Source: an optimization exercise on an open RTL-to-GDS flow (aim: small area and a short achievable clock period). Production flows keep margins and buffers that such runs may drop. At most, simulation tests tie the RTL to the original design; equivalence was not proved. The series may have gaps, and a smaller design here may also do less where the tests do not look. For runs 2 to 8, only the layout was checked, not whether the RTL still works. Power is estimated from default activity; no workload was simulated.

--- flow/design.v ---
`timescale 1ns / 1ps
module logic_16(
    );
endmodule
module and_16_1(
	input [15:0] x,
	input y,
	output [15:0] z
);
	and(z[0], x[0], y);
	and(z[1], x[1], y);
	and(z[2], x[2], y);
	and(z[3], x[3], y);
	and(z[4], x[4], y);
	and(z[5], x[5], y);
	and(z[6], x[6], y);
	and(z[7], x[7], y);
	and(z[8], x[8], y);
	and(z[9], x[9], y);
	and(z[10], x[10], y);
	and(z[11], x[11], y);
	and(z[12], x[12], y);
	and(z[13], x[13], y);
	and(z[14], x[14], y);
	and(z[15], x[15], y);
endmodule
module or_16_16(
	input [15:0] x,
	input [15:0] y,
	input [15:0] a,
	input [15:0] b,
	input [15:0] c,
	input [15:0] d,
	input [15:0] e,
	input [15:0] f,
	input [15:0] g,
	input [15:0] h,
	input [15:0] i,
	input [15:0] j,
	input [15:0] k,
	input [15:0] l,
	input [15:0] m,
	input [15:0] n,
	output [15:0] z
);
	or(z[0], x[0], y[0], a[0], b[0], c[0], d[0], e[0], f[0], g[0], h[0], i[0], j[0], k[0], l[0], m[0], n[0]);
	or(z[1], x[1], y[1], a[1], b[1], c[1], d[1], e[1], f[1], g[1], h[1], i[1], j[1], k[1], l[1], m[1], n[1]);
	or(z[2], x[2], y[2], a[2], b[2], c[2], d[2], e[2], f[2], g[2], h[2], i[2], j[2], k[2], l[2], m[2], n[2]);
	or(z[3], x[3], y[3], a[3], b[3], c[3], d[3], e[3], f[3], g[3], h[3], i[3], j[3], k[3], l[3], m[3], n[3]);
	or(z[4], x[4], y[4], a[4], b[4], c[4], d[4], e[4], f[4], g[4], h[4], i[4], j[4], k[4], l[4], m[4], n[4]);
	or(z[5], x[5], y[5], a[5], b[5], c[5], d[5], e[5], f[5], g[5], h[5], i[5], j[5], k[5], l[5], m[5], n[5]);
	or(z[6], x[6], y[6], a[6], b[6], c[6], d[6], e[6], f[6], g[6], h[6], i[6], j[6], k[6], l[6], m[6], n[6]);
	or(z[7], x[7], y[7], a[7], b[7], c[7], d[7], e[7], f[7], g[7], h[7], i[7], j[7], k[7], l[7], m[7], n[7]);
	or(z[8], x[8], y[8], a[8], b[8], c[8], d[8], e[8], f[8], g[8], h[8], i[8], j[8], k[8], l[8], m[8], n[8]);
	or(z[9], x[9], y[9], a[9], b[9], c[9], d[9], e[9], f[9], g[9], h[9], i[9], j[9], k[9], l[9], m[9], n[9]);
	or(z[10], x[10], y[10], a[10], b[10], c[10], d[10], e[10], f[10], g[10], h[10], i[10], j[10], k[10], l[10], m[10], n[10]);
	or(z[11], x[11], y[11], a[11], b[11], c[11], d[11], e[11], f[11], g[11], h[11], i[11], j[11], k[11], l[11], m[11], n[11]);
	or(z[12], x[12], y[12], a[12], b[12], c[12], d[12], e[12], f[12], g[12], h[12], i[12], j[12], k[12], l[12], m[12], n[12]);
	or(z[13], x[13], y[13], a[13], b[13], c[13], d[13], e[13], f[13], g[13], h[13], i[13], j[13], k[13], l[13], m[13], n[13]);
	or(z[14], x[14], y[14], a[14], b[14], c[14], d[14], e[14], f[14], g[14], h[14], i[14], j[14], k[14], l[14], m[14], n[14]);
	or(z[15], x[15], y[15], a[15], b[15], c[15], d[15], e[15], f[15], g[15], h[15], i[15], j[15], k[15], l[15], m[15], n[15]);
endmodule
module two_to_one_mux(
	input [15:0] a,
	input [15:0] b,
	input s,
	output [15:0] c
);
	wire [15:0] at, bt;
	wire sn;
	not(sn, s);
	and(at[0], a[0], sn);
	and(at[1], a[1], sn);
	and(at[2], a[2], sn);
	and(at[3], a[3], sn);
	and(at[4], a[4], sn);
	and(at[5], a[5], sn);
	and(at[6], a[6], sn);
	and(at[7], a[7], sn);
	and(at[8], a[8], sn);
	and(at[9], a[9], sn);
	and(at[10], a[10], sn);
	and(at[11], a[11], sn);
	and(at[12], a[12], sn);
	and(at[13], a[13], sn);
	and(at[14], a[14], sn);
	and(at[15], a[15], sn);
	and(bt[0], b[0], s);
	and(bt[1], b[1], s);
	and(bt[2], b[2], s);
	and(bt[3], b[3], s);
	and(bt[4], b[4], s);
	and(bt[5], b[5], s);
	and(bt[6], b[6], s);
	and(bt[7], b[7], s);
	and(bt[8], b[8], s);
	and(bt[9], b[9], s);
	and(bt[10], b[10], s);
	and(bt[11], b[11], s);
	and(bt[12], b[12], s);
	and(bt[13], b[13], s);
	and(bt[14], b[14], s);
	and(bt[15], b[15], s);
	or(c[0], at[0], bt[0]);
	or(c[1], at[1], bt[1]);
	or(c[2], at[2], bt[2]);
	or(c[3], at[3], bt[3]);
	or(c[4], at[4], bt[4]);
	or(c[5], at[5], bt[5]);
	or(c[6], at[6], bt[6]);
	or(c[7], at[7], bt[7]);
	or(c[8], at[8], bt[8]);
	or(c[9], at[9], bt[9]);
	or(c[10], at[10], bt[10]);
	or(c[11], at[11], bt[11]);
	or(c[12], at[12], bt[12]);
	or(c[13], at[13], bt[13]);
	or(c[14], at[14], bt[14]);
	or(c[15], at[15], bt[15]);
endmodule
module two_to_one_mux_4(
	input [3:0] a,
	input [3:0] b,
	input s,
	output [3:0] c
);
	wire [3:0] at, bt;
	wire sn;
	not(sn, s);
	and(at[0], a[0], sn);
	and(at[1], a[1], sn);
	and(at[2], a[2], sn);
	and(at[3], a[3], sn);
	and(bt[0], b[0], s);
	and(bt[1], b[1], s);
	and(bt[2], b[2], s);
	and(bt[3], b[3], s);
	or(c[0], at[0], bt[0]);
	or(c[1], at[1], bt[1]);
	or(c[2], at[2], bt[2]);
	or(c[3], at[3], bt[3]);
endmodule
module D_flip_flop_16(
	input [15:0] data,
	input load,
	input clk,
	input clr,
	output [15:0] Q
);
	D_flip_flop_extended d0 (data[0], load, clk, clr, Q[0]);
	D_flip_flop_extended d1 (data[1], load, clk, clr, Q[1]);
	D_flip_flop_extended d2 (data[2], load, clk, clr, Q[2]);
	D_flip_flop_extended d3 (data[3], load, clk, clr, Q[3]);
	D_flip_flop_extended d4 (data[4], load, clk, clr, Q[4]);
	D_flip_flop_extended d5 (data[5], load, clk, clr, Q[5]);
	D_flip_flop_extended d6 (data[6], load, clk, clr, Q[6]);
	D_flip_flop_extended d7 (data[7], load, clk, clr, Q[7]);
	D_flip_flop_extended d8 (data[8], load, clk, clr, Q[8]);
	D_flip_flop_extended d9 (data[9], load, clk, clr, Q[9]);
	D_flip_flop_extended d10 (data[10], load, clk, clr, Q[10]);
	D_flip_flop_extended d11 (data[11], load, clk, clr, Q[11]);
	D_flip_flop_extended d12 (data[12], load, clk, clr, Q[12]);
	D_flip_flop_extended d13 (data[13], load, clk, clr, Q[13]);
	D_flip_flop_extended d14 (data[14], load, clk, clr, Q[14]);
	D_flip_flop_extended d15 (data[15], load, clk, clr, Q[15]);
endmodule
module two_to_one_mux_1(
	input a,
	input b,
	input s,
	output c
);
	wire sn, at, bt;
	not(sn, s);
	and(at, a, sn);
	and(bt, b, s);
	or(c, at, bt);
endmodule
module sign_extend_4_to_16(
	input [3:0] four_bit_in,
	output [15:0] sixteen_bit_out
);
	or(sixteen_bit_out[0], 1'b0, four_bit_in[0]);
	or(sixteen_bit_out[1], 1'b0, four_bit_in[1]);
	or(sixteen_bit_out[2], 1'b0, four_bit_in[2]);
	or(sixteen_bit_out[3], 1'b0, four_bit_in[3]);
	or(sixteen_bit_out[4], 1'b0, four_bit_in[3]);
	or(sixteen_bit_out[5], 1'b0, four_bit_in[3]);
	or(sixteen_bit_out[6], 1'b0, four_bit_in[3]);
	or(sixteen_bit_out[7], 1'b0, four_bit_in[3]);
	or(sixteen_bit_out[8], 1'b0, four_bit_in[3]);
	or(sixteen_bit_out[9], 1'b0, four_bit_in[3]);
	or(sixteen_bit_out[10], 1'b0, four_bit_in[3]);
	or(sixteen_bit_out[11], 1'b0, four_bit_in[3]);
	or(sixteen_bit_out[12], 1'b0, four_bit_in[3]);
	or(sixteen_bit_out[13], 1'b0, four_bit_in[3]);
	or(sixteen_bit_out[14], 1'b0, four_bit_in[3]);
	or(sixteen_bit_out[15], 1'b0, four_bit_in[3]);
endmodule
module sixteen_to_one_mux(
	input [15:0] i0,
	input [15:0] i1,
	input [15:0] i2,
	input [15:0] i3,
	input [15:0] i4,
	input [15:0] i5,
	input [15:0] i6,
	input [15:0] i7,
	input [15:0] i8,
	input [15:0] i9,
	input [15:0] i10,
	input [15:0] i11,
	input [15:0] i12,
	input [15:0] i13,
	input [15:0] i14,
	input [15:0] i15,
	input [3:0] s,
	output [15:0] out
);
	wire [15:0] s_decoded;
	wire [15:0] out0;
	wire [15:0] out1;
	wire [15:0] out2;
	wire [15:0] out3;
	wire [15:0] out4;
	wire [15:0] out5;
	wire [15:0] out6;
	wire [15:0] out7;
	wire [15:0] out8;
	wire [15:0] out9;
	wire [15:0] out10;
	wire [15:0] out11;
	wire [15:0] out12;
	wire [15:0] out13;
	wire [15:0] out14;
	wire [15:0] out15;
	four_to_sixteen_decoder decode0 (s, 1'b1, s_decoded);
	and_16_1 and0 (i0, s_decoded[0], out0);
	and_16_1 and1 (i1, s_decoded[1], out1);
	and_16_1 and2 (i2, s_decoded[2], out2);
	and_16_1 and3 (i3, s_decoded[3], out3);
	and_16_1 and4 (i4, s_decoded[4], out4);
	and_16_1 and5 (i5, s_decoded[5], out5);
	and_16_1 and6 (i6, s_decoded[6], out6);
	and_16_1 and7 (i7, s_decoded[7], out7);
	and_16_1 and8 (i8, s_decoded[8], out8);
	and_16_1 and9 (i9, s_decoded[9], out9);
	and_16_1 and10 (i10, s_decoded[10], out10);
	and_16_1 and11 (i11, s_decoded[11], out11);
	and_16_1 and12 (i12, s_decoded[12], out12);
	and_16_1 and13 (i13, s_decoded[13], out13);
	and_16_1 and14 (i14, s_decoded[14], out14);
	and_16_1 and15 (i15, s_decoded[15], out15);
	or_16_16 or0 (out0, out1, out2, out3, out4, out5, out6, out7, out8, out9, out10, out11, out12, out13, out14, out15, out);
endmodule
module four_to_sixteen_decoder(
	input [3:0] i,
	input e,
	output [15:0] out
);
	wire [15:0] ni;   
	not(ni[0], i[0]);   
	not(ni[1], i[1]);
	not(ni[2], i[2]);
	not(ni[3], i[3]);
	and(out[0], ni[0], ni[1], ni[2], ni[3], e);   
	and(out[1], i[0], ni[1], ni[2], ni[3], e);
	and(out[2], ni[0], i[1], ni[2], ni[3], e);
	and(out[3], i[0], i[1], ni[2], ni[3], e);
	and(out[4], ni[0], ni[1], i[2], ni[3], e);
	and(out[5], i[0], ni[1], i[2], ni[3], e);
	and(out[6], ni[0], i[1], i[2], ni[3], e);
	and(out[7], i[0], i[1], i[2], ni[3], e);
	and(out[8], ni[0], ni[1], ni[2], i[3], e);
	and(out[9], i[0], ni[1], ni[2], i[3], e);
	and(out[10], ni[0], i[1], ni[2], i[3], e);
	and(out[11], i[0], i[1], ni[2], i[3], e);
	and(out[12], ni[0], ni[1], i[2], i[3], e);
	and(out[13], i[0], ni[1], i[2], i[3], e);
	and(out[14], ni[0], i[1], i[2], i[3], e);
	and(out[15], i[0], i[1], i[2], i[3], e);
endmodule
module jump_combine(
	input [11:0] address,
	input [3:0] pc_in,
	output [15:0] pc_out
);
	or(pc_out[0], 1'b0, address[0]);
	or(pc_out[1], 1'b0, address[1]);
	or(pc_out[2], 1'b0, address[2]);
	or(pc_out[3], 1'b0, address[3]);
	or(pc_out[4], 1'b0, address[4]);
	or(pc_out[5], 1'b0, address[5]);
	or(pc_out[6], 1'b0, address[6]);
	or(pc_out[7], 1'b0, address[7]);
	or(pc_out[8], 1'b0, address[8]);
	or(pc_out[9], 1'b0, address[9]);
	or(pc_out[10], 1'b0, address[10]);
	or(pc_out[11], 1'b0, address[11]);
	or(pc_out[12], 1'b0, pc_in[0]);
	or(pc_out[13], 1'b0, pc_in[1]);
	or(pc_out[14], 1'b0, pc_in[2]);
	or(pc_out[15], 1'b0, pc_in[3]);
endmodule
`timescale 1ns / 1ps
module twos_complement_adder(a, b, s, f, cout);
	input [15:0] a;   
	input [15:0] b;   
	input f;   
	output [15:0] s;   
	output cout;
	wire [14:0] c;   
	wire [15:0] xb;   
	xor(xb[0], b[0], f);
	xor(xb[1], b[1], f);
	xor(xb[2], b[2], f);
	xor(xb[3], b[3], f);
	xor(xb[4], b[4], f);
	xor(xb[5], b[5], f);
	xor(xb[6], b[6], f);
	xor(xb[7], b[7], f);
	xor(xb[8], b[8], f);
	xor(xb[9], b[9], f);
	xor(xb[10], b[10], f);
	xor(xb[11], b[11], f);
	xor(xb[12], b[12], f);
	xor(xb[13], b[13], f);
	xor(xb[14], b[14], f);
	xor(xb[15], b[15], f);
	full_adder add0 (a[0], xb[0], f, s[0], c[0]);
	full_adder add1 (a[1], xb[1], c[0], s[1], c[1]);
	full_adder add2 (a[2], xb[2], c[1], s[2], c[2]);
	full_adder add3 (a[3], xb[3], c[2], s[3], c[3]);
	full_adder add4 (a[4], xb[4], c[3], s[4], c[4]);
	full_adder add5 (a[5], xb[5], c[4], s[5], c[5]);
	full_adder add6 (a[6], xb[6], c[5], s[6], c[6]);
	full_adder add7 (a[7], xb[7], c[6], s[7], c[7]);
	full_adder add8 (a[8], xb[8], c[7], s[8], c[8]);
	full_adder add9 (a[9], xb[9], c[8], s[9], c[9]);
	full_adder add10 (a[10], xb[10], c[9], s[10], c[10]);
	full_adder add11 (a[11], xb[11], c[10], s[11], c[11]);
	full_adder add12 (a[12], xb[12], c[11], s[12], c[12]);
	full_adder add13 (a[13], xb[13], c[12], s[13], c[13]);
	full_adder add14 (a[14], xb[14], c[13], s[14], c[14]);
	full_adder add15 (a[15], xb[15], c[14], s[15], cout);
endmodule
module full_adder(a, b, cin, s, cout);
		input a, b, cin;   
		output s, cout;   
		wire ab, axorb, cab;   
		xor(s, a, b, cin);   
		and(ab, a, b);
		xor(axorb, a, b);
		and(cab, axorb, cin);
		or(cout, ab, cab);
endmodule
`timescale 1ns / 1ps
module ALU(
	input [15:0] rs,
	input [15:0] rt,
	input [3:0] op,
	output [15:0] rd,
	output bne, ov
);
	wire [15:0] and_16;
	wire [15:0] or_16;
	wire [15:0] add_16;
	wire [15:0] slt_16;
	wire cout;
	and(and_16[0], rs[0], rt[0]);
	and(and_16[1], rs[1], rt[1]);
	and(and_16[2], rs[2], rt[2]);
	and(and_16[3], rs[3], rt[3]);
	and(and_16[4], rs[4], rt[4]);
	and(and_16[5], rs[5], rt[5]);
	and(and_16[6], rs[6], rt[6]);
	and(and_16[7], rs[7], rt[7]);
	and(and_16[8], rs[8], rt[8]);
	and(and_16[9], rs[9], rt[9]);
	and(and_16[10], rs[10], rt[10]);
	and(and_16[11], rs[11], rt[11]);
	and(and_16[12], rs[12], rt[12]);
	and(and_16[13], rs[13], rt[13]);
	and(and_16[14], rs[14], rt[14]);
	and(and_16[15], rs[15], rt[15]);
	or(or_16[0], rs[0], rt[0]);
	or(or_16[1], rs[1], rt[1]);
	or(or_16[2], rs[2], rt[2]);
	or(or_16[3], rs[3], rt[3]);
	or(or_16[4], rs[4], rt[4]);
	or(or_16[5], rs[5], rt[5]);
	or(or_16[6], rs[6], rt[6]);
	or(or_16[7], rs[7], rt[7]);
	or(or_16[8], rs[8], rt[8]);
	or(or_16[9], rs[9], rt[9]);
	or(or_16[10], rs[10], rt[10]);
	or(or_16[11], rs[11], rt[11]);
	or(or_16[12], rs[12], rt[12]);
	or(or_16[13], rs[13], rt[13]);
	or(or_16[14], rs[14], rt[14]);
	or(or_16[15], rs[15], rt[15]);
	twos_complement_adder add0 (rs, rt, add_16, op[2], cout);
	and(slt_16[0], 1, add_16[15]);
	and(slt_16[1], 0, 0);
	and(slt_16[2], 0, 0);
	and(slt_16[3], 0, 0);
	and(slt_16[4], 0, 0);
	and(slt_16[5], 0, 0);
	and(slt_16[6], 0, 0);
	and(slt_16[7], 0, 0);
	and(slt_16[8], 0, 0);
	and(slt_16[9], 0, 0);
	and(slt_16[10], 0, 0);
	and(slt_16[11], 0, 0);
	and(slt_16[12], 0, 0);
	and(slt_16[13], 0, 0);
	and(slt_16[14], 0, 0);
	and(slt_16[15], 0, 0);
	sixteen_to_one_mux mux0 (and_16, or_16, add_16, 16'h0000, 16'h0000, 16'h0000, add_16, slt_16, add_16, 16'h0000,
	add_16, 16'h0000, 16'h0000, 16'h0000, 16'h0000, 16'h0000, op, rd);
	or(bne, add_16[0], add_16[1], add_16[2], add_16[3], add_16[4], add_16[5], add_16[6], add_16[7],
	 add_16[8], add_16[9], add_16[10], add_16[11], add_16[12], add_16[13], add_16[14], add_16[15]);
endmodule
`timescale 1ns / 1ps
module D_flip_flop(
	input D,
	input clk,
	input clr,
	output reg Q
);
	always @(posedge clk) begin
		if(!clr)
			Q <= 1'b0;
		else
			Q <= D;
	end
endmodule
module D_flip_flop_extended(
	input data,
	input load,
	input clk,
	input clr,
	output Q
);
	wire D;
	two_to_one_mux_1 mux0 (Q, data, load, D);
	D_flip_flop D0 (D, clk, clr, Q);
endmodule
`timescale 1ns / 1ps
module control_unit(
	input [3:0] op,
	output reg reg_dst, alu_src, mem_to_reg, reg_write,
			 mem_write, branch, jump
);
	always @* begin
		reg_dst=0; alu_src=0; mem_to_reg=0; reg_write=0;
		mem_write=0; branch=0; jump=0;
		case(op)
			4'b0000:
			begin
				reg_dst=1; alu_src=0; mem_to_reg=0; reg_write=1;
				mem_write=0; branch=0; jump=0;
			end
			4'b0001:
			begin
				reg_dst=1; alu_src=0; mem_to_reg=0; reg_write=1;
				mem_write=0; branch=0; jump=0;
			end
			4'b0010:
			begin
				reg_dst=1; alu_src=0; mem_to_reg=0; reg_write=1;
				mem_write=0; branch=0; jump=0;
			end
			4'b0011:
			begin
			end
			4'b0100:
			begin
			end
			4'b0101:
			begin
			end
			4'b0110:
			begin
				reg_dst=1; alu_src=0; mem_to_reg=0; reg_write=1;
				mem_write=0; branch=0; jump=0;
			end
			4'b0111:
			begin
				reg_dst=1; alu_src=0; mem_to_reg=0; reg_write=1;
				mem_write=0; branch=0; jump=0;
			end
			4'b1000:
			begin
				reg_dst=0; alu_src=1; mem_to_reg=1; reg_write=1;
				mem_write=0; branch=0; jump=0;
			end
			4'b1001:
			begin
			end
			4'b1010:
			begin
				alu_src=1; reg_write=0;
				mem_write=1; branch=0; jump=0;
			end
			4'b1011:
			begin
			end
			4'b1100:
			begin
			end
			4'b1101:
			begin
			end
			4'b1110:
			begin
				alu_src=0; reg_write=0; mem_write=0; branch=1; jump=0;
			end
			4'b1111:
			begin
				reg_write=0; jump=1; mem_write=0;
			end
		endcase
	end
endmodule
`timescale 1ns / 1ps
module data_memory(
	input [15:0] address,
	input [15:0] write_data,
	input load,
	input clr,
	input clk,
	output [15:0] output_data
);	
	reg [15:0] memory [3:0];
	always@ (posedge clk) begin
		if(!clr) begin
			memory[0] <= 1;
			memory[1] <= 22;
			memory[2] <= 5;
			memory[3] <= 0;
		end
		else if(load)
			memory[address[1:0]] <= write_data;
	end
	assign output_data = memory[address[1:0]];
endmodule
`timescale 1ns / 1ps
module program_counter(
	input clk,
	input [15:0] pc_in,	
	input clr,
	input en,
	output reg [15:0] pc_out
);
	always@ (posedge clk) begin
		if(clr)
			pc_out <= 0;
		else if(en)
			pc_out <= pc_in;
	end
endmodule
`timescale 1ns / 1ps
module register_file(
	input [3:0] a_addr,
	input [3:0] b_addr,
	input [3:0] c,
	input [15:0] data,
	input load,
	input clr,
	input clk,
	output [15:0] a_data,
	output [15:0] b_data,
	output wire [15:0] R0, R1, R2, R3, R4, R5, R6, R7, R8, R9, R10, R11, R12, R13, R14, R15
);
	wire [15:0] c_decoded;
	four_to_sixteen_decoder decode0 (c, load, c_decoded);
	D_flip_flop_16 reg0 (data, c_decoded[0], clk, clr, R0);
	D_flip_flop_16 reg1 (data, c_decoded[1], clk, clr, R1);
	D_flip_flop_16 reg2 (data, c_decoded[2], clk, clr, R2);
	D_flip_flop_16 reg3 (data, c_decoded[3], clk, clr, R3);
	D_flip_flop_16 reg4 (data, c_decoded[4], clk, clr, R4);
	D_flip_flop_16 reg5 (data, c_decoded[5], clk, clr, R5);
	D_flip_flop_16 reg6 (data, c_decoded[6], clk, clr, R6);
	D_flip_flop_16 reg7 (data, c_decoded[7], clk, clr, R7);
	D_flip_flop_16 reg8 (data, c_decoded[8], clk, clr, R8);
	D_flip_flop_16 reg9 (data, c_decoded[9], clk, clr, R9);
	D_flip_flop_16 reg10 (data, c_decoded[10], clk, clr, R10);
	D_flip_flop_16 reg11 (data, c_decoded[11], clk, clr, R11);
	D_flip_flop_16 reg12 (data, c_decoded[12], clk, clr, R12);
	D_flip_flop_16 reg13 (data, c_decoded[13], clk, clr, R13);
	D_flip_flop_16 reg14 (data, c_decoded[14], clk, clr, R14);
	D_flip_flop_16 reg15 (data, c_decoded[15], clk, clr, R15);
	sixteen_to_one_mux outputmux0 (R0, R1, R2, R3, R4, R5, R6, R7, R8, R9, R10, R11, R12, R13, R14, R15, a_addr, a_data);
	sixteen_to_one_mux outputmux1 (R0, R1, R2, R3, R4, R5, R6, R7, R8, R9, R10, R11, R12, R13, R14, R15, b_addr, b_data);
endmodule
`timescale 1ns / 1ps
module microprocessor(
	input wire clk,
	input wire clr,
	input wire step,
	input wire [15:0] instruction,
	output wire [15:0] pc_out,
	output reg wb_en,
	output reg [3:0] wb_addr,
	output reg [15:0] wb_data,
	output reg st_en,
	output reg [1:0] st_addr,
	output reg [15:0] st_data
);
	wire [15:0] pc_in;
	wire [15:0] pc_inc;
	wire [15:0] offset_extended;
	wire [15:0] pc_bne;
	wire branch_ok;
	wire [15:0] pc0, pc1;
	wire reg_dst, alu_src, mem_to_reg, reg_write, mem_write, branch, jump;
	wire [3:0] reg_addr;
	wire [15:0] reg_data_in;
	wire [15:0] reg_data_out0, reg_data_out1;
	wire [15:0] alu_in, alu_out;
	wire bne;
	wire [15:0] data_memory_out;
	wire [15:0] R0, R1, R2, R3, R4, R5, R6, R7, R8, R9, R10, R11, R12, R13, R14, R15;
	wire reg_load, mem_load;
	and(reg_load, reg_write, step);
	and(mem_load, mem_write, step);
	program_counter program_counter0 (.clk(clk), .pc_in(pc_in), .clr(clr), .en(step), .pc_out(pc_out));
	ALU pc_increment (.rs(pc_out), .rt(16'h0001), .op(4'h02), .rd(pc_inc));
	sign_extend_4_to_16 extend_bne (.four_bit_in(instruction[3:0]), .sixteen_bit_out(offset_extended));
	ALU alu_bne (.rs(pc_inc), .rt(offset_extended), .op(4'h2), .rd(pc_bne));
	two_to_one_mux mux_branch (.a(pc_inc), .b(pc_bne), .s(branch_ok), .c(pc0));
	jump_combine jump_combine0 (.address(instruction[11:0]), .pc_in(pc_inc[15:12]), .pc_out(pc1));
	two_to_one_mux mux_pc_in (.a(pc0), .b(pc1), .s(jump), .c(pc_in));
	control_unit control_unit0 (.op(instruction[15:12]), .reg_dst(reg_dst), .alu_src(alu_src),
										 .mem_to_reg(mem_to_reg), .reg_write(reg_write), .mem_write(mem_write),
										 .branch(branch), .jump(jump));
	two_to_one_mux_4 mux_register_file_in (.a(instruction[7:4]), .b(instruction[3:0]), .s(reg_dst), .c(reg_addr));
	register_file register_file0 (.a_addr(instruction[11:8]), .b_addr(instruction[7:4]), .c(reg_addr), .data(reg_data_in),
											.load(reg_load), .clr(~clr), .clk(clk), .a_data(reg_data_out0), .b_data(reg_data_out1),
											.R0(R0), .R1(R1), .R2(R2), .R3(R3), .R4(R4), .R5(R5), .R6(R6), .R7(R7), .R8(R8), .R9(R9),
											.R10(R10), .R11(R11), .R12(R12), .R13(R13), .R14(R14), .R15(R15));
	two_to_one_mux mux_alu_in (.a(reg_data_out0), .b(offset_extended), .s(alu_src), .c(alu_in));
	ALU alu_main (.rs(reg_data_out1), .rt(alu_in), .op(instruction[15:12]), .rd(alu_out), .bne(bne));
	and(branch_ok, branch, bne);
	data_memory data_memory0 (.address(alu_out), .write_data(reg_data_out1), .load(mem_load), .clr(~clr), .clk(clk), .output_data(data_memory_out));
	two_to_one_mux mux_write_back (.a(alu_out), .b(data_memory_out), .s(mem_to_reg), .c(reg_data_in));
	always@(posedge clk)
	begin
		if(clr)
		begin
			wb_en <= 1'b0;
			st_en <= 1'b0;
		end
		else
		begin
			wb_en <= reg_load;
			st_en <= mem_load;
		end
		if(reg_load)
		begin
			wb_addr <= reg_addr;
			wb_data <= reg_data_in;
		end
		if(mem_load)
		begin
			st_addr <= alu_out[1:0];
			st_data <= reg_data_out1;
		end
	end
endmodule
--- flow/run.sh ---
#!/bin/bash
# synth_recipe.tcl (not shown) runs the flow's synth.tcl, then flattens the netlist and writes it again
# the make line also repeats each setting of config.mk as NAME=value (left out here)
make -C /OpenROAD-flow-scripts/flow DESIGN_CONFIG=/design/flow/config.mk WORK_HOME=/design/flow/orfs CLKGATE_MAP_FILE= SYNTH_SCRIPT=/design/flow/synth_recipe.tcl finish
--- flow/config.mk ---
export PLATFORM = sky130hd
export DESIGN_NAME = microprocessor
export DESIGN_NICKNAME = microprocessor
export VERILOG_FILES = /design/flow/design.v
export SDC_FILE = /design/flow/constraint.sdc
export NUM_CORES = 4
export LEC_CHECK = 0
export CAP_MARGIN = 20
export CORE_MARGIN = 2
export CORE_UTILIZATION = 40
export SETUP_SLACK_MARGIN = 0.3
export SLEW_MARGIN = 20
--- flow/constraint.sdc ---
create_clock -name core_clock -period 10.5 [get_ports {clk}]
set_input_delay 2.1000 -clock core_clock [delete_from_list [all_inputs] [get_ports {clk}]]
set_output_delay 2.1000 -clock core_clock [all_outputs]
set_load 0.01 [all_outputs]
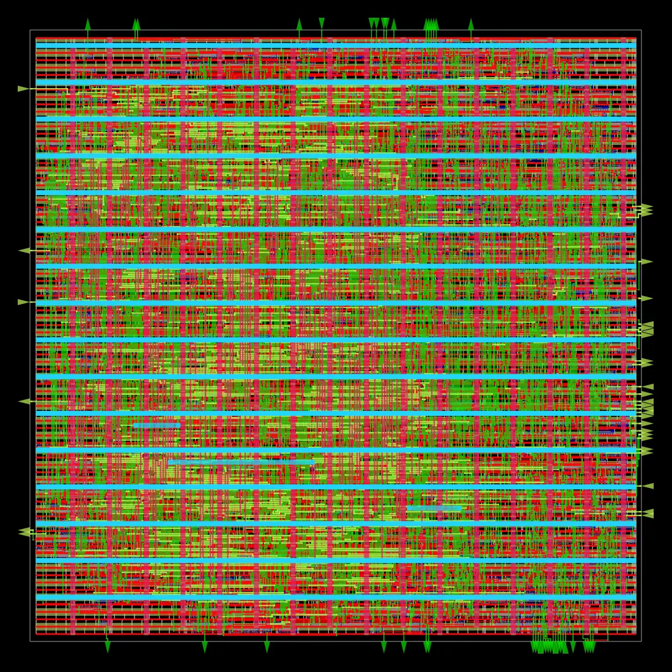
Run 1: the whole layout, all layers
Die X: 226 µm
die extent in y: 226 µm
DIE AREA: 51100 µm²
num rows: 81

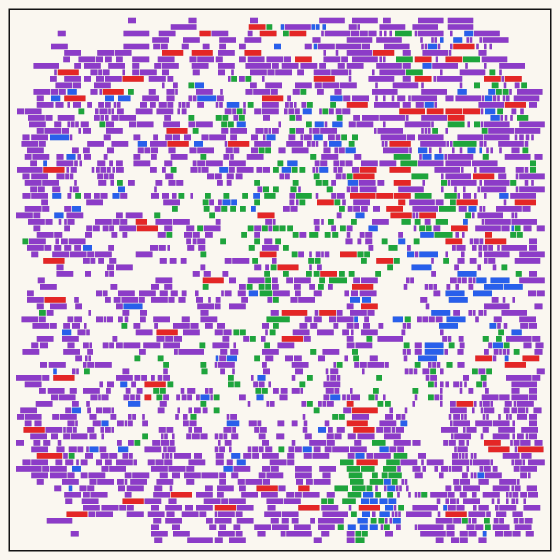
Run 1: cells by drive strength
legend:
  drive 3 to 4:
    colour: green
    cells: 266
  drive 1 or less:
    colour: purple
    cells: 1648
  drive 2:
    colour: blue
    cells: 136
  drive 6 and up:
    colour: red
    cells: 95

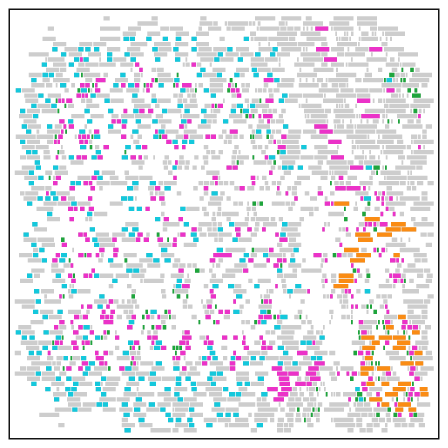
Run 1: gate families picked out
legend:
  AND-OR and OR-AND gates:
    colour: cyan
    cells: 320
    most_used: a22o_1
  NAND gates:
    colour: green
    cells: 150
    most_used: nand2_1
    where: all over the die
  inverting AOI/OAI gates:
    colour: magenta
    cells: 366
    most_used: a22oi_1
    where: all over the die
  adder and majority cells:
    colour: orange
    cells: 44
    most_used: ha_1

==> impl_results.md, run 1 <==
* Outcome: finished clean
* XOR/XNOR share of the synthesized area at 0.00831
* Sink Count at 376
* Int Pwr at 2.69 mW
* Worst path top cell family by delay: adder cells
* Drt first-iter violations at 2659
* Clock buffers at 59
* Final wirelength at 101000 µm
* Max-slew violations at 0
* Final net count at 2172
* GRT overflow at 0
* Seq/Total Area, Yosys at 0.433
* Multiplexer share of the synthesized area at 0.0627
* CP max-delay cell: fa_2
* Starting Density at 0.404
* YS warnings at 5
* Clock group at 1.64 mW
* Fraction of area in multi-input gates at 0.424
* F_max at 99.6 MHz
* First drt pass iteration count at 7
* Leading cell type by number of instances after synthesis: dfxtp_1
* Post-CTS setup buffer count at 0
* Clock-cell share at 0.0617
* Comb_multi_in at 1312
* Via density per instance at between 6 and 7
* Nonclk buf count at 327
* Largest family of logic cells by synthesized area: compound AO/OA/AOI/OAI gates
* Power, Total at 3.76 mW
* Non-Clock Inverter Count at 49
* Seq cells post-synth at 376
* Layout cells sized above 1 at 0.232
* Top Ports at 75
* Adder-cell share of the synthesized area at 0.0384
* Hold Fails Final Rpt at 0
* First-pass GRT wire length at 140000 µm
* Unrepaired setup endpoints after global routing: false
* PnR worst setup slack at 0.462 ns
* GRT Resource Usage Total at 0.390
* Hold_ws at around 0.48 ns
* Fillcell total at 4505
* Min cycle time layout at 10.04 ns
* Clock Path Buffers at 3
* Post-CTS Hold Buffers at 0
* H-tree depth at 2
* Flop-to-flop setup slack at approximately 2 ns
* Net Sw Frac at 0.284
* Core Util, Final at 0.503
* Net Count, Synth at 1990
* Actual slew at the worst max-slew pin at 1.18 ns
* Post-route ant nets at 0
* Hold depth at 2
* Leakage at approximately 9 nW
* Arr. time, crit path at ~11 ns
* Drt wl/cell at 36.0 µm
* Max-cap viol count at 0
* Distinct cell type count after synthesis at 100
* Clk Tree Root Cell: clkbuf_16
* Clock transition at path regs at 0.06 ns
* Worst Setup Slack post-DPL at -0.447 ns
* Mean area per synthesized cell at 10.2 µm²
* Final non-filler cell total at 2809
* Top cells by count, synth: dfxtp_1, a22o_1, nor2_1
* Leading area contributor after synthesis: dfxtp_1
* Worst path bufs/invs at 8
* Max_slew headroom at 0.210
* Compound-gate portion of the synthesized area at 0.286
* Sequential share of power at 0.406
* Combinational power at 0.590 mW
* Dpl cells at 2722
* Antenna diode count at 0
* Worst path depth at 32
* Initial antenna violation count at 4
* Post-synth top flop: dfxtp_1
* Remaining DRCs at 0
* Clock Skew at 0.0134 ns
* Simple-gate area share of the yosys netlist at 0.112
* Startpoint types: input pin
* Endpoint class of the critical path: flip-flop
* WHS Endpoint: program_counter0.pc_out[15]
* Hold path start: program_counter0.pc_out[15]
* TNS Setup at 0 ns
* Top class by area: multi-input gates
* Ys async rst share at 0
* DR vias at 19083
* Max Fanout on Critical Path at 9
* Seq cells at 376
* Post-detail-place hpwl at 69200 µm
* Pwr dens at approximately 150 nW/µm²
* Post-synth EDFFs at a little over 100
* Largest net degree at the start of global routing at 52
* Gate Count Post-Synth at between 1500 and 2000
* CP Class: input pin to flip-flop
* N_taps at about 660
* Reported net switching power at about 1.1 mW
* Insertion delay to the later sink of the worst-skew pair at 0.59 ns
* Multi-input combinational cell area at 10400 µm²
* Final setup violation count at 0
* Combinational power share at 0.157
* Max power group: clock
* Type of the worst min-delay path: flip-flop to flip-flop
* Flop+latch power at 1.53 mW
* Buffering overhead at 0.125
* Mapped Area at between 15000 and 20000 µm²
* Post-route cell area at 24600 µm²
* Period utilization at 0.956
* Placed cell area at 22900 µm²
* Num CTS Buffers at 44
* Worst Path Required at ~11 ns
* Peak supply drop at 0.128 mV
* PostCTS Resize Cnt at 2
* IO Port Bufs at 74
* GPL Wtd Cong at slightly above 1
* Top cell by count, worst path: fa_2
* Area contributors post-synth: dfxtp_1, edfxtp_1, a22o_1
* Reg2Reg Depth at 29
* Vias in the first global route at 18209
* Yosys top cell area share at 0.278
* Reg area at 8550 µm²
* CP max stage delay at roughly 0.38 ns
==> run 1: routing by layer <==
metal  wire [µm]  share of wire  global-route usage
met3       10300           0.10              0.0772
met1       39200           0.39               0.503
met2       44200           0.44               0.603
met5          86        0.00085                   0
met4        7140          0.071               0.234
==> run 1: cell usage in the layout (no fill, tap or decap), types with 15 or more instances in the layout <==
master / netlist / final
dfxtp_1: 274 / 274
a22o_1: 225 / 225
buf_4: 37 / 218
nor2_1: 156 / 152
edfxtp_1: 102 / 102
nand2_1: 94 / 94
clkdlybuf4s50_1: 0 / 65
a32o_1: 64 / 64
mux2i_1: 62 / 62
a22oi_1: 62 / 61
o21ai_0: 51 / 50
clkbuf_16: 0 / 48
mux2_2: 45 / 45
a21oi_1: 62 / 43
inv_1: 43 / 43
a32oi_1: 40 / 40
nor3_1: 51 / 38
buf_12: 0 / 34
nand3_1: 29 / 28
o22ai_1: 23 / 23
a31oi_1: 22 / 21
nor2b_1: 21 / 18
a221oi_1: 17 / 17
nor3_2: 2 / 15
a21oi_4: 0 / 15
ha_1: 15 / 15
==> run 2: a larger rewrite; changed files in full <==
==> flow/design.v <==
`timescale 1ns / 1ps
module microprocessor(
	input wire clk,
	input wire clr,
	input wire step,
	input wire [15:0] instruction,
	output wire [15:0] pc_out,
	output reg wb_en,
	output reg [3:0] wb_addr,
	output reg [15:0] wb_data,
	output reg st_en,
	output reg [1:0] st_addr,
	output reg [15:0] st_data
);
	wire [3:0] op = instruction[15:12];
	wire [3:0] ra = instruction[11:8];
	wire [3:0] rb = instruction[7:4];
	wire [3:0] rc = instruction[3:0];
	reg [15:0] pc;
	reg [255:0] R;           
	reg [63:0] M;            
	wire [15:0] r_wdata = wb_data & {16{~clr}};
	genvar gi;
	generate
		for (gi = 0; gi < 16; gi = gi + 1) begin : rf
			wire en = clr | (wb_en & (wb_addr == gi));
			always @(posedge clk)
				if (en) R[16*gi +: 16] <= r_wdata;
		end
	endgenerate
	wire fwd_a = wb_en & (wb_addr == ra);
	wire fwd_b = wb_en & (wb_addr == rb);
	reg [15:0] A, B;
	integer k;
	always @* begin
		A = {16{fwd_a}} & wb_data;
		B = {16{fwd_b}} & wb_data;
		for (k = 0; k < 16; k = k + 1) begin
			A = A | ({16{~fwd_a & (ra == k)}} & R[16*k +: 16]);
			B = B | ({16{~fwd_b & (rb == k)}} & R[16*k +: 16]);
		end
	end
	wire is_logic = (op[3:1] == 3'b000);                  
	wire is_arith = (op == 4'd2) | (op[3:1] == 3'b011);   
	wire is_lw = (op == 4'd8);
	wire is_sw = (op == 4'd10);
	wire is_bne = (op == 4'd14);
	wire is_j = (op == 4'd15);
	wire sub = op[2];
	wire [15:0] x = A ^ {16{sub}};
	wire [15:0] p0 = B ^ x;
	wire [15:0] g0 = B & x;
	wire [15:0] g1, p1, g2, p2, g3, p3, g4, p4;
	assign g1[0] = g0[0] | (p0[0] & sub);
	assign p1[0] = 1'b0;
	generate
		for (gi = 1; gi < 16; gi = gi + 1) begin : ks1
			assign g1[gi] = g0[gi] | (p0[gi] & (gi == 1 ? g1[0] : g0[gi-1]));
			assign p1[gi] = p0[gi] & p0[gi-1];
		end
		for (gi = 0; gi < 16; gi = gi + 1) begin : ks2
			if (gi < 2) begin : lo
				assign g2[gi] = g1[gi];
				assign p2[gi] = p1[gi];
			end else begin : hi
				assign g2[gi] = g1[gi] | (p1[gi] & g1[gi-2]);
				assign p2[gi] = p1[gi] & p1[gi-2];
			end
		end
		for (gi = 0; gi < 16; gi = gi + 1) begin : ks3
			if (gi < 4) begin : lo
				assign g3[gi] = g2[gi];
				assign p3[gi] = p2[gi];
			end else begin : hi
				assign g3[gi] = g2[gi] | (p2[gi] & g2[gi-4]);
				assign p3[gi] = p2[gi] & p2[gi-4];
			end
		end
		for (gi = 0; gi < 16; gi = gi + 1) begin : ks4
			if (gi < 8) begin : lo
				assign g4[gi] = g3[gi];
			end else begin : hi
				assign g4[gi] = g3[gi] | (p3[gi] & g3[gi-8]);
			end
		end
	endgenerate
	wire [15:0] sum = p0 ^ {g4[14:0], sub};
	wire [1:0] maddr = B[1:0] + rc[1:0];
	wire [15:0] lw_data = M[16*maddr +: 16];
	reg [15:0] res;
	always @* begin
		if (is_lw)
			res = lw_data;
		else case ({op[2], op[1:0]})
			3'b000: res = B & A;
			3'b001: res = B | A;
			3'b111: res = {15'd0, sum[15]};
			default: res = sum;
		endcase
	end
	wire wr = step & (is_logic | is_arith | is_lw);
	wire st = step & is_sw;
	wire [63:0] m_init = {16'd0, 16'd5, 16'd22, 16'd1};
	generate
		for (gi = 0; gi < 4; gi = gi + 1) begin : dm
			wire en = clr | (st & (maddr == gi));
			always @(posedge clk)
				if (en) M[16*gi +: 16] <= clr ? m_init[16*gi +: 16] : B;
		end
	endgenerate
	wire [15:0] pc_inc = pc + 16'd1;
	wire taken = is_bne & (B != A);
	wire [15:0] pc_next = is_j ? {pc_inc[15:12], instruction[11:0]} :
	                      taken ? pc_inc + {{12{rc[3]}}, rc} : pc_inc;
	assign pc_out = pc;
	always @(posedge clk) begin
		if (clr) begin
			pc <= 16'd0;
			wb_en <= 1'b0;
			st_en <= 1'b0;
		end else begin
			if (step) pc <= pc_next;
			wb_en <= wr;
			st_en <= st;
		end
		wb_addr <= is_lw ? rb : rc;
		wb_data <= res;
		st_addr <= maddr;
		st_data <= B;
	end
endmodule
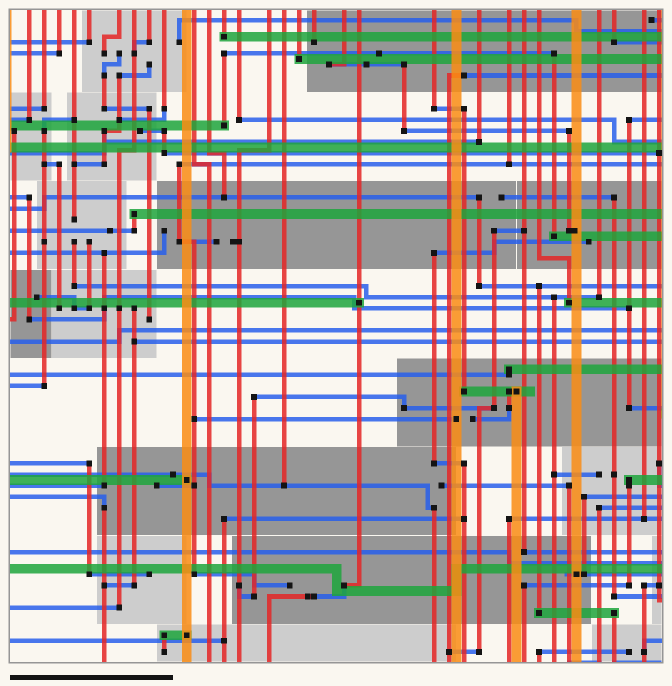
Run 2: zoomed window
Scale bar: 5 µm. Region (99, 143) to (119, 163) µm. Cells in grey, sequential cells in the stronger grey; small squares are vias.
legend:
  met1:
    colour: blue
  met2:
    colour: red
  met4:
    colour: orange
  met3:
    colour: green
netlist names of flops here include: R (5)
sequential cells in the window: 5
most frequent: edfxtp_1 (5), a22oi_1 (2)
cells with their middle in the window: 11

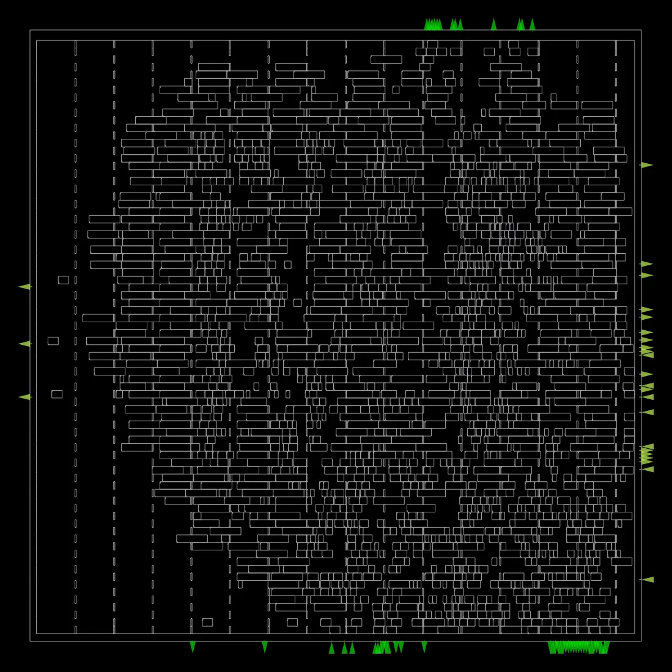
Run 2: placed standard cells
Seq cells: 376
core area: 45400 µm²
fillcell total: 4037

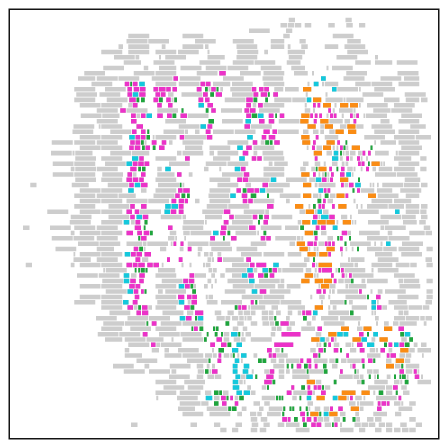
Run 2: gate families picked out
legend:
  adder and majority cells:
    colour: orange
    cells: 65
    most_used: ha_1
    where: a vertical strip on the right
  AND-OR and OR-AND gates:
    colour: cyan
    cells: 87
    most_used: a22o_1
  NAND gates:
    colour: green
    cells: 162
    most_used: nand2_1
  inverting AOI/OAI gates:
    colour: magenta
    cells: 341
    most_used: a22oi_1
final non-filler cell total: 2175
fraction of area in multi-input gates: 0.339
commonest non-fill, non-tap cell in the layout: edfxtp_1

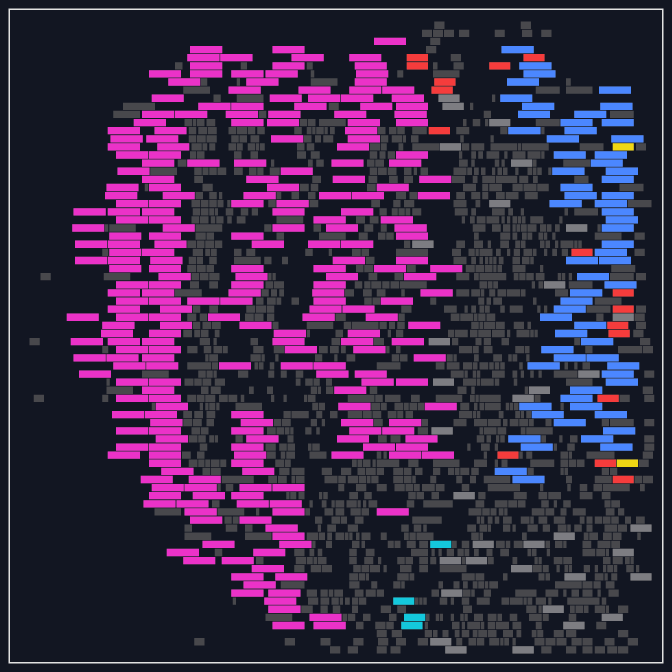
Run 2: where the registers sit
Other sequential cells in the stronger grey, the rest of the logic in the fainter grey.
legend:
  R:
    colour: magenta
    placed_flops: 256
  st_addr:
    colour: yellow
    placed_flops: 2
  st_data:
    colour: red
    placed_flops: 16
  wb_addr:
    colour: cyan
    placed_flops: 4
  M:
    colour: blue
    placed_flops: 64
not coloured: 34

==> run 2 against run 1 <==
Non-clock buffer count fell by 208. Sequential share of layout area is 15 points higher. Fmax increased by 31%. Die area decreased by 6.5%. Global-route usage shrank 13 points. Core utilization is 3.1 points lower.
==> impl_results.md, run 2 <==
* Final wirelength at 63000 µm (-38%)
* Vias in the first global route at 13812 (-24%)
* Outcome: finished clean
* YS warnings at 1 (-4)
* Gate Count Post-Synth at 1465 (-24%)
* Area contributors post-synth: edfxtp_1, dfxtp_1, a22oi_1
* Final net count at 1628 (-25%)
* Flop+latch power at 2.20 mW (+44%)
* Die extent in y at 219 µm (-3.3%)
* Comb_multi_in at 952 (-27%)
* Mean area per synthesized cell at 12.6 µm² (+23%)
* Unrepaired setup endpoints after global routing: false
* Max power group: sequential cells
* PnR worst setup slack at 2.84 ns (+2.37 ns)
* Drt wl/cell at 29.0 µm (-19%)
* Yosys top cell area share at 0.521 (+0.243)
* Seq/Total Area, Yosys at 0.582 (+0.149)
* Drt first-iter violations at 1999 (-25%)
* Reg area at 10700 µm² (+26%)
* Post-synth EDFFs at 320 (+210%)
* XOR/XNOR share of the synthesized area at 0.0322 (+0.0239)
* Nonclk buf count at 119 (-64%)
* Arr. time, crit path at 8.13 ns (-2.43 ns)
* Post-CTS Hold Buffers at 0 (unchanged)
* GPL Wtd Cong at 0.952 (-5.5%)
* Insertion delay to the later sink of the worst-skew pair at 0.60 ns (about the same)
* Antenna diode count at 0 (unchanged)
* Clock Skew at 0.0361 ns (+0.0227 ns)
* TNS Setup at 0 ns (unchanged)
* Max Fanout on Critical Path at 29 (+20)
* Adder-cell share of the synthesized area at 0.0450 (+0.00651)
* Simple-gate area share of the yosys netlist at 0.0966 (-0.0153)
* Sink Count at 376 (unchanged)
* Post-route ant nets at 0 (unchanged)
* Worst Path Required at 10.97 ns (-0.05 ns)
* Startpoint types: input pin
* Final setup violation count at 0 (unchanged)
* Max-cap viol count at 0 (unchanged)
* Leading area contributor after synthesis: edfxtp_1
* Int Pwr at 3.22 mW (+20%)
* Num rows at 78 (-3.7%)
* Post-detail-place hpwl at 40600 µm (-41%)
* Clock transition at path regs at 0.07 ns (about the same)
* Post-synth top flop: edfxtp_1
* Hold Fails Final Rpt at 0 (unchanged)
* Sequential share of power at 0.472 (+0.066)
* Via density per instance at 6.51 (-4.2%)
* Post-CTS setup buffer count at 0 (unchanged)
* Reported net switching power at 1.44 mW (+35%)
* H-tree depth at 2 (unchanged)
* Clock Path Buffers at 3 (unchanged)
* Clock-cell share at 0.0650 (+0.00328)
* CP Class: input pin to flip-flop
* Post-route cell area at 21400 µm² (-13%)
* Leakage at 7.72 nW (-14%)
* Worst Setup Slack post-DPL at 2.29 ns (+2.74 ns)
* Ys async rst share at 0 (unchanged)
* Buffering overhead at 0.0501 (-0.0746)
* Initial antenna violation count at 2 (-2)
* F_max at 130 MHz (+31%)
* Clk Tree Root Cell: clkbuf_16
* DIE AREA at 47800 µm² (-6.5%)
* PostCTS Resize Cnt at 0 (-2)
* IO Port Bufs at 74 (unchanged)
* Net Sw Frac at 0.309 (+0.0248)
* Compound-gate portion of the synthesized area at 0.176 (-0.110)
* N_taps at 600 (-9.6%)
* Combinational power at 0.995 mW (+69%)
* Flop-to-flop setup slack at 4.46 ns (+2.48 ns)
* Largest net degree at the start of global routing at 60 (+15%)
* Min cycle time layout at 7.66 ns (-2.37 ns)
* Mapped Area at 18400 µm² (-6.6%)
* Multi-input combinational cell area at 7260 µm² (-30%)
* Starting Density at 0.406 (+0.00222)
* Clock buffers at 53 (-10%)
* DR vias at 14155 (-26%)
* Die X at 219 µm (-3.3%)
* Leading cell type by number of instances after synthesis: edfxtp_1
* Most frequent cells in the layout: edfxtp_1, a22oi_1, nand2_1
* Placed cell area at 20000 µm² (-12%)
* Largest family of logic cells by synthesized area: compound AO/OA/AOI/OAI gates
* Peak supply drop at 0.130 mV (+2.1%)
* Seq cells post-synth at 376 (unchanged)
* Multiplexer share of the synthesized area at 0.0367 (-0.0259)
* Hold_ws at 0.529 ns (+0.0491 ns)
* Hold path start: pc[11]
* WHS Endpoint: pc[11]
run 2: cell count changes in the layout (fill, tap and decap cells not counted), moves of 42 or more:
| cell | previous run | this run |
|---|---|---|
| mux2i_1 | 62 | 20 |
| ha_1 | 15 | 63 |
| a32o_1 | 64 | 0 |
| buf_4 | 218 | 45 |
| a22o_1 | 225 | 39 |
| nor2_1 | 152 | 78 |
| a22oi_1 | 61 | 113 |
| dfxtp_1 | 274 | 56 |
| edfxtp_1 | 102 | 320 |
| mux2_2 | 45 | 2 |
run 2: critical path: stages:
cell and delay, ns:
clkdlybuf4s50_1 0.81, xor2_1 0.18, nor3_4 0.34, and2_4 0.58, nor3_2 0.25, buf_4 0.27
a22o_1 0.19, a221oi_1 0.20, nand4_1 0.14, a211oi_2 0.50, inv_1 0.13, ha_1 0.37
nor4_1 0.47, nand4_1 0.25, nand4_1 0.15, buf_4 0.32, nor4b_1 0.10, o211ai_1 0.10
o311ai_1 0.15, xnor2_1 0.16, nor2b_1 0.14, xnor2_1 0.13, nor2_1 0.05
run 2: layer usage:
layer,up-vias,share of wire,GRT usage
met5,-,0,0
met4,0,0.058,0.128
met3,275,0.11,0.0578
met2,1040,0.45,0.409
met1,6875,0.38,0.347
li1,5965,-,-
## Run 3: what changed since run 2
--- a/flow/config.mk
+++ b/flow/config.mk
@@ -8,5 +8,5 @@
 export CAP_MARGIN = 20
 export CORE_MARGIN = 2
 export CORE_UTILIZATION = 40
-export SETUP_SLACK_MARGIN = 0.3
+export SETUP_SLACK_MARGIN = 5
 export SLEW_MARGIN = 20
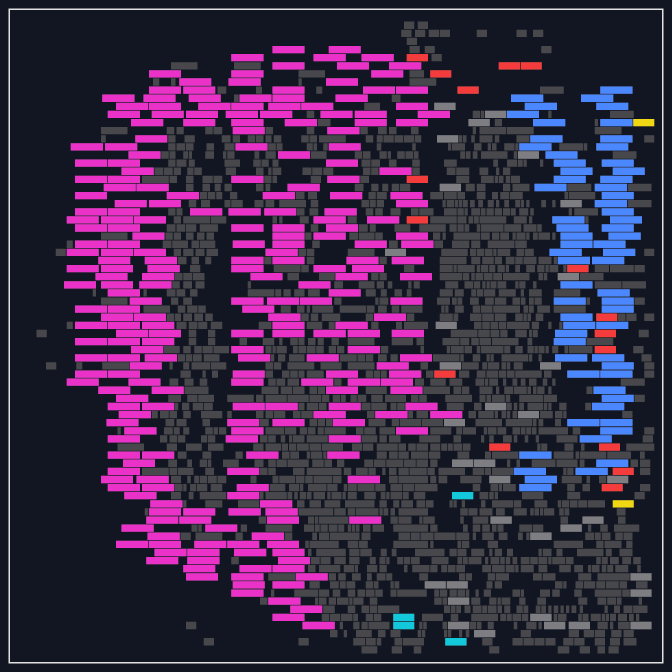
Run 3: where the registers sit
Other sequential cells in the stronger grey, the rest of the logic in the fainter grey.
legend:
  wb_addr:
    colour: cyan
    placed_flops: 4
  M:
    colour: blue
    placed_flops: 64
  st_data:
    colour: red
    placed_flops: 16
  st_addr:
    colour: yellow
    placed_flops: 2
  R:
    colour: magenta
    placed_flops: 256
not coloured: 34
Seq/total area: 0.440
Reg area: 10700 µm²

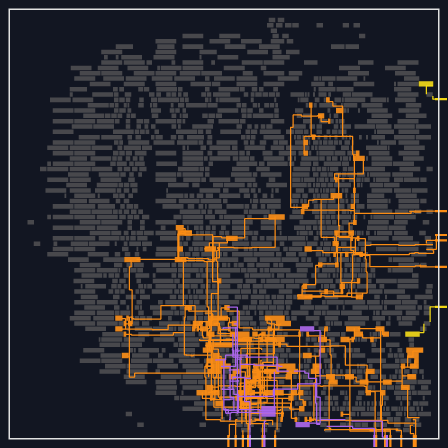
Run 3: port wiring
legend:
  st_addr:
    colour: yellow
    direction: output
    edge: right
    end_cells: 2
    buffers: 2
    wire: 29.4 µm
  wb_addr:
    colour: purple
    direction: output
    edge: bottom
    end_cells: 4
    buffers: 4
    wire: 656 µm
  instruction:
    colour: orange
    direction: input
    edge: 12 bottom, 4 right
    end_cells: 168
    buffers: 37
    wire: 3900 µm

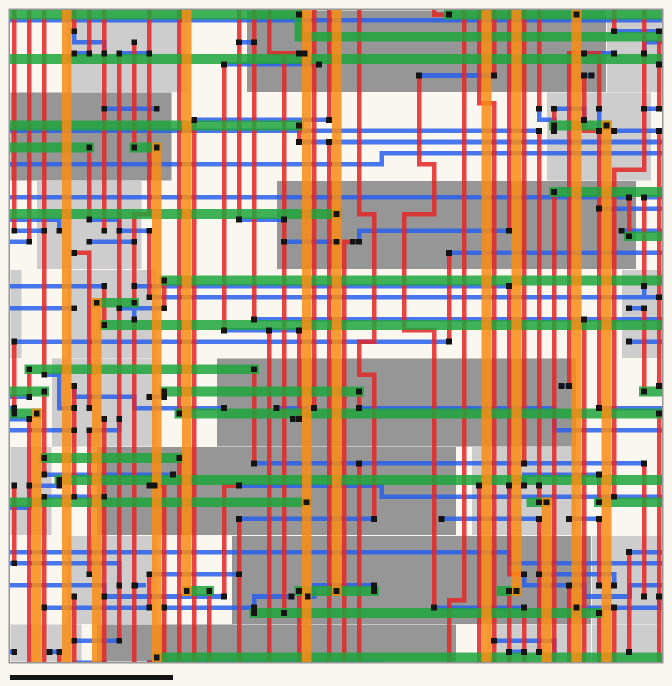
Run 3: zoomed window
Scale bar: 5 µm. Region (99, 143) to (119, 163) µm. Cells in grey, sequential cells in the stronger grey; small squares are vias.
legend:
  met4:
    colour: orange
  met3:
    colour: green
  met2:
    colour: red
  met1:
    colour: blue
netlist names of flops here include: R (5)
sequential cells in the window: 5
cells with their middle in the window: 14
most frequent: edfxtp_1 (5), a22o_1 (3), a221oi_1 (2)

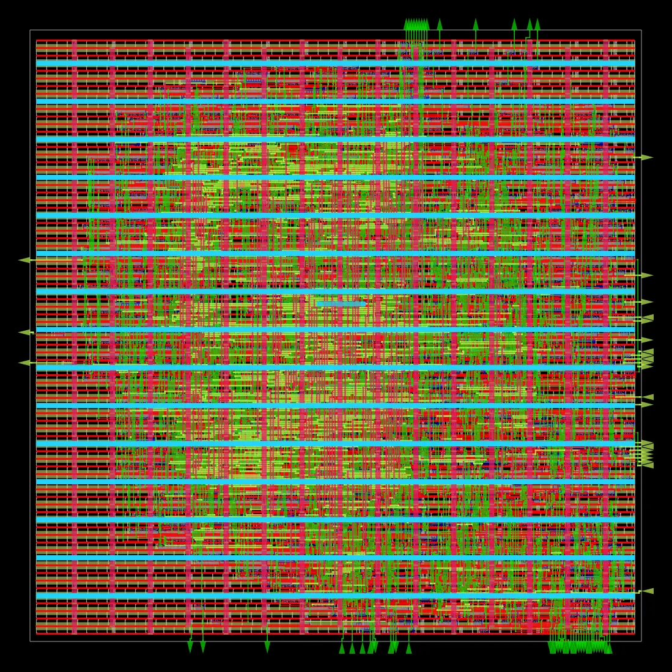
Run 3: the whole layout, all layers
die extent in y: 219 µm
Top Ports: 75
num rows: 78
final non-filler cell total: 2348
final wirelength: 69500 µm

==> run 3 against run 2 <==
Clock power is 5% lower. Flip-flop and latch count stayed put. Count of clock-buffer cells in the layout is 1 lower. Synthesized area stayed put. Sequential power hardly changed. Core utilization is 6.6 points higher. Cell count is 8.0% higher. Combinational power is 36% higher. Synthesized cell count stayed put. Critical path depth is 4 higher.
==> impl_results.md, run 3 <==
* Min cycle time layout at 5.96 ns (-1.70 ns)
* Clock Skew at 0.0203 ns (-0.0158 ns)
* Leading area contributor after synthesis: edfxtp_1
* Post-synth top flop: edfxtp_1
* Worst path top cell family by delay: compound AO/OA/AOI/OAI gates
* Adder-cell share of the synthesized area at 0.0450 (unchanged)
* Nonclk buf count at 292 (+150%)
* Mapped Area at 18400 µm² (unchanged)
* Clock transition at path regs at 0.06 ns (about the same)
* H-tree depth at 2 (unchanged)
* Seq cells at 376 (unchanged)
* Clock buffers at 52 (-1.9%)
* Hold Fails Final Rpt at 0 (unchanged)
* Core area at 45400 µm² (unchanged)
* N_taps at 600 (unchanged)
* Sequential share of power at 0.446 (-0.026)
* Non-Clock Inverter Count at 53
* GPL Wtd Cong at 0.966 (+1.5%)
* Met1 Use GR at 0.362 (+0.0141)
* F_max at 168 MHz (+29%)
* Die X at 219 µm (unchanged)
* Fraction of area in multi-input gates at 0.342 (+0.00296)
* Post-synth EDFFs at 320 (unchanged)
* Worst Path Required at 11.01 ns (+0.04 ns)
* Top Metal Used: met5
* Largest family of logic cells by synthesized area: compound AO/OA/AOI/OAI gates
* Insertion delay to the later sink of the worst-skew pair at 0.59 ns (about the same)
* Seq/Total Area, Yosys at 0.582 (unchanged)
* Seq cells post-synth at 376 (unchanged)
* Drt first-iter violations at 1962 (-1.9%)
* YS warnings at 1 (unchanged)
* Pwr dens at a little over 200 nW/µm²
* Gate Count Post-Synth at 1465 (unchanged)
* Multi-input combinational cell area at 8360 µm² (+15%)
* Arr. time, crit path at 6.47 ns (-1.66 ns)
* Final net count at 1801 (+11%)
* Layout cells sized above 1 at 0.287
* Mean area per synthesized cell at 12.6 µm² (unchanged)
* Clock-cell share at 0.0525 (-0.0125)
* Simple-gate area share of the yosys netlist at 0.0966 (unchanged)
* Initial antenna violation count at 3 (+1)
* M2 GR Usage at 0.441 (+0.0322)
* Largest net degree at the start of global routing at 42 (-30%)
* Grt met3 use at 0.0635 (+0.00571)
* DR vias at 15109 (+6.7%)
* Clock Path Buffers at 3 (unchanged)
* TNS Setup at 0 ns (unchanged)
* DIE AREA at 47800 µm² (unchanged)
* Multiplexer share of the synthesized area at 0.0367 (unchanged)
* XOR/XNOR share of the synthesized area at 0.0322 (unchanged)
* Unrepaired setup endpoints after global routing: true
* Reported net switching power at 1.58 mW (+9.8%)
* Leakage at 9.11 nW (+18%)
* First-pass GRT wire length at 97400 µm
* Final setup violation count at 0 (unchanged)
* Power, Total at 4.97 mW
* IO Port Bufs at 74 (unchanged)
* Worst Setup Slack post-DPL at 2.64 ns (+0.350 ns)
* Comb_multi_in at 954 (+0.21%)
* Most frequent cells in the layout: edfxtp_1, buf_4, a22oi_1
* Area contributors post-synth: edfxtp_1, dfxtp_1, a22oi_1
* Leading cell type by number of instances after synthesis: edfxtp_1
* Net Count, Synth at 1549
* Net Sw Frac at 0.318 (+0.00891)
* Commonest non-fill, non-tap cell in the layout: edfxtp_1
* Post-route cell area at 24400 µm² (+14%)
* Via density per instance at 6.43 (-1.1%)
* Post-route ant nets at 0 (unchanged)
* PnR worst setup slack at 4.54 ns (+1.70 ns)
* Ys async rst share at 0 (unchanged)
* CP Class: input pin to flip-flop
* Num CTS Buffers at 40
* Compound-gate portion of the synthesized area at 0.176 (unchanged)
* Max_slew headroom at 0.177
* Int Pwr at 3.39 mW (+5.3%)
* Top reg by flops: R
* Drt wl/cell at 29.6 µm (+2.2%)
* Core Util, Final at 0.538
* CP max-delay cell: a222oi_1
* Antenna diode count at 0 (unchanged)
* Sink Count at 376 (unchanged)
* Post-CTS Hold Buffers at 0 (unchanged)
* GRT busiest layer: met2
* M1 WL at 25800 µm (+6.6%)
* Vias in the first global route at 14570 (+5.5%)
* Max-slew violations at 0
* Post-detail-place hpwl at 40700 µm (+0.26%)
* Outcome: finished clean
* First drt pass iteration count at 7
* Fillcell total at 3692 (-8.5%)
* WL met2 at 31000 µm (+10%)
* Met3 Routed Length at 7860 µm (+12%)
* Hold_ws at 0.508 ns (-0.0214 ns)
* Clk pwr share at 0.282
* Clk Tree Root Cell: clkbuf_16
* CP max stage delay at 0.40 ns (-0.41 ns)
* Starting Density at 0.406 (unchanged)
* Worst path bufs/invs at 8 (+4)
* Yosys top cell area share at 0.521 (unchanged)
* Distinct cell type count after synthesis at 78
* Max-cap viol count at 0 (unchanged)
* Actual slew at the worst max-slew pin at 1.23 ns
* Startpoint types: input pin
* Max Fanout on Critical Path at 13 (-55%)
* Placed cell area at 20200 µm² (+0.73%)
* Buffering overhead at 0.127 (+0.0766)
* Peak supply drop at 0.123 mV (-5.8%)
## run 3: cell counts after synthesis
Identical to the previous run, type by type.
## run 3: power groups by stage
stage | sequential, mW | combinational (mW) | clock [mW]
3_5_place_dp | 2.22 | 0.997 | 0
5_1_grt | 2.23 | 1.43 | 1.46
6_report | 2.22 | 1.35 | 1.40
3_3_place_gp | 2.22 | 0.989 | 0
2_1_floorplan | 2.12 | 0.621 | 0
4_1_cts | 2.19 | 1.18 | 1.41
## run 3: path summary, 6_finish.rpt
path | startpoint | endpoint | slack, ns | depth (start not counted)
max | instruction[9] | wb_data[12] | 4.54 | 27
min | pc[11] | pc[11] | 0.51 | 2
max reg2reg | wb_addr[3] | wb_data[12] | 5.49 | 25
min reg2reg | pc[11] | pc[11] | 0.51 | 2
## run 3: cell families after synthesis
logic type | after synthesis
adder cells (fa/ha/maj) | 65
flip-flops | 376
AO/OA/AOI/OAI | 428
XOR/XNOR | 66
buffers and inverters | 137
AND/OR/NAND/NOR | 350
multiplexers | 43
## run 3: timing repair
item | CTS | global route
resized for setup | 156 | 132
endpoints found under the setup margin | 96 | 92
gates cloned | 7 | 3
buffers inserted | 115 | 53
pin swaps | 62 | 93
## Run 4: what changed since run 3
--- a/flow/design.v
+++ b/flow/design.v
@@ -28,18 +28,20 @@
 				if (en) R[16*gi +: 16] <= r_wdata;
 		end
 	endgenerate
+	reg [15:0] Ar, Br;
+	integer k;
+	always @* begin
+		Ar = 16'd0;
+		Br = 16'd0;
+		for (k = 0; k < 16; k = k + 1) begin
+			Ar = Ar | ({16{ra == k}} & R[16*k +: 16]);
+			Br = Br | ({16{rb == k}} & R[16*k +: 16]);
+		end
+	end
 	wire fwd_a = wb_en & (wb_addr == ra);
 	wire fwd_b = wb_en & (wb_addr == rb);
-	reg [15:0] A, B;
-	integer k;
-	always @* begin
-		A = {16{fwd_a}} & wb_data;
-		B = {16{fwd_b}} & wb_data;
-		for (k = 0; k < 16; k = k + 1) begin
-			A = A | ({16{~fwd_a & (ra == k)}} & R[16*k +: 16]);
-			B = B | ({16{~fwd_b & (rb == k)}} & R[16*k +: 16]);
-		end
-	end
+	wire [15:0] A = fwd_a ? wb_data : Ar;
+	wire [15:0] B = fwd_b ? wb_data : Br;
 	wire is_logic = (op[3:1] == 3'b000);                  
 	wire is_arith = (op == 4'd2) | (op[3:1] == 3'b011);   
 	wire is_lw = (op == 4'd8);
--- a/flow/config.mk
+++ b/flow/config.mk
@@ -8,5 +8,5 @@
 export CAP_MARGIN = 20
 export CORE_MARGIN = 2
 export CORE_UTILIZATION = 40
-export SETUP_SLACK_MARGIN = 5
+export SETUP_SLACK_MARGIN = 4
 export SLEW_MARGIN = 20
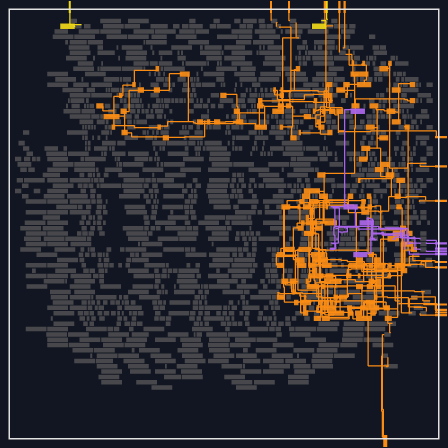
Run 4: port wiring
legend:
  st_addr:
    colour: yellow
    direction: output
    edge: top
    end_cells: 2
    buffers: 2
    wire: 23.6 µm
  wb_addr:
    colour: purple
    direction: output
    edge: right
    end_cells: 4
    buffers: 4
    wire: 409 µm
  instruction:
    colour: orange
    direction: input
    edge: 9 right, 5 top, 2 bottom
    end_cells: 203
    buffers: 26
    wire: 3930 µm
IO Port Bufs: 74

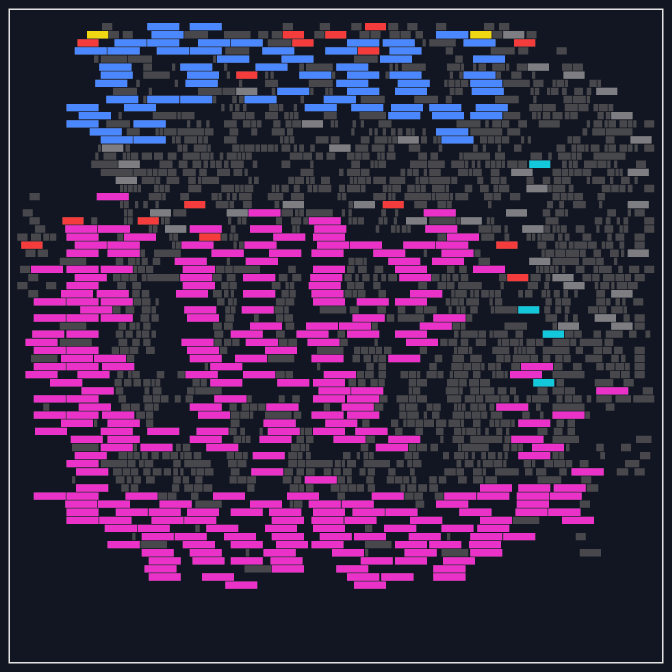
Run 4: where the registers sit
Other sequential cells in the stronger grey, the rest of the logic in the fainter grey.
legend:
  wb_addr:
    colour: cyan
    placed_flops: 4
    where: middle right
  M:
    colour: blue
    placed_flops: 64
  R:
    colour: magenta
    placed_flops: 256
  st_data:
    colour: red
    placed_flops: 16
  st_addr:
    colour: yellow
    placed_flops: 2
Core Util, Final: 0.484
Seq/total area: 0.488
Flop+latch power: 2.18 mW

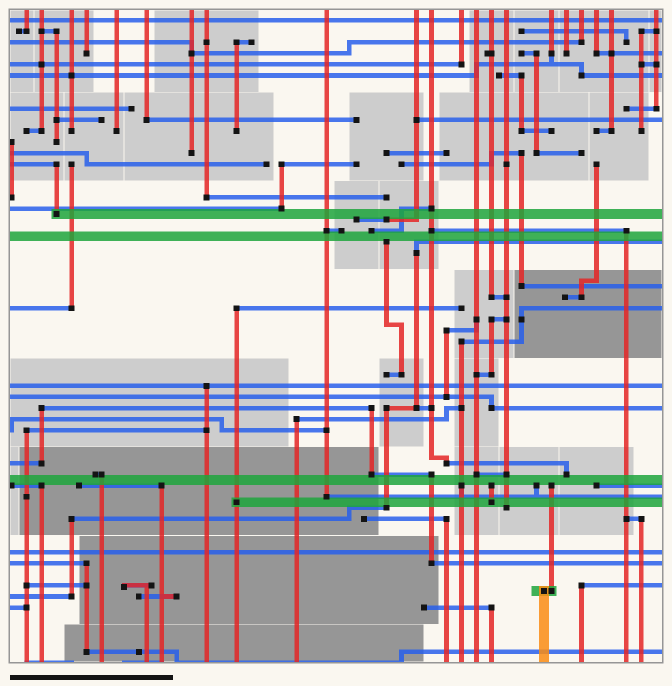
Run 4: zoomed window
Scale bar: 5 µm. Region (100, 143) to (120, 163) µm. Cells in grey, sequential cells in the stronger grey; small squares are vias.
legend:
  met3:
    colour: green
  met1:
    colour: blue
  met4:
    colour: orange
  met2:
    colour: red
most frequent: a21oi_1 (5), nor2_1 (4)
sequential cells in the window: 3
netlist names of flops here include: R (2), wb_data (1)
cells with their middle in the window: 24

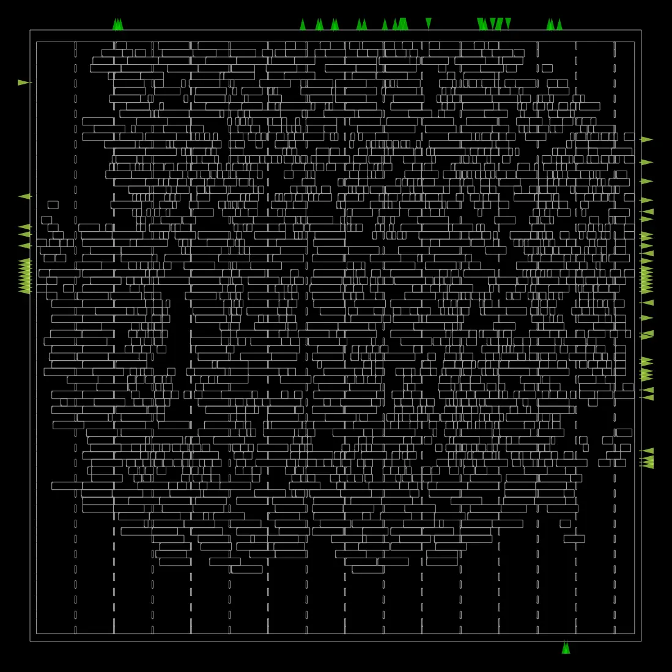
Run 4: placed standard cells
fillcell total: 4051
core area: 45500 µm²
n_taps: 600
final non-filler cell total: 2271

==> run 4 against run 3 <==
Flip-flop and latch count unchanged. Die area up 0.44%. Register-to-register slack better by 0.21 ns. Highest routed layer unchanged. Routed wire length down 8.8%. Critical path depth down 6. Global-route usage down 1.9 points. Core utilization down 5.4 points. Total power down 5.8%.
==> impl_results.md, run 4 <==
* Outcome: finished clean
* H-tree depth at 2 (unchanged)
* Hold depth at 2 (unchanged)
* Final net count at 1723 (-4.3%)
* Met3 Routed Length at 7650 µm (-2.7%)
* Worst path depth at 21 (-22%)
* Int Pwr at 3.26 mW (-4.0%)
* Mean area per synthesized cell at 12.1 µm² (-4.2%)
* Pwr dens at 213 nW/µm² (+4.5%)
* GRT busiest layer: met2
* Max-cap viol count at 0 (unchanged)
* TNS Setup at 0 ns (unchanged)
* Area contributors post-synth: edfxtp_1, dfxtp_1, a22oi_1
* Most frequent cells in the layout: edfxtp_1, a22oi_1, nor2_1
* Max-slew violations at 0 (unchanged)
* Via density per instance at 6.35 (-1.4%)
* Insertion delay to the later sink of the worst-skew pair at 0.60 ns (about the same)
* F_max at 157 MHz (-6.3%)
* CP Class: input pin to flip-flop
* Worst path bufs/invs at 3 (-5)
* Final setup violation count at 0 (unchanged)
* Sequential share of power at 0.465 (+0.019)
* Drt first-iter violations at 2045 (+4.2%)
* R2r endpoint: wb_data[14]
* Worst path top cell family by delay: compound AO/OA/AOI/OAI gates
* Hold Fails Final Rpt at 0 (unchanged)
* Post-detail-place hpwl at 39900 µm (-2.1%)
* Arr. time, crit path at 6.83 ns (+0.36 ns)
* Net Sw Frac at 0.304 (-0.0132)
* Seq/Total Area, Yosys at 0.580 (-0.00264)
* Vias in the first global route at 13980 (-4.0%)
* Layout cells sized above 1 at 0.148 (-0.138)
* Seq cells post-synth at 376 (unchanged)
* PnR worst setup slack at 4.14 ns (-0.399 ns)
* Peak supply drop at 0.149 mV (+21%)
* First-pass GRT wire length at 91500 µm (-6.0%)
* GPL Wtd Cong at 0.967 (about the same)
* Clock Path Buffers at 3 (unchanged)
* WHS Endpoint: pc[6]
* Post-route cell area at 22000 µm² (-9.9%)
* Antenna diode count at 0 (unchanged)
* Placed cell area at 20300 µm² (+0.68%)
* Leading area contributor after synthesis: edfxtp_1
* Buffering overhead at 0.0614 (-0.0653)
* Comb_multi_in at 1020 (+6.9%)
* Max_slew headroom at 0.245 (+0.0677)
* M1 WL at 25100 µm (-2.6%)
* Num CTS Buffers at 40 (unchanged)
* Die X at 219 µm (+0.22%)
* Clk Tree Root Cell: clkbuf_16
* Reg area at 10700 µm² (unchanged)
* Worst Setup Slack post-DPL at 2.96 ns (+0.315 ns)
* Power, Total at 4.68 mW (-5.8%)
* CP Launch Point: instruction[4]
* Post-CTS Hold Buffers at 0 (unchanged)
* Seq cells at 376 (unchanged)
* First drt pass iteration count at 6 (-1)
* Multi-input combinational cell area at 7600 µm² (-9.1%)
* Gate Count Post-Synth at 1536 (+4.8%)
* Yosys top cell area share at 0.519 (-0.00236)
* Max power group: sequential cells
* Largest net degree at the start of global routing at 53 (+26%)
* Post-route ant nets at 0 (unchanged)
* Ys async rst share at 0 (unchanged)
* Final wirelength at 63400 µm (-8.8%)
* Nonclk buf count at 149 (-49%)
* Hold path start: pc[6]
* Startpoint types: input pin
* DIE AREA at 48000 µm² (+0.44%)
* Max Fanout on Critical Path at 32 (+19)
* Clock buffers at 46 (-12%)
* Reported net switching power at 1.43 mW (-9.7%)
* DR vias at 14415 (-4.6%)
* Top Metal Used: met5
* Clk pwr share at 0.314 (+0.032)
* Initial antenna violation count at 1 (-2)
* Min cycle time layout at 6.36 ns (+0.399 ns)
* Sink Count at 376 (unchanged)
-- run 4: cell types whose count changed in the layout (fill, tap and decap cells not counted), moves of 16 or more --
| cell | delta |
|---|---|
| nor2_1 | +61 |
| buf_4 | -69 |
| nand3_1 | +32 |
| a221oi_1 | +25 |
| buf_12 | -27 |
| a222oi_1 | -24 |
| a21oi_1 | +37 |
| a221oi_2 | -27 |
| buf_6 | -43 |
| a22oi_1 | +23 |
| xor2_1 | +21 |
| ha_4 | -16 |
-- run 4: cells by family after synthesis --
family,count (synthesis),share of synthesized area
flops,376,0.580
buf+inv,141,0.0312
compound gates,448,0.173
simple gates,399,0.104
fa+ha+maj,65,0.0447
mux,42,0.0362
xor+xnor,65,0.0308
-- run 4: worst reg2reg max path, delay by kind of cell (launching register included) --
| family | cells | cell delay [ns] |
|---|---|---|
| xor gates and xnor gates | 2 | 0.42 |
| muxes | 1 | 0.16 |
| and+or+nand+nor | 5 | 1.31 |
| DFF | 1 | 0.79 |
| AOI/OAI and AO/OA | 9 | 1.53 |
| adders and majority gates | 1 | 0.48 |
-- run 4: what timing repair did --
action,CTS,global route
cloned,0,1
setup endpoints to repair,13,22
gates resized for setup,28,38
pin swaps,1,5
buffers inserted,4,7
## Run 5: what changed since run 4
--- a/flow/design.v
+++ b/flow/design.v
@@ -49,44 +49,7 @@
 	wire is_bne = (op == 4'd14);
 	wire is_j = (op == 4'd15);
 	wire sub = op[2];
-	wire [15:0] x = A ^ {16{sub}};
-	wire [15:0] p0 = B ^ x;
-	wire [15:0] g0 = B & x;
-	wire [15:0] g1, p1, g2, p2, g3, p3, g4, p4;
-	assign g1[0] = g0[0] | (p0[0] & sub);
-	assign p1[0] = 1'b0;
-	generate
-		for (gi = 1; gi < 16; gi = gi + 1) begin : ks1
-			assign g1[gi] = g0[gi] | (p0[gi] & (gi == 1 ? g1[0] : g0[gi-1]));
-			assign p1[gi] = p0[gi] & p0[gi-1];
-		end
-		for (gi = 0; gi < 16; gi = gi + 1) begin : ks2
-			if (gi < 2) begin : lo
-				assign g2[gi] = g1[gi];
-				assign p2[gi] = p1[gi];
-			end else begin : hi
-				assign g2[gi] = g1[gi] | (p1[gi] & g1[gi-2]);
-				assign p2[gi] = p1[gi] & p1[gi-2];
-			end
-		end
-		for (gi = 0; gi < 16; gi = gi + 1) begin : ks3
-			if (gi < 4) begin : lo
-				assign g3[gi] = g2[gi];
-				assign p3[gi] = p2[gi];
-			end else begin : hi
-				assign g3[gi] = g2[gi] | (p2[gi] & g2[gi-4]);
-				assign p3[gi] = p2[gi] & p2[gi-4];
-			end
-		end
-		for (gi = 0; gi < 16; gi = gi + 1) begin : ks4
-			if (gi < 8) begin : lo
-				assign g4[gi] = g3[gi];
-			end else begin : hi
-				assign g4[gi] = g3[gi] | (p3[gi] & g3[gi-8]);
-			end
-		end
-	endgenerate
-	wire [15:0] sum = p0 ^ {g4[14:0], sub};
+	wire [15:0] sum = B + (A ^ {16{sub}}) + {15'd0, sub};
 	wire [1:0] maddr = B[1:0] + rc[1:0];
 	wire [15:0] lw_data = M[16*maddr +: 16];
 	reg [15:0] res;
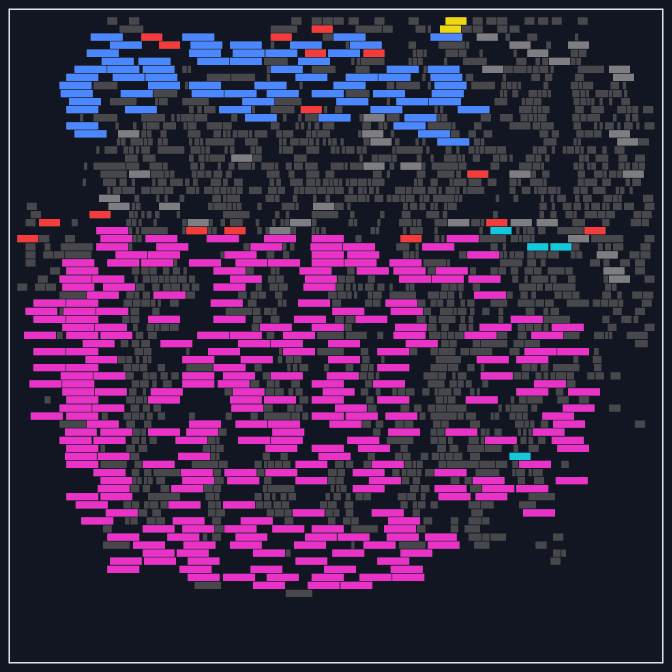
Run 5: where the registers sit
Other sequential cells in the stronger grey, the rest of the logic in the fainter grey.
legend:
  st_addr:
    colour: yellow
    placed_flops: 2
  st_data:
    colour: red
    placed_flops: 16
  R:
    colour: magenta
    placed_flops: 256
  wb_addr:
    colour: cyan
    placed_flops: 4
  M:
    colour: blue
    placed_flops: 64
not coloured: 34
Core Util, Final: 0.473
Seq/total area: 0.490

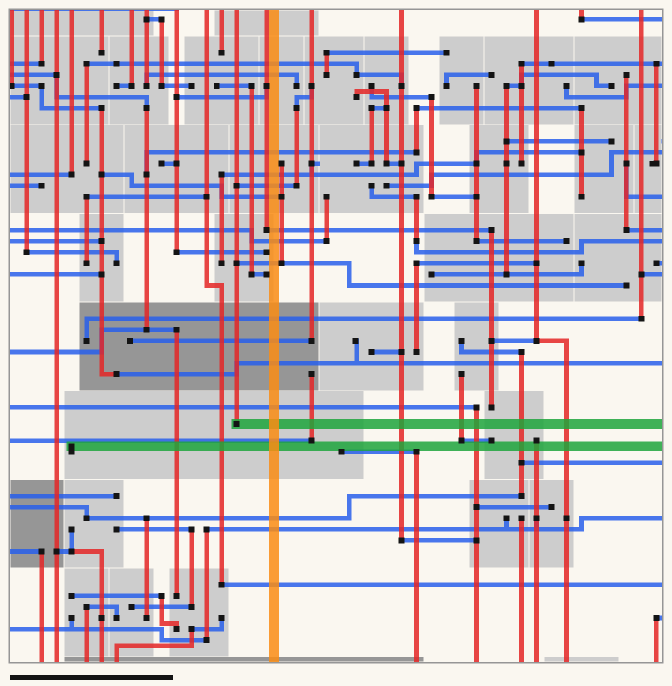
Run 5: zoomed window
Scale bar: 5 µm. Region (100, 144) to (120, 164) µm. Cells in grey, sequential cells in the stronger grey; small squares are vias.
legend:
  met1:
    colour: blue
  met2:
    colour: red
  met4:
    colour: orange
  met3:
    colour: green
netlist names of flops here include: wb_data (1)
cells with their middle in the window: 31
sequential cells in the window: 1
most frequent: a21oi_1 (6), nor2_1 (4), nand2_1 (4)

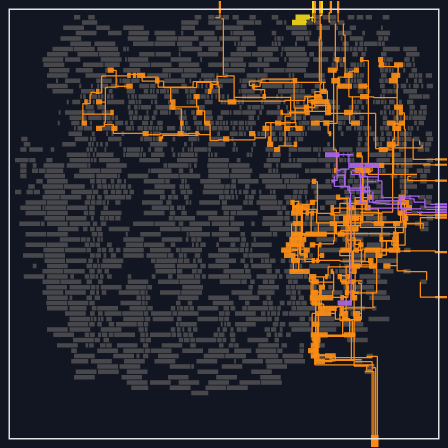
Run 5: port wiring
legend:
  instruction:
    colour: orange
    direction: input
    edge: 7 right, 5 top, 4 bottom
    end_cells: 199
    buffers: 25
    wire: 3970 µm
  st_addr:
    colour: yellow
    direction: output
    edge: top
    end_cells: 2
    buffers: 2
    wire: 13.9 µm
  wb_addr:
    colour: purple
    direction: output
    edge: right
    end_cells: 4
    buffers: 4
    wire: 429 µm

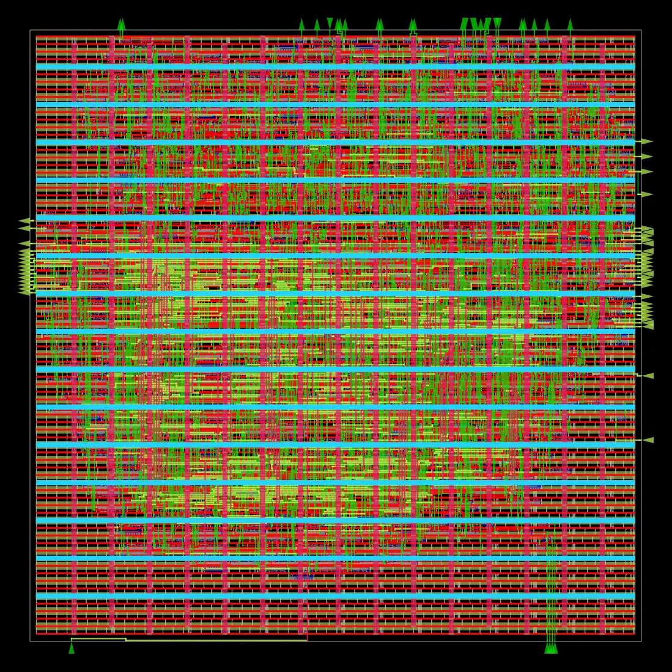
Run 5: the whole layout, all layers
final wirelength: 62700 µm
post-route cell area: 21900 µm²
num rows: 79

==> run 5 against run 4 <==
Still clean. Synthesized area grew 0.78%. Clock skew grew 0.011 ns. Routed wire length shrank 1.1%. Synthesized cell count grew 0.98%. Hold slack lost 0.0055 ns. Design area shrank 0.51%.
==> impl_results.md, run 5 <==
* YS warnings at 1
* Largest net degree at the start of global routing at 35 (-34%)
* Min cycle time layout at 6.36 ns (-0.00183 ns)
* Post-route ant nets at 0 (unchanged)
* GRT overflow at 0
* Max-cap viol count at 0 (unchanged)
* Leakage at 7.97 nW
* Actual slew at the worst max-slew pin at between 1 and 1.5 ns
* Unrepaired setup endpoints after global routing: true
* Top cells by count, synth: edfxtp_1, a22oi_1, nor2_1
* M1 WL at 24600 µm (-1.9%)
* Met1 Use GR at 0.352
* Power, Total at 4.59 mW (-2.0%)
* Largest register FFs at 256
* Num CTS Buffers at 39 (-2.5%)
* PnR worst setup slack at 4.14 ns (+0.00183 ns)
* Worst path bufs/invs at 4 (+1)
* Post-detail-place hpwl at 38700 µm (-3.1%)
* Int Pwr at 3.19 mW (-2.2%)
* Final setup violation count at 0 (unchanged)
* Final non-filler cell total at 2269 (-0.088%)
* Insertion delay to the later sink of the worst-skew pair at 0.58 ns (-0.02 ns)
* Max_slew headroom at 0.251 (+0.00677)
* Post-synth EDFFs at between 300 and 400
* Top Metal Used: met4
* Drt wl/cell at roughly 28 µm
* Layout cells sized above 1 at 0.133 (-0.0154)
* Yosys top cell area share at 0.515 (-0.00400)
* GRT busiest layer: met2
* Seq cells post-synth at 376 (unchanged)
* Clock Path Buffers at 3 (unchanged)
* Distinct cell type count after synthesis at just over 80
* Pwr dens at 210 nW/µm² (-1.5%)
* PostCTS Resize Cnt at 25 (-11%)
* Peak supply drop at 0.142 mV (-4.2%)
* Max Fanout on Critical Path at 30 (-6.3%)
* Worst Path Required at 10.99 ns
* Endpoint class of the critical path: flip-flop
* Clk Tree Root Cell: clkbuf_16
* Top reg by flops: R
* Largest registers: R: 256 flops, M: 64 flops
* Max-slew violations at 0 (unchanged)
* Vias in the first global route at 14175 (+1.4%)
* Type of the worst min-delay path: flip-flop to flip-flop
* Dpl cells at ~2200
* DR vias at 14314 (-0.70%)
* TNS Setup at 0 ns (unchanged)
* Net Sw Frac at 0.306 (+0.00183)
* CP max stage delay at between 0.4 and 0.5 ns
* F_max at 157 MHz (about the same)
* Met3 Routed Length at 7910 µm (+3.4%)
* Starting Density at 0.403
* CP Class: input pin to flip-flop
* Top Ports at 75
* First drt pass iteration count at 7 (+1)
* Crit-path cells: clkdlybuf4s50_1, buf_4, inv_1, nor4b_2, buf_4, a22oi_1, nand3_1, nor2_1, a21oi_1, ha_1, a21oi_1, o31ai_1, a41o_1, o31a_1, a221o_1, o41ai_4, mux2i_1, nand2_1, a31oi_1
* Commonest non-fill, non-tap cell in the layout: edfxtp_1
* Period utilization at 0.605
* TritonCTS clock tree: done
* Reported net switching power at 1.41 mW (-1.4%)
* WL met2 at around 27000 µm
* Final net count at 1718 (-0.29%)
* Arr. time, crit path at 6.85 ns (+0.02 ns)
* First-pass GRT wire length at 92000 µm (+0.53%)
* Core area at 46300 µm² (+1.7%)
* Worst path top cell family by delay: compound AO/OA/AOI/OAI gates
* Post-CTS Hold Buffers at 0 (unchanged)
* Placed cell area at 20300 µm² (+0.10%)
* Clock Skew at 0.0322 ns
* CP max-delay cell: clkdlybuf4s50_1
* Sink Count at 376 (unchanged)
* Clock group at 1.40 mW
* Startpoint types: input pin
* GRT Resource Usage Total at 0.260
* Hold Fails Final Rpt at 0 (unchanged)
* Worst Setup Slack post-DPL at 2.57 ns (-0.381 ns)
* Combinational power at just over 1 mW
* GPL Wtd Cong at 0.965 (-0.22%)
* Remaining DRCs at 0
* Most frequent cells in the layout: edfxtp_1, a22oi_1, nor2_1
* Flop+latch power at 2.18 mW (about the same)
* Leading cell type by number of instances after synthesis: edfxtp_1
* Mapped Area at 18700 µm²
* Hold_ws at 0.527 ns
* Ys async rst share at 0 (unchanged)
* Seq/Total Area, Yosys at 0.575 (-0.00447)
* Gate Count Post-Synth at 1551 (+0.98%)
* Outcome: finished clean
* DIE AREA at 48400 µm² (+0.76%)
* Die X at 220 µm (+0.38%)
* M2 GR Usage at 0.386
* Clock transition at path regs at about 0.06 ns
* Post-CTS setup buffer count at 14 (+10)
* Post-synth top flop: edfxtp_1
* Net Count, Synth at 1635
* Sequential share of power at 0.475 (+0.010)
* Clk pwr share at 0.304 (-0.010)
* Initial antenna violation count at 0 (-1)
* Leading area contributor after synthesis: edfxtp_1
* Antenna diode count at 0 (unchanged)
* Combinational power share at 0.221
* Max power group: sequential cells
* Area growth syn-to-layout at 17.3%
* Die extent in y at 220 µm
* IO Port Bufs at 74 (unchanged)
* Drt first-iter violations at 2207 (+7.9%)
* Area contributors post-synth: edfxtp_1, dfxtp_1, a22oi_1
* Grt met3 use at 0.0740
* Mean area per synthesized cell at 12.0 µm² (-0.20%)
* Via density per instance at 6.31 (-0.61%)
* H-tree depth at 2 (unchanged)
## run 5: cell types whose count changed in the layout (fill, tap and decap cells not counted), moves of 6 or more
| cell | delta |
|---|---|
| o22ai_1 | -6 |
| nand2b_1 | +12 |
| nand3_1 | +11 |
| nor3_2 | -9 |
| o21ai_0 | +12 |
| nor2_4 | -8 |
| a22oi_1 | +9 |
## run 5: cells by family after synthesis
logic type	synth area share
AND/OR/NAND/NOR	0.114
flip-flops	0.575
XOR/XNOR	0.0286
multiplexers	0.0314
AO/OA/AOI/OAI	0.175
adder cells (fa/ha/maj)	0.0444
buffers and inverters	0.0319
## run 5: final cells by class
class | count | area [µm²]
clock inverters | 25 | 274
flip-flops and latches | 376 | 10700
well taps | 607 | 759
multi-input cells | 1026 | 7650
clock buffers | 44 | 1000
fillers | 4117 | 24400
repair buffers | 140 | 1270
inverters | 51 | 191
## run 5: final timing paths
kind / startpoint / to / slack [ns] / cells past startpoint
worst max register to register: wb_addr[1] / wb_data[14] / 5.94 / 20
worst min register to register: pc[10] / pc[10] / 0.53 / 2
worst max-delay path: instruction[5] / wb_data[0] / 4.14 / 19
worst min-delay path: pc[10] / pc[10] / 0.53 / 2
## Run 6: what changed since run 5
--- a/flow/design.v
+++ b/flow/design.v
@@ -28,6 +28,14 @@
 				if (en) R[16*gi +: 16] <= r_wdata;
 		end
 	endgenerate
+	wire [63:0] m_init = {16'd0, 16'd5, 16'd22, 16'd1};
+	generate
+		for (gi = 0; gi < 4; gi = gi + 1) begin : dm
+			wire en = clr | (st_en & (st_addr == gi));
+			always @(posedge clk)
+				if (en) M[16*gi +: 16] <= clr ? m_init[16*gi +: 16] : st_data;
+		end
+	endgenerate
 	reg [15:0] Ar, Br;
 	integer k;
 	always @* begin
@@ -51,7 +59,7 @@
 	wire sub = op[2];
 	wire [15:0] sum = B + (A ^ {16{sub}}) + {15'd0, sub};
 	wire [1:0] maddr = B[1:0] + rc[1:0];
-	wire [15:0] lw_data = M[16*maddr +: 16];
+	wire [15:0] lw_data = (st_en && st_addr == maddr) ? st_data : M[16*maddr +: 16];
 	reg [15:0] res;
 	always @* begin
 		if (is_lw)
@@ -65,14 +73,6 @@
 	end
 	wire wr = step & (is_logic | is_arith | is_lw);
 	wire st = step & is_sw;
-	wire [63:0] m_init = {16'd0, 16'd5, 16'd22, 16'd1};
-	generate
-		for (gi = 0; gi < 4; gi = gi + 1) begin : dm
-			wire en = clr | (st & (maddr == gi));
-			always @(posedge clk)
-				if (en) M[16*gi +: 16] <= clr ? m_init[16*gi +: 16] : B;
-		end
-	endgenerate
 	wire [15:0] pc_inc = pc + 16'd1;
 	wire taken = is_bne & (B != A);
 	wire [15:0] pc_next = is_j ? {pc_inc[15:12], instruction[11:0]} :
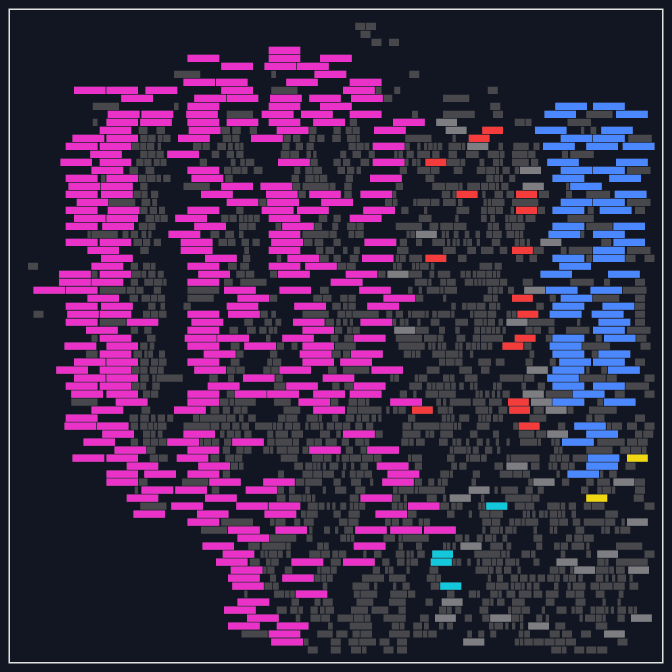
Run 6: where the registers sit
Other sequential cells in the stronger grey, the rest of the logic in the fainter grey.
legend:
  wb_addr:
    colour: cyan
    placed_flops: 4
  st_addr:
    colour: yellow
    placed_flops: 2
  st_data:
    colour: red
    placed_flops: 16
  R:
    colour: magenta
    placed_flops: 256
  M:
    colour: blue
    placed_flops: 64
not coloured: 34
Seq/total area: 0.480
Flop+latch power: 2.19 mW
Core Util, Final: 0.480

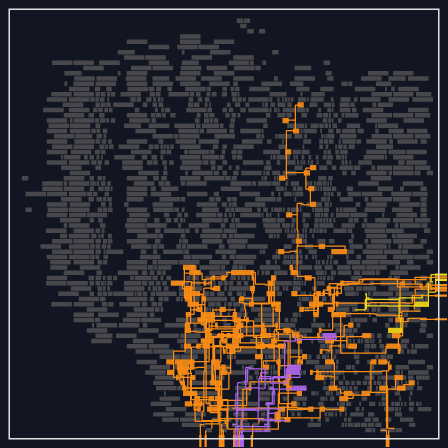
Run 6: port wiring
legend:
  st_addr:
    colour: yellow
    direction: output
    edge: right
    end_cells: 2
    buffers: 2
    wire: 136 µm
  wb_addr:
    colour: purple
    direction: output
    edge: bottom
    end_cells: 4
    buffers: 4
    wire: 430 µm
  instruction:
    colour: orange
    direction: input
    edge: 10 bottom, 6 right
    end_cells: 195
    buffers: 23
    wire: 3350 µm

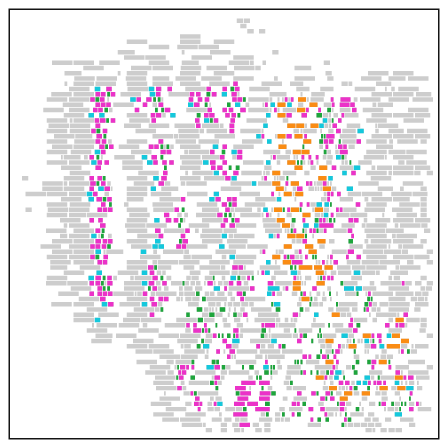
Run 6: gate families picked out
legend:
  AND-OR and OR-AND gates:
    colour: cyan
    cells: 98
    most_used: a22o_1
  NAND gates:
    colour: green
    cells: 198
    most_used: nand2_1
  adder and majority cells:
    colour: orange
    cells: 65
    most_used: ha_1
  inverting AOI/OAI gates:
    colour: magenta
    cells: 375
    most_used: a22oi_1

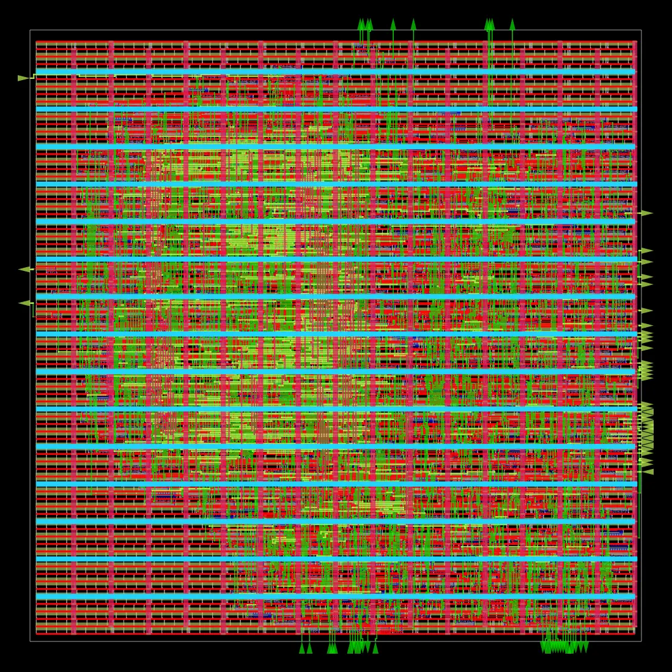
Run 6: the whole layout, all layers
die extent in y: 222 µm
final non-filler cell total: 2306
DIE AREA: 49200 µm²
final wirelength: 63200 µm
Die X: 222 µm

==> run 6 against run 5 <==
Clock skew shrank 0.0099 ns. Hold slack lost 0.0090 ns. Sequential share of layout area shrank 1.1 points. Clock power grew 8%. Die area rose by 1.7%. Fmax increased by 1.3%. Largest cell class unchanged. Still clean. Setup slack improved by 0.079 ns. Global-route usage down 0.65 points. Combinational power rose by 5%. Synthesized area rose by 1.8%.
==> impl_results.md, run 6 <==
* Worst path top cell family by delay: simple AND/OR/NAND/NOR gates
* Drt first-iter violations at 2194 (-0.59%)
* Clock Skew at 0.0222 ns (-0.00994 ns)
* Met1 Use GR at 0.337 (-0.0152)
* Min cycle time layout at 6.28 ns (-0.0792 ns)
* Max-slew violations at 0 (unchanged)
* Hold Fails Final Rpt at 0 (unchanged)
* Unrepaired setup endpoints after global routing: true
* Distinct cell type count after synthesis at 85 (+4.9%)
* Clock buffers at 55 (+25%)
* Most frequent cells in the layout: edfxtp_1, a22oi_1, nor2_1
* GRT Resource Usage Total at 0.253 (-0.00654)
* GRT overflow at 0 (unchanged)
* Num rows at 79 (unchanged)
* Top Ports at 75 (unchanged)
* Reported net switching power at 1.45 mW (+3.5%)
* M2 GR Usage at 0.392 (+0.00602)
* Max Fanout on Critical Path at 29 (-3.3%)
* Combinational power share at 0.222 (about the same)
* Clock transition at path regs at 0.06 ns (about the same)
* GRT busiest layer: met2
* N_taps at 607 (unchanged)
* Sink Count at 376 (unchanged)
* H-tree depth at 2 (unchanged)
* Largest family of logic cells by synthesized area: compound AO/OA/AOI/OAI gates
* Hold_ws at 0.518 ns (-0.00896 ns)
* Multi-input combinational cell area at 7990 µm² (+4.5%)
* CP max stage delay at 0.47 ns (+0.02 ns)
* Net Sw Frac at 0.306 (-0.000321)
* Clk pwr share at 0.318 (+0.014)
* TritonCTS clock tree: done
* Type of the worst min-delay path: flip-flop to flip-flop
* F_max at 159 MHz (+1.3%)
* Top class by area: flip-flops and latches
* Antenna diode count at 0 (unchanged)
* Clock group at 1.51 mW (+8%)
* Area contributors post-synth: edfxtp_1, dfxtp_1, a22oi_1
* Endpoint class of the critical path: flip-flop
* Simple-gate area share of the yosys netlist at 0.109 (-0.00466)
* GPL Wtd Cong at 0.922 (-4.5%)
* Post-synth EDFFs at 320 (unchanged)
* Non-Clock Inverter Count at 54 (+5.9%)
* Post-route ant nets at 0 (unchanged)
* Seq cells at 376 (unchanged)
* CP max-delay cell: clkdlybuf4s50_1
* Leading area contributor after synthesis: edfxtp_1
* Yosys top cell area share at 0.506 (-0.00886)
* Top cells by count, synth: edfxtp_1, a22oi_1, nor2_1
* Actual slew at the worst max-slew pin at 1.17 ns (+0.0520 ns)
* Grt met3 use at 0.0690 (-0.00494)
* Insertion delay to the later sink of the worst-skew pair at 0.59 ns (about the same)
* Outcome: finished clean
* Post-CTS setup buffer count at 19 (+5)
* Largest register FFs at 256 (unchanged)
* Combinational power at 1.06 mW (+5%)
* XOR/XNOR share of the synthesized area at 0.0307 (+0.00208)
* PostCTS Resize Cnt at 14 (-44%)
* Compound-gate portion of the synthesized area at 0.185 (+0.0104)
* Via density per instance at 6.33 (+0.40%)
* Period utilization at 0.598 (-0.00754)
* CP Class: input pin to flip-flop
* Drt wl/cell at 27.4 µm (-0.78%)
* Int Pwr at 3.30 mW (+3.6%)
* Startpoint types: input pin
* Max-cap viol count at 0 (unchanged)
* Mapped Area at 19000 µm² (+1.8%)
* Clock-cell share at 0.0634 (+0.00497)
* Ys async rst share at 0 (unchanged)
* Max_slew headroom at 0.218 (-0.0335)
* Sequential share of power at 0.460 (-0.015)
* Mean area per synthesized cell at 12.0 µm² (+0.14%)
* Multiplexer share of the synthesized area at 0.0344 (+0.00302)
* Top reg by flops: R
* DR vias at 14606 (+2.0%)
* Fraction of area in multi-input gates at 0.357 (+0.00760)
* Max power group: sequential cells
* Post-CTS Hold Buffers at 0 (unchanged)
* Commonest non-fill, non-tap cell in the layout: edfxtp_1
* Comb_multi_in at 1053 (+2.6%)
* TNS Setup at 0 ns (unchanged)
* Post-detail-place hpwl at 38900 µm (+0.62%)
* Largest net degree at the start of global routing at 34 (-2.9%)
* Final setup violation count at 0 (unchanged)
* Seq/Total Area, Yosys at 0.565 (-0.00990)
* Reg area at 10700 µm² (unchanged)
* Nonclk buf count at 139 (-0.71%)
* Peak supply drop at 0.107 mV (-25%)
* Starting Density at 0.407 (+0.00358)
* Adder-cell share of the synthesized area at 0.0436 (-0.000764)
* Arr. time, crit path at 6.73 ns (-0.12 ns)
* M1 WL at 25500 µm (+3.4%)
* Post-synth top flop: edfxtp_1
* Met3 Routed Length at 6910 µm (-13%)
* Final net count at 1750 (+1.9%)
* First drt pass iteration count at 6 (-1)
* Crit-path cells: clkdlybuf4s50_1, buf_6, nand2b_2, nor3_2, buf_4, a22o_1, a221oi_1, nand3_1, or3_1, o21a_1, ha_1, nor4_1, nand4_1, nand4_1, buf_4, o2111a_1, o21ai_0, xor2_1, nor2_1
* Clock Path Buffers at 3 (unchanged)
* Area growth syn-to-layout at 17.9%
* WL met2 at 27800 µm (+2.1%)
* Seq cells post-synth at 376 (unchanged)
* Fillcell total at 4163 (+1.1%)
* Remaining DRCs at 0 (unchanged)
* IO Port Bufs at 74 (unchanged)
* Net Count, Synth at 1660 (+1.5%)
* Initial antenna violation count at 0 (unchanged)
* Largest registers: R: 256 flops, M: 64 flops
* Worst Path Required at 10.95 ns (-0.04 ns)
* YS warnings at 1 (unchanged)
* Leakage at 8.17 nW (+2.6%)
* Worst path bufs/invs at 4 (unchanged)
* Layout cells sized above 1 at 0.133 (about the same)
* Vias in the first global route at 14243 (+0.48%)
* Pwr dens at 213 nW/µm² (+1.3%)
* Core area at 46700 µm² (+0.85%)
* Num CTS Buffers at 42 (+7.7%)
* Clk Tree Root Cell: clkbuf_16
* First-pass GRT wire length at 93200 µm (+1.3%)
* Top Metal Used: met4
* Buffering overhead at 0.0568 (-0.00128)
* Gate Count Post-Synth at 1576 (+1.6%)
* Leading cell type by number of instances after synthesis: edfxtp_1
-- run 6: changes by cell type in the layout (fill, tap and decap cells not counted), moves of 10 or more --
cell     previous run  this run
nand2_1            67        79
nor2_1            124        85
or3_1               5        15
nor2b_1            19        37
o21a_1              3        19
a21oi_1            76        53
-- run 6: final timing paths --
check | cells after the start | startpoint | slack [ns] | end
worst max-delay path | 19 | instruction[6] | 4.22 | pc[15]
worst min register to register | 2 | pc[15] | 0.52 | pc[15]
worst min-delay path | 2 | pc[15] | 0.52 | pc[15]
worst max register to register | 16 | wb_addr[1] | 5.91 | wb_data[14]
-- run 6: stage by stage --
| stage | util | instances | area (µm²) | setup WS, ns | total power, mW |
|---|---|---|---|---|---|
| 2_1_floorplan | - | 1576 | 19000 | 4.25 | 2.76 |
| 3_3_place_gp | 0.443 | 2205 | 20600 | 2.90 | 3.22 |
| 3_5_place_dp | 0.443 | 2205 | 20600 | 2.76 | 3.23 |
| 4_1_cts | 0.477 | 2301 | 22300 | 4.04 | 4.74 |
| 5_1_grt | 0.480 | 2306 | 22400 | 3.96 | 4.94 |
| 6_report | 0.480 | 2306 | 22400 | 4.22 | 4.75 |
## Run 7: what changed since run 6
--- a/flow/design.v
+++ b/flow/design.v
@@ -28,14 +28,6 @@
 				if (en) R[16*gi +: 16] <= r_wdata;
 		end
 	endgenerate
-	wire [63:0] m_init = {16'd0, 16'd5, 16'd22, 16'd1};
-	generate
-		for (gi = 0; gi < 4; gi = gi + 1) begin : dm
-			wire en = clr | (st_en & (st_addr == gi));
-			always @(posedge clk)
-				if (en) M[16*gi +: 16] <= clr ? m_init[16*gi +: 16] : st_data;
-		end
-	endgenerate
 	reg [15:0] Ar, Br;
 	integer k;
 	always @* begin
@@ -59,7 +51,7 @@
 	wire sub = op[2];
 	wire [15:0] sum = B + (A ^ {16{sub}}) + {15'd0, sub};
 	wire [1:0] maddr = B[1:0] + rc[1:0];
-	wire [15:0] lw_data = (st_en && st_addr == maddr) ? st_data : M[16*maddr +: 16];
+	wire [15:0] lw_data = M[16*maddr +: 16];
 	reg [15:0] res;
 	always @* begin
 		if (is_lw)
@@ -73,6 +65,14 @@
 	end
 	wire wr = step & (is_logic | is_arith | is_lw);
 	wire st = step & is_sw;
+	wire [63:0] m_init = {16'd0, 16'd5, 16'd22, 16'd1};
+	generate
+		for (gi = 0; gi < 4; gi = gi + 1) begin : dm
+			wire en = clr | (st & (maddr == gi));
+			always @(posedge clk)
+				if (en) M[16*gi +: 16] <= clr ? m_init[16*gi +: 16] : B;
+		end
+	endgenerate
 	wire [15:0] pc_inc = pc + 16'd1;
 	wire taken = is_bne & (B != A);
 	wire [15:0] pc_next = is_j ? {pc_inc[15:12], instruction[11:0]} :
==> flow/flow/run.sh (new file) <==
#!/bin/bash
# Own layout flow: the standard flow (standard.sh, the standard synthesis
# script and ORFS) with a few extra ORFS settings:
#  - the port buffers are sky130_fd_sc_hd__buf_4 instead of the resizer's default
#    choice (a slow delay cell);
#  - repair_timing aims for a larger setup margin.
# Each step's full output goes to a log file in the work folder.
set -euo pipefail
W=$(pwd)
X=("BUFFER_PORTS_ARGS=-buffer_cell sky130_fd_sc_hd__buf_4")
if [[ -f flow/extra.txt ]]; then
  while IFS= read -r line; do
    [[ -z "$line" || "$line" == \#* ]] && continue
    X+=("$line")
  done < flow/extra.txt
fi
printf '%s\n' "${X[@]}" > "$W/flow_settings.log"
bash standard.sh "${X[@]}" synth > "$W/flow_synth.log" 2>&1
bash standard.sh "${X[@]}" finish > "$W/flow_layout.log" 2>&1
test -f out/final.def
==> flow/flow/extra.txt (new file) <==
SETUP_SLACK_MARGIN=5
CTS_BUF_LIST=sky130_fd_sc_hd__clkbuf_8
==> flow/standard.sh (new file) <==
#!/bin/bash
# synth_recipe.tcl (not shown) runs the flow's synth.tcl, then flattens the netlist and writes it again
# the make line also repeats each setting of config.mk as NAME=value (left out here)
make -C /OpenROAD-flow-scripts/flow DESIGN_CONFIG=/design/flow/config.mk WORK_HOME=/design/flow/orfs CLKGATE_MAP_FILE= SYNTH_SCRIPT=/design/flow/synth_recipe.tcl "${@:-finish}"
removed: flow/run.sh
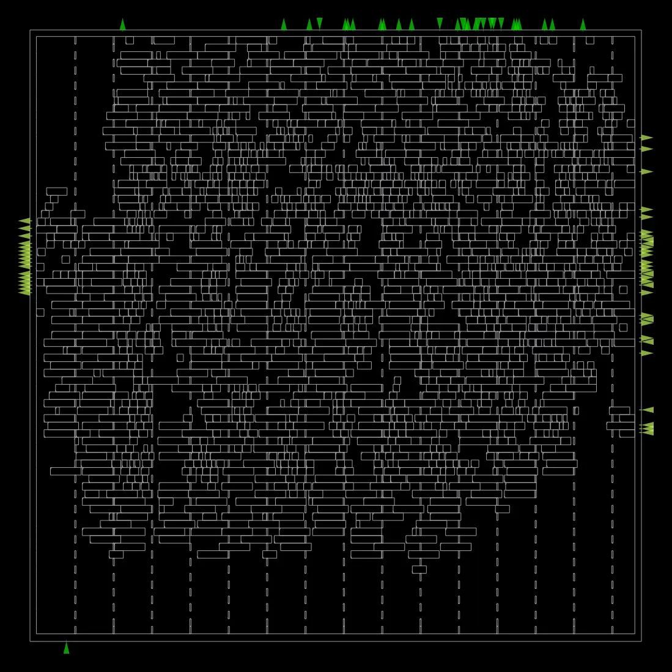
Run 7: placed standard cells
core area: 46300 µm²
n_taps: 607
final non-filler cell total: 2371

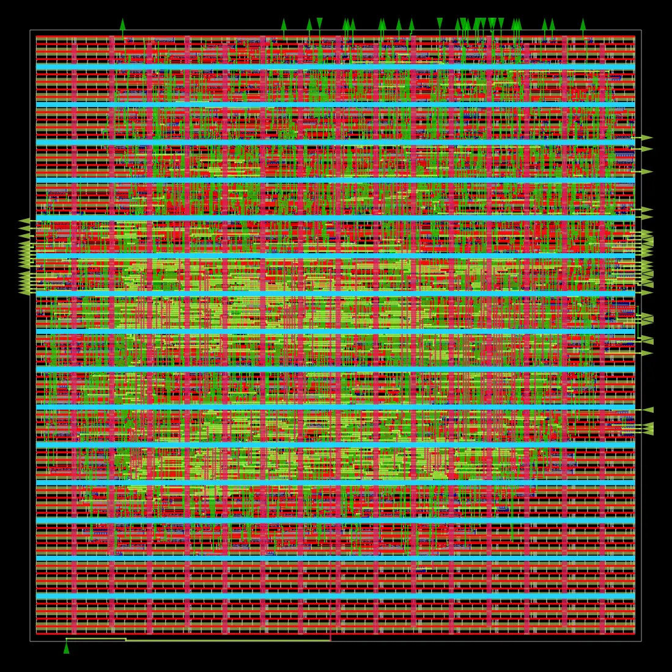
Run 7: the whole layout, all layers
DIE AREA: 48400 µm²
Core Util, Final: 0.493

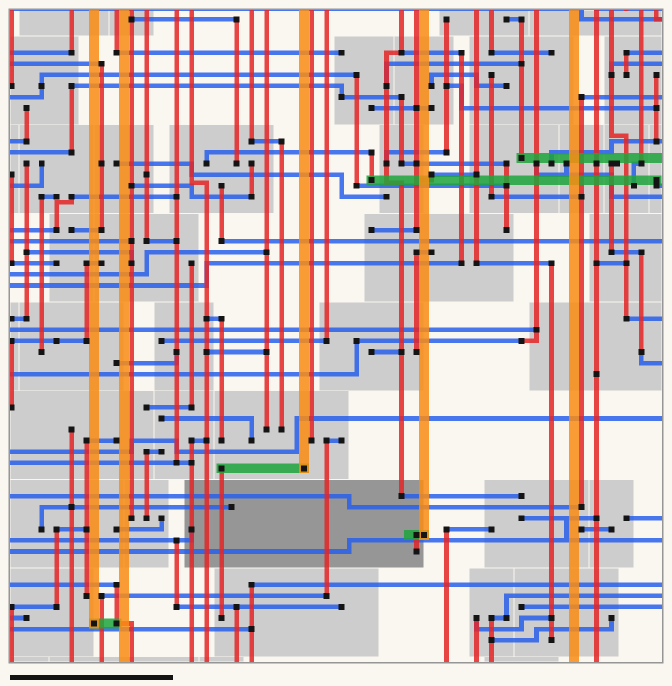
Run 7: zoomed window
Scale bar: 5 µm. Region (100, 144) to (120, 164) µm. Cells in grey, sequential cells in the stronger grey; small squares are vias.
legend:
  met1:
    colour: blue
  met3:
    colour: green
  met4:
    colour: orange
  met2:
    colour: red
sequential cells in the window: 1
cells with their middle in the window: 32
netlist names of flops here include: st_data (1)
most frequent: nor2_1 (4), ha_1 (4)

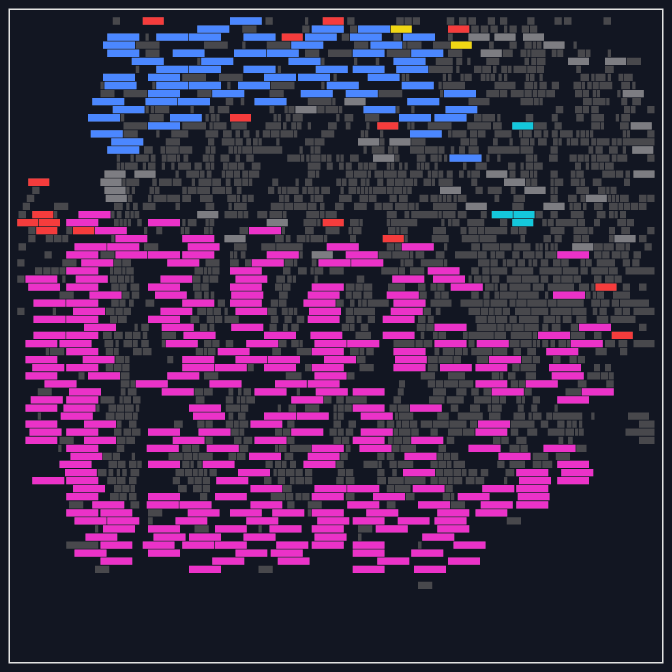
Run 7: where the registers sit
Other sequential cells in the stronger grey, the rest of the logic in the fainter grey.
legend:
  st_addr:
    colour: yellow
    placed_flops: 2
  R:
    colour: magenta
    placed_flops: 256
  wb_addr:
    colour: cyan
    placed_flops: 4
  M:
    colour: blue
    placed_flops: 64
  st_data:
    colour: red
    placed_flops: 16
Seq/total area: 0.471
Flop+latch power: 2.18 mW

==> run 7 against run 6 <==
Non-clock buffer count is 54 higher. Fmax is 15% higher. Combinational power hardly changed. Still clean. Sequential share of layout area is 0.88 points lower. Clock skew is 0.042 ns higher. Total power is 4.6% lower. First-iteration DRC count is 2.6% higher. Highest routed layer unchanged. Critical path depth is 2 lower. Clock power is 17% lower.
==> impl_results.md, run 7 <==
* Outcome: finished clean
* DR vias at 15018 (+2.8%)
* Mean area per synthesized cell at 12.0 µm² (-0.14%)
* Combinational power share at 0.240 (+0.018)
* Largest register FFs at 256 (unchanged)
* YS warnings at 1 (unchanged)
* Critical Path Sink: wb_data[0]
* Pwr dens at 199 nW/µm² (-6.4%)
* TritonCTS clock tree: done
* Post-synth EDFFs at 320 (unchanged)
* Post-detail-place hpwl at 38000 µm (-2.4%)
* Drt wl/cell at 27.5 µm (+0.28%)
* GRT overflow at 0 (unchanged)
* GRT busiest layer: met2
* Hold path start: pc[13]
* Area growth syn-to-layout at 22.2%
* Final net count at 1795 (+2.6%)
* Clk Tree Root Cell: clkbuf_8
* Seq/Total Area, Yosys at 0.575 (+0.00990)
* CP Launch Point: instruction[11]
* Worst Path Required at 11.09 ns (+0.14 ns)
* Reg area at 10700 µm² (unchanged)
* Power, Total at 4.53 mW (-4.6%)
* Compound-gate portion of the synthesized area at 0.175 (-0.0104)
* Max_slew headroom at 0.246 (+0.0281)
* Worst path bufs/invs at 1 (-3)
* Most frequent cells in the layout: edfxtp_1, buf_4, a22oi_1
* Ys async rst share at 0 (unchanged)
* Net Sw Frac at 0.324 (+0.0182)
* Insertion delay to the later sink of the worst-skew pair at 0.73 ns (+0.14 ns)
* Adder-cell share of the synthesized area at 0.0444 (+0.000764)
* Post-route ant nets at 0 (unchanged)
* Post-synth top flop: edfxtp_1
* Largest net degree at the start of global routing at 38 (+12%)
* XOR/XNOR share of the synthesized area at 0.0286 (-0.00208)
* H-tree depth at 2 (unchanged)
* Crit-path cells: buf_12, and4bb_4, a22oi_1, nand3_1, nor2_4, a21oi_4, xor2_2, ha_4, a21oi_2, o31ai_1, a41o_1, o31a_1, a221o_1, o41ai_4, mux2i_1, nand2_1, a31oi_1
* CP Class: input pin to flip-flop
* Post-CTS setup buffer count at 40 (+21)
* Simple-gate area share of the yosys netlist at 0.114 (+0.00466)
* Hold_ws at 0.523 ns (+0.00472 ns)
* Peak supply drop at 0.127 mV (+19%)
* Distinct cell type count after synthesis at 81 (-4.7%)
* Reg2Reg Depth at 17 (+1)
* Drt first-iter violations at 2250 (+2.6%)
* Area contributors post-synth: edfxtp_1, dfxtp_1, a22oi_1
* Top Metal Used: met4
* Top Ports at 75 (unchanged)
* WL met2 at 28000 µm (+0.70%)
* Final setup violation count at 0 (unchanged)
* Worst path depth at 17 (-2)
* M2 GR Usage at 0.395 (+0.00300)
* Max Fanout on Critical Path at 23 (-21%)
* Met1 Use GR at 0.359 (+0.0226)
* PostCTS Resize Cnt at 47 (+33)
* Leakage at 8.59 nW (+5.2%)
* Min cycle time layout at 5.48 ns (-0.802 ns)
* Top reg by flops: R
* Period utilization at 0.522 (-0.0764)
* Type of the worst min-delay path: flip-flop to flip-flop
* R2r endpoint: wb_data[0]
* Worst path top cell family by delay: compound AO/OA/AOI/OAI gates
* Top cells by count, synth: edfxtp_1, a22oi_1, nor2_1
* Clock Skew at 0.0638 ns (+0.0416 ns)
* Endpoint class of the critical path: flip-flop
* First drt pass iteration count at 8 (+2)
* Layout cells sized above 1 at 0.237 (+0.104)
* Sequential share of power at 0.481 (+0.021)
* Hold depth at 2 (unchanged)
* Actual slew at the worst max-slew pin at 1.13 ns (-0.0440 ns)
* GPL Wtd Cong at 0.887 (-3.8%)
* Starting Density at 0.403 (-0.00358)
* Die X at 220 µm (-0.85%)
* Arr. time, crit path at 6.06 ns (-0.67 ns)
* Seq cells post-synth at 376 (unchanged)
* M1 WL at 25600 µm (+0.40%)
* Max-slew violations at 0 (unchanged)
* F_max at 183 MHz (+15%)
* Met3 Routed Length at 8170 µm (+18%)
* Unrepaired setup endpoints after global routing: true
* First-pass GRT wire length at 93100 µm (about the same)
* Startpoint types: input pin
* Post-route cell area at 22800 µm² (+1.9%)
* Num CTS Buffers at 61 (+45%)
* Yosys top cell area share at 0.515 (+0.00886)
* Clk pwr share at 0.279 (-0.039)
* Initial antenna violation count at 2 (+2)
* Hold Fails Final Rpt at 0 (unchanged)
* Num rows at 79 (unchanged)
* Flop-to-flop setup slack at 5.86 ns (-0.05 ns)
* WHS Endpoint: pc[13]
* Sink Count at 376 (unchanged)
* Reported net switching power at 1.47 mW (+1.0%)
* Leading cell type by number of instances after synthesis: edfxtp_1
* Commonest non-fill, non-tap cell in the layout: edfxtp_1
* Mapped Area at 18700 µm² (-1.7%)
## run 7: cell types whose count changed after synthesis, sizes merged, moves of 8 or more
cell / previous run / this run
nor3: 21 / 13
nand2b: 26 / 17
a211oi: 16 / 8
a21oi: 55 / 78
nor2: 99 / 129
nand2: 82 / 69
or3: 15 / 5
o21a: 20 / 3
nor2b: 39 / 19
## run 7: power by group through the flow
stage	Sequential, mW	Clock (mW)	Combinational [mW]
2_1_floorplan	2.13	0	0.613
3_3_place_gp	2.20	0	0.953
3_5_place_dp	2.20	0	0.961
4_1_cts	2.17	1.28	1.00
5_1_grt	2.20	1.35	1.18
6_report	2.18	1.26	1.09
## run 7: area by class of cell
type | count | share of cell area
multi-input cells | 1028 | 0.354
clock inverters | 52 | 0.0142
diodes | 1 | 0.000110
inverters | 51 | 0.00873
flip-flops and latches | 376 | 0.471
repair buffers | 193 | 0.0811
clock buffers | 63 | 0.0380
well taps | 607 | 0.0333
## run 7: tightest hold or removal path: cells and delay by family, from the launching register on
family | cells | cell delay (ns)
compound gates | 1 | 0.05
flops | 1 | 0.33
simple gates | 1 | 0.09
## Run 8: what changed since run 7
==> flow/flow/extra.txt (replaced) <==
SETUP_SLACK_MARGIN=4.5
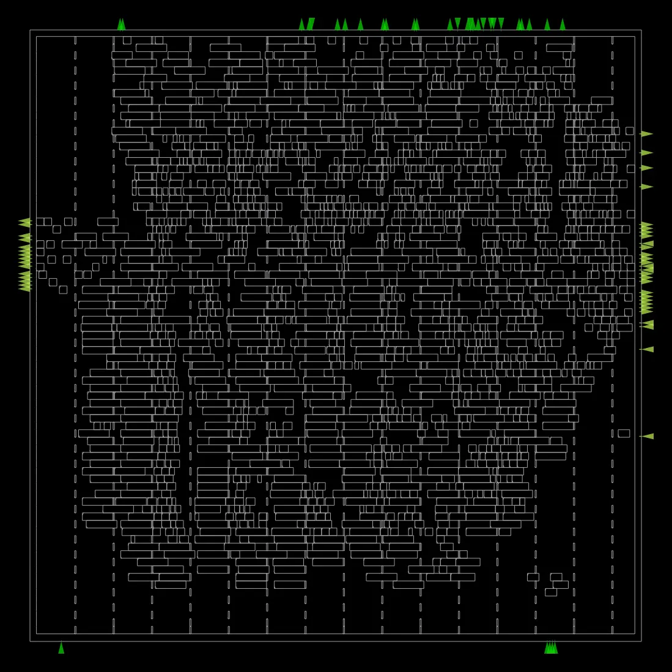
Run 8: placed standard cells
Seq/total area: 0.494
fillcell total: 4139

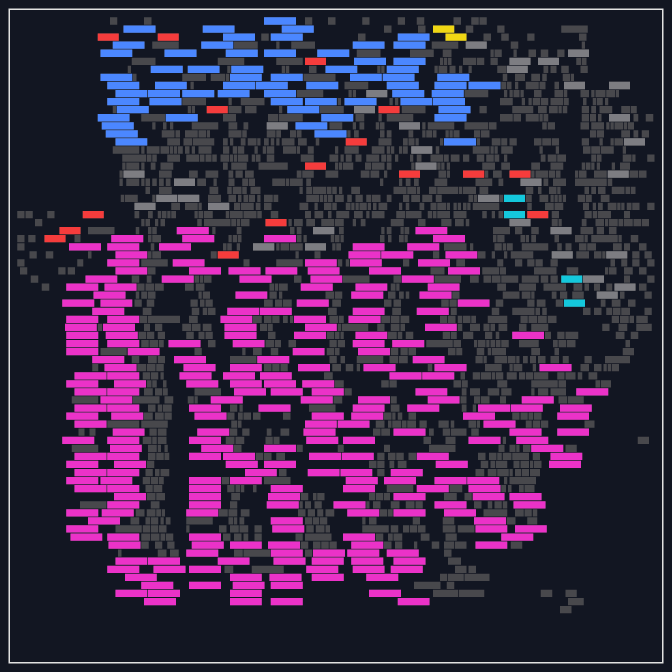
Run 8: where the registers sit
Other sequential cells in the stronger grey, the rest of the logic in the fainter grey.
legend:
  st_data:
    colour: red
    placed_flops: 16
  M:
    colour: blue
    placed_flops: 64
  wb_addr:
    colour: cyan
    placed_flops: 4
  st_addr:
    colour: yellow
    placed_flops: 2
  R:
    colour: magenta
    placed_flops: 256
not coloured: 34

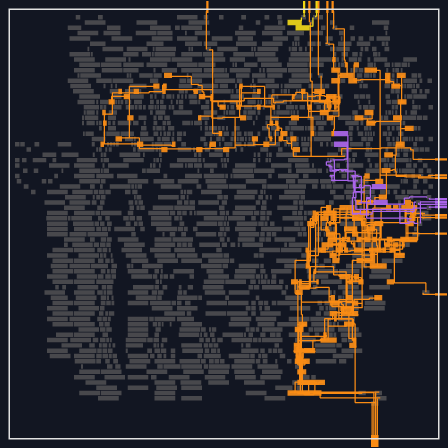
Run 8: port wiring
legend:
  instruction:
    colour: orange
    direction: input
    edge: 7 right, 5 top, 4 bottom
    end_cells: 199
    buffers: 16
    wire: 3660 µm
  wb_addr:
    colour: purple
    direction: output
    edge: right
    end_cells: 4
    buffers: 4
    wire: 427 µm
  st_addr:
    colour: yellow
    direction: output
    edge: top
    end_cells: 2
    buffers: 2
    wire: 15.0 µm

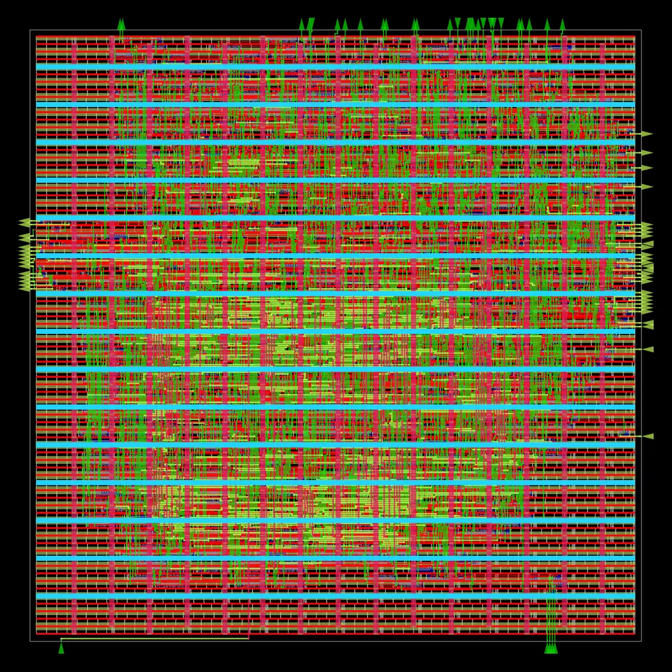
Run 8: the whole layout, all layers
final wirelength: 62900 µm
Die X: 220 µm
die extent in y: 220 µm
post-route cell area: 21700 µm²

==> run 8 against run 7 <==
Synthesized cell count unchanged. Register-to-register slack better by 0.04 ns. Non-clock buffer count down 69. Synthesized area unchanged. Flip-flop and latch count unchanged. Sequential power about the same. Setup slack worse by 0.35 ns. Largest power group unchanged.
==> impl_results.md, run 8 <==
* GRT Resource Usage Total at 0.260
* GRT overflow at 0 (unchanged)
* Arr. time, crit path at 6.26 ns (+0.20 ns)
* N_taps at 607 (unchanged)
* Layout cells sized above 1 at 0.169 (-0.0679)
* Clock Path Buffers at 3
* Yosys top cell area share at 0.515 (unchanged)
* R2R Path Start: wb_addr[1]
* CP Class: input pin to flip-flop
* Drt wl/cell at 27.9 µm (+1.4%)
* Crit-path cells: buf_6, and4bb_2, a22o_1, a221oi_1, nand3_1, nor2_1, a21oi_2, ha_1, nor4_1, nand4_1, nand4_1, buf_4, nand2_1, o22ai_1, a21oi_1, mux2i_1, nor2_1
* Area growth syn-to-layout at 16.4%
* Leakage at 8.03 nW (-6.6%)
* Gate Count Post-Synth at between 1500 and 2000
* Hold depth at 2 (unchanged)
* Post-route ant nets at 0 (unchanged)
* Max-slew violations at 0 (unchanged)
* R2r endpoint: wb_data[14]
* Seq cells post-synth at 376 (unchanged)
* First-pass GRT wire length at 91600 µm (-1.7%)
* Actual slew at the worst max-slew pin at 1.10 ns (-0.0285 ns)
* Endpoint class of the critical path: flip-flop
* Max Fanout on Critical Path at 37 (+61%)
* Met1 Use GR at 0.344 (-0.0150)
* Top cells by count, synth: edfxtp_1, a22oi_1, nor2_1
* Starting Density at 0.403 (unchanged)
* Comb_multi_in at 1026 (-0.19%)
* Clock group at 1.47 mW (+17%)
* Non-Clock Inverter Count at 51 (unchanged)
* Unrepaired setup endpoints after global routing: false
* Core area at 46300 µm² (unchanged)
* Remaining DRCs at 0
* Post-detail-place hpwl at 37900 µm (-0.10%)
* Leading cell type by number of instances after synthesis: edfxtp_1
* Clk Tree Root Cell: clkbuf_16
* Largest net degree at the start of global routing at 50 (+32%)
* Clock-cell share at 0.0624 (+0.0101)
* Sink Count at 376 (unchanged)
* Clock transition at path regs at 0.06 ns
* First drt pass iteration count at 8 (unchanged)
* DR vias at 14365 (-4.3%)
* IO Port Bufs at 74
* Worst Path Required at 10.94 ns (-0.15 ns)
* Flop+latch power at 2.18 mW (about the same)
* Max_slew headroom at 0.265 (+0.0191)
* Reported net switching power at 1.41 mW (-4.4%)
* Worst path bufs/invs at 2 (+1)
* Num rows at 79 (unchanged)
* Top class by area: flip-flops and latches
* Multi-input combinational cell area at 7700 µm²
* GPL Wtd Cong at 0.900 (+1.4%)
* Via density per instance at ~6.4
* H-tree depth at 2 (unchanged)
* CP Launch Point: instruction[7]
* Post-synth top flop: edfxtp_1
* Max power group: sequential cells
* DIE AREA at 48400 µm² (unchanged)
* Max-cap viol count at 0
* Top Metal Used: met4
* M2 GR Usage at 0.401 (+0.00597)
* Outcome: finished clean
* Net Count, Synth at 1635
* Mapped Area at 18700 µm² (unchanged)
* Final net count at 1704 (-5.1%)
* Flop-to-flop setup slack at 5.90 ns (+0.04 ns)
* Initial antenna violation count at 0 (-2)
* Type of the worst min-delay path: flip-flop to flip-flop
* M1 WL at 24700 µm (-3.4%)
* WHS Endpoint: pc[13]
* Grt met3 use at 0.0582
* PostCTS Resize Cnt at 14 (-70%)
* Period utilization at 0.555 (+0.0330)
* Post-CTS Hold Buffers at 0
* Hold_ws at 0.523 ns (+0.000646 ns)
* Met3 Routed Length at 6750 µm (-17%)
* GRT busiest layer: met2
* Min cycle time layout at 5.82 ns (+0.347 ns)
* Drt first-iter violations at 1992 (-11%)
* Leading area contributor after synthesis: edfxtp_1
* Largest register FFs at 256 (unchanged)
* Post-synth EDFFs at 320 (unchanged)
* Largest registers: R: 256 flops, M: 64 flops
* CP max-delay cell: and4bb_2
* Post-CTS setup buffer count at 5 (-88%)
* Insertion delay to the later sink of the worst-skew pair at 0.60 ns (-0.13 ns)
* TNS Setup at 0 ns
* Fraction of area in multi-input gates at 0.354 (+0.000803)
* Combinational power share at 0.215 (-0.025)
* Top Ports at 75 (unchanged)
* Clock Skew at 0.0421 ns (-0.0217 ns)
* Reg area at 10700 µm² (unchanged)
* Ys async rst share at 0 (unchanged)
* Net Sw Frac at 0.302 (-0.0216)
* Antenna diode count at 0 (-1)
* Seq/Total Area, Yosys at 0.575 (unchanged)
* Hold Fails Final Rpt at 0 (unchanged)
* Combinational power at 0.998 mW (-8%)
* Sequential share of power at 0.469 (-0.012)
* Hold path start: pc[13]
* Top reg by flops: R
* Worst path top cell family by delay: simple AND/OR/NAND/NOR gates
* Num CTS Buffers at 41 (-33%)
* Distinct cell type count after synthesis at 81 (unchanged)
* Final setup violation count at 0 (unchanged)
* Worst path depth at 17 (unchanged)
* Commonest non-fill, non-tap cell in the layout: edfxtp_1
* Mean area per synthesized cell at 12.0 µm² (unchanged)
* Most frequent cells in the layout: edfxtp_1, a22oi_1, nor2_1
* Area contributors post-synth: edfxtp_1, dfxtp_1, a22oi_1
* Seq cells at 376 (unchanged)
* CP max stage delay at 0.47 ns
* WL met2 at 28200 µm (+0.74%)
* Peak supply drop at 0.106 mV (-16%)
* Clock buffers at 52 (-17%)
* Pwr dens at 214 nW/µm² (+7.6%)
* Nonclk buf count at 124 (-36%)
* TritonCTS clock tree: done
* Critical Path Sink: pc[11]
* Reg2Reg Depth at 20 (+3)
* Buffering overhead at 0.0450 (-0.0362)
* YS warnings at 1 (unchanged)
* F_max at 172 MHz (-6.0%)
* Startpoint types: input pin
* Clk pwr share at 0.316 (+0.037)
* Int Pwr at 3.24 mW
* Vias in the first global route at 14188
run 8: cell types whose count changed in the layout (fill, tap and decap cells not counted), moves of 9 or more:
cell       before  now
buf_12         17    0
a21oi_1        61   72
clkbuf_8       63    2
nor2_1        114  125
clkbuf_16       3   42
buf_4         153  114
clkinv_1       16    7
inv_1          71   50
run 8: through the flow:
step | power, mW | setup slack, ns | cell area [µm²] | cells | util
after floorplan | 2.72 | 4.52 | 18700 | 1551 | -
after global placement | 3.14 | 3.52 | 20100 | 2172 | 0.435
after detailed placement | 3.15 | 3.50 | 20100 | 2172 | 0.435
after CTS | 4.62 | 4.49 | 21500 | 2249 | 0.466
after global routing | 4.83 | 4.51 | 21700 | 2256 | 0.469
final | 4.65 | 4.68 | 21700 | 2256 | 0.469
run 8: kinds of logic (layout without fill, tap and decap cells):
| family | count (synthesis) | after routing | share of synthesized area |
|---|---|---|---|
| simple gates | 409 | 409 | 0.114 |
| compound gates | 455 | 455 | 0.175 |
| flops | 376 | 376 | 0.575 |
| fa+ha+maj | 65 | 65 | 0.0444 |
| buf+inv | 149 | 247 | 0.0319 |
| xor+xnor | 61 | 61 | 0.0286 |
| mux | 36 | 36 | 0.0314 |

separate check: timing with driven ports:
In the flow no input, the clock included, has a driving cell. The finished layouts below were timed again as built, in two steps. Step 1 sets driving cells, clkbuf_16 on the clock port and buf_2 on the other inputs (assumed; they add their load-dependent delay and slew). Step 2 adds t to the input delays and takes it off the output delays; t is the mean of the earliest and latest rising clock arrival at the registers after step 1. Input paths then give back, and output paths get back, about the clock's delay inside the block. Slacks: no drivers / after step 1 / after step 2; pairs: no drivers / after step 1.
run | t (ns) | slack for setup (ns) | worst setup path after step 2
run 1 | 0.642 | 0.462 / 0.474 / -0.168 | input to register
run 2 | 0.639 | 2.836 / 2.869 / 2.231 | input to register
run 3 | 0.634 | 4.540 / 4.579 / 3.945 | input to register
run 4 | 0.641 | 4.141 / 4.159 / 3.518 | input to register
run 5 | 0.619 | 4.143 / 4.151 / 3.532 | input to register
run 6 | 0.631 | 4.222 / 4.255 / 3.624 | input to register
run 7 | 0.744 | 5.024 / 4.968 / 4.224 | input to register
run 8 | 0.636 | 4.677 / 4.690 / 4.054 | input to register
Met with ideal ports but missed after step 2: setup timing in run 1. The setup slack of run 7, which loses most, moves by -0.056 ns with the drivers and by -0.800 ns with both steps.
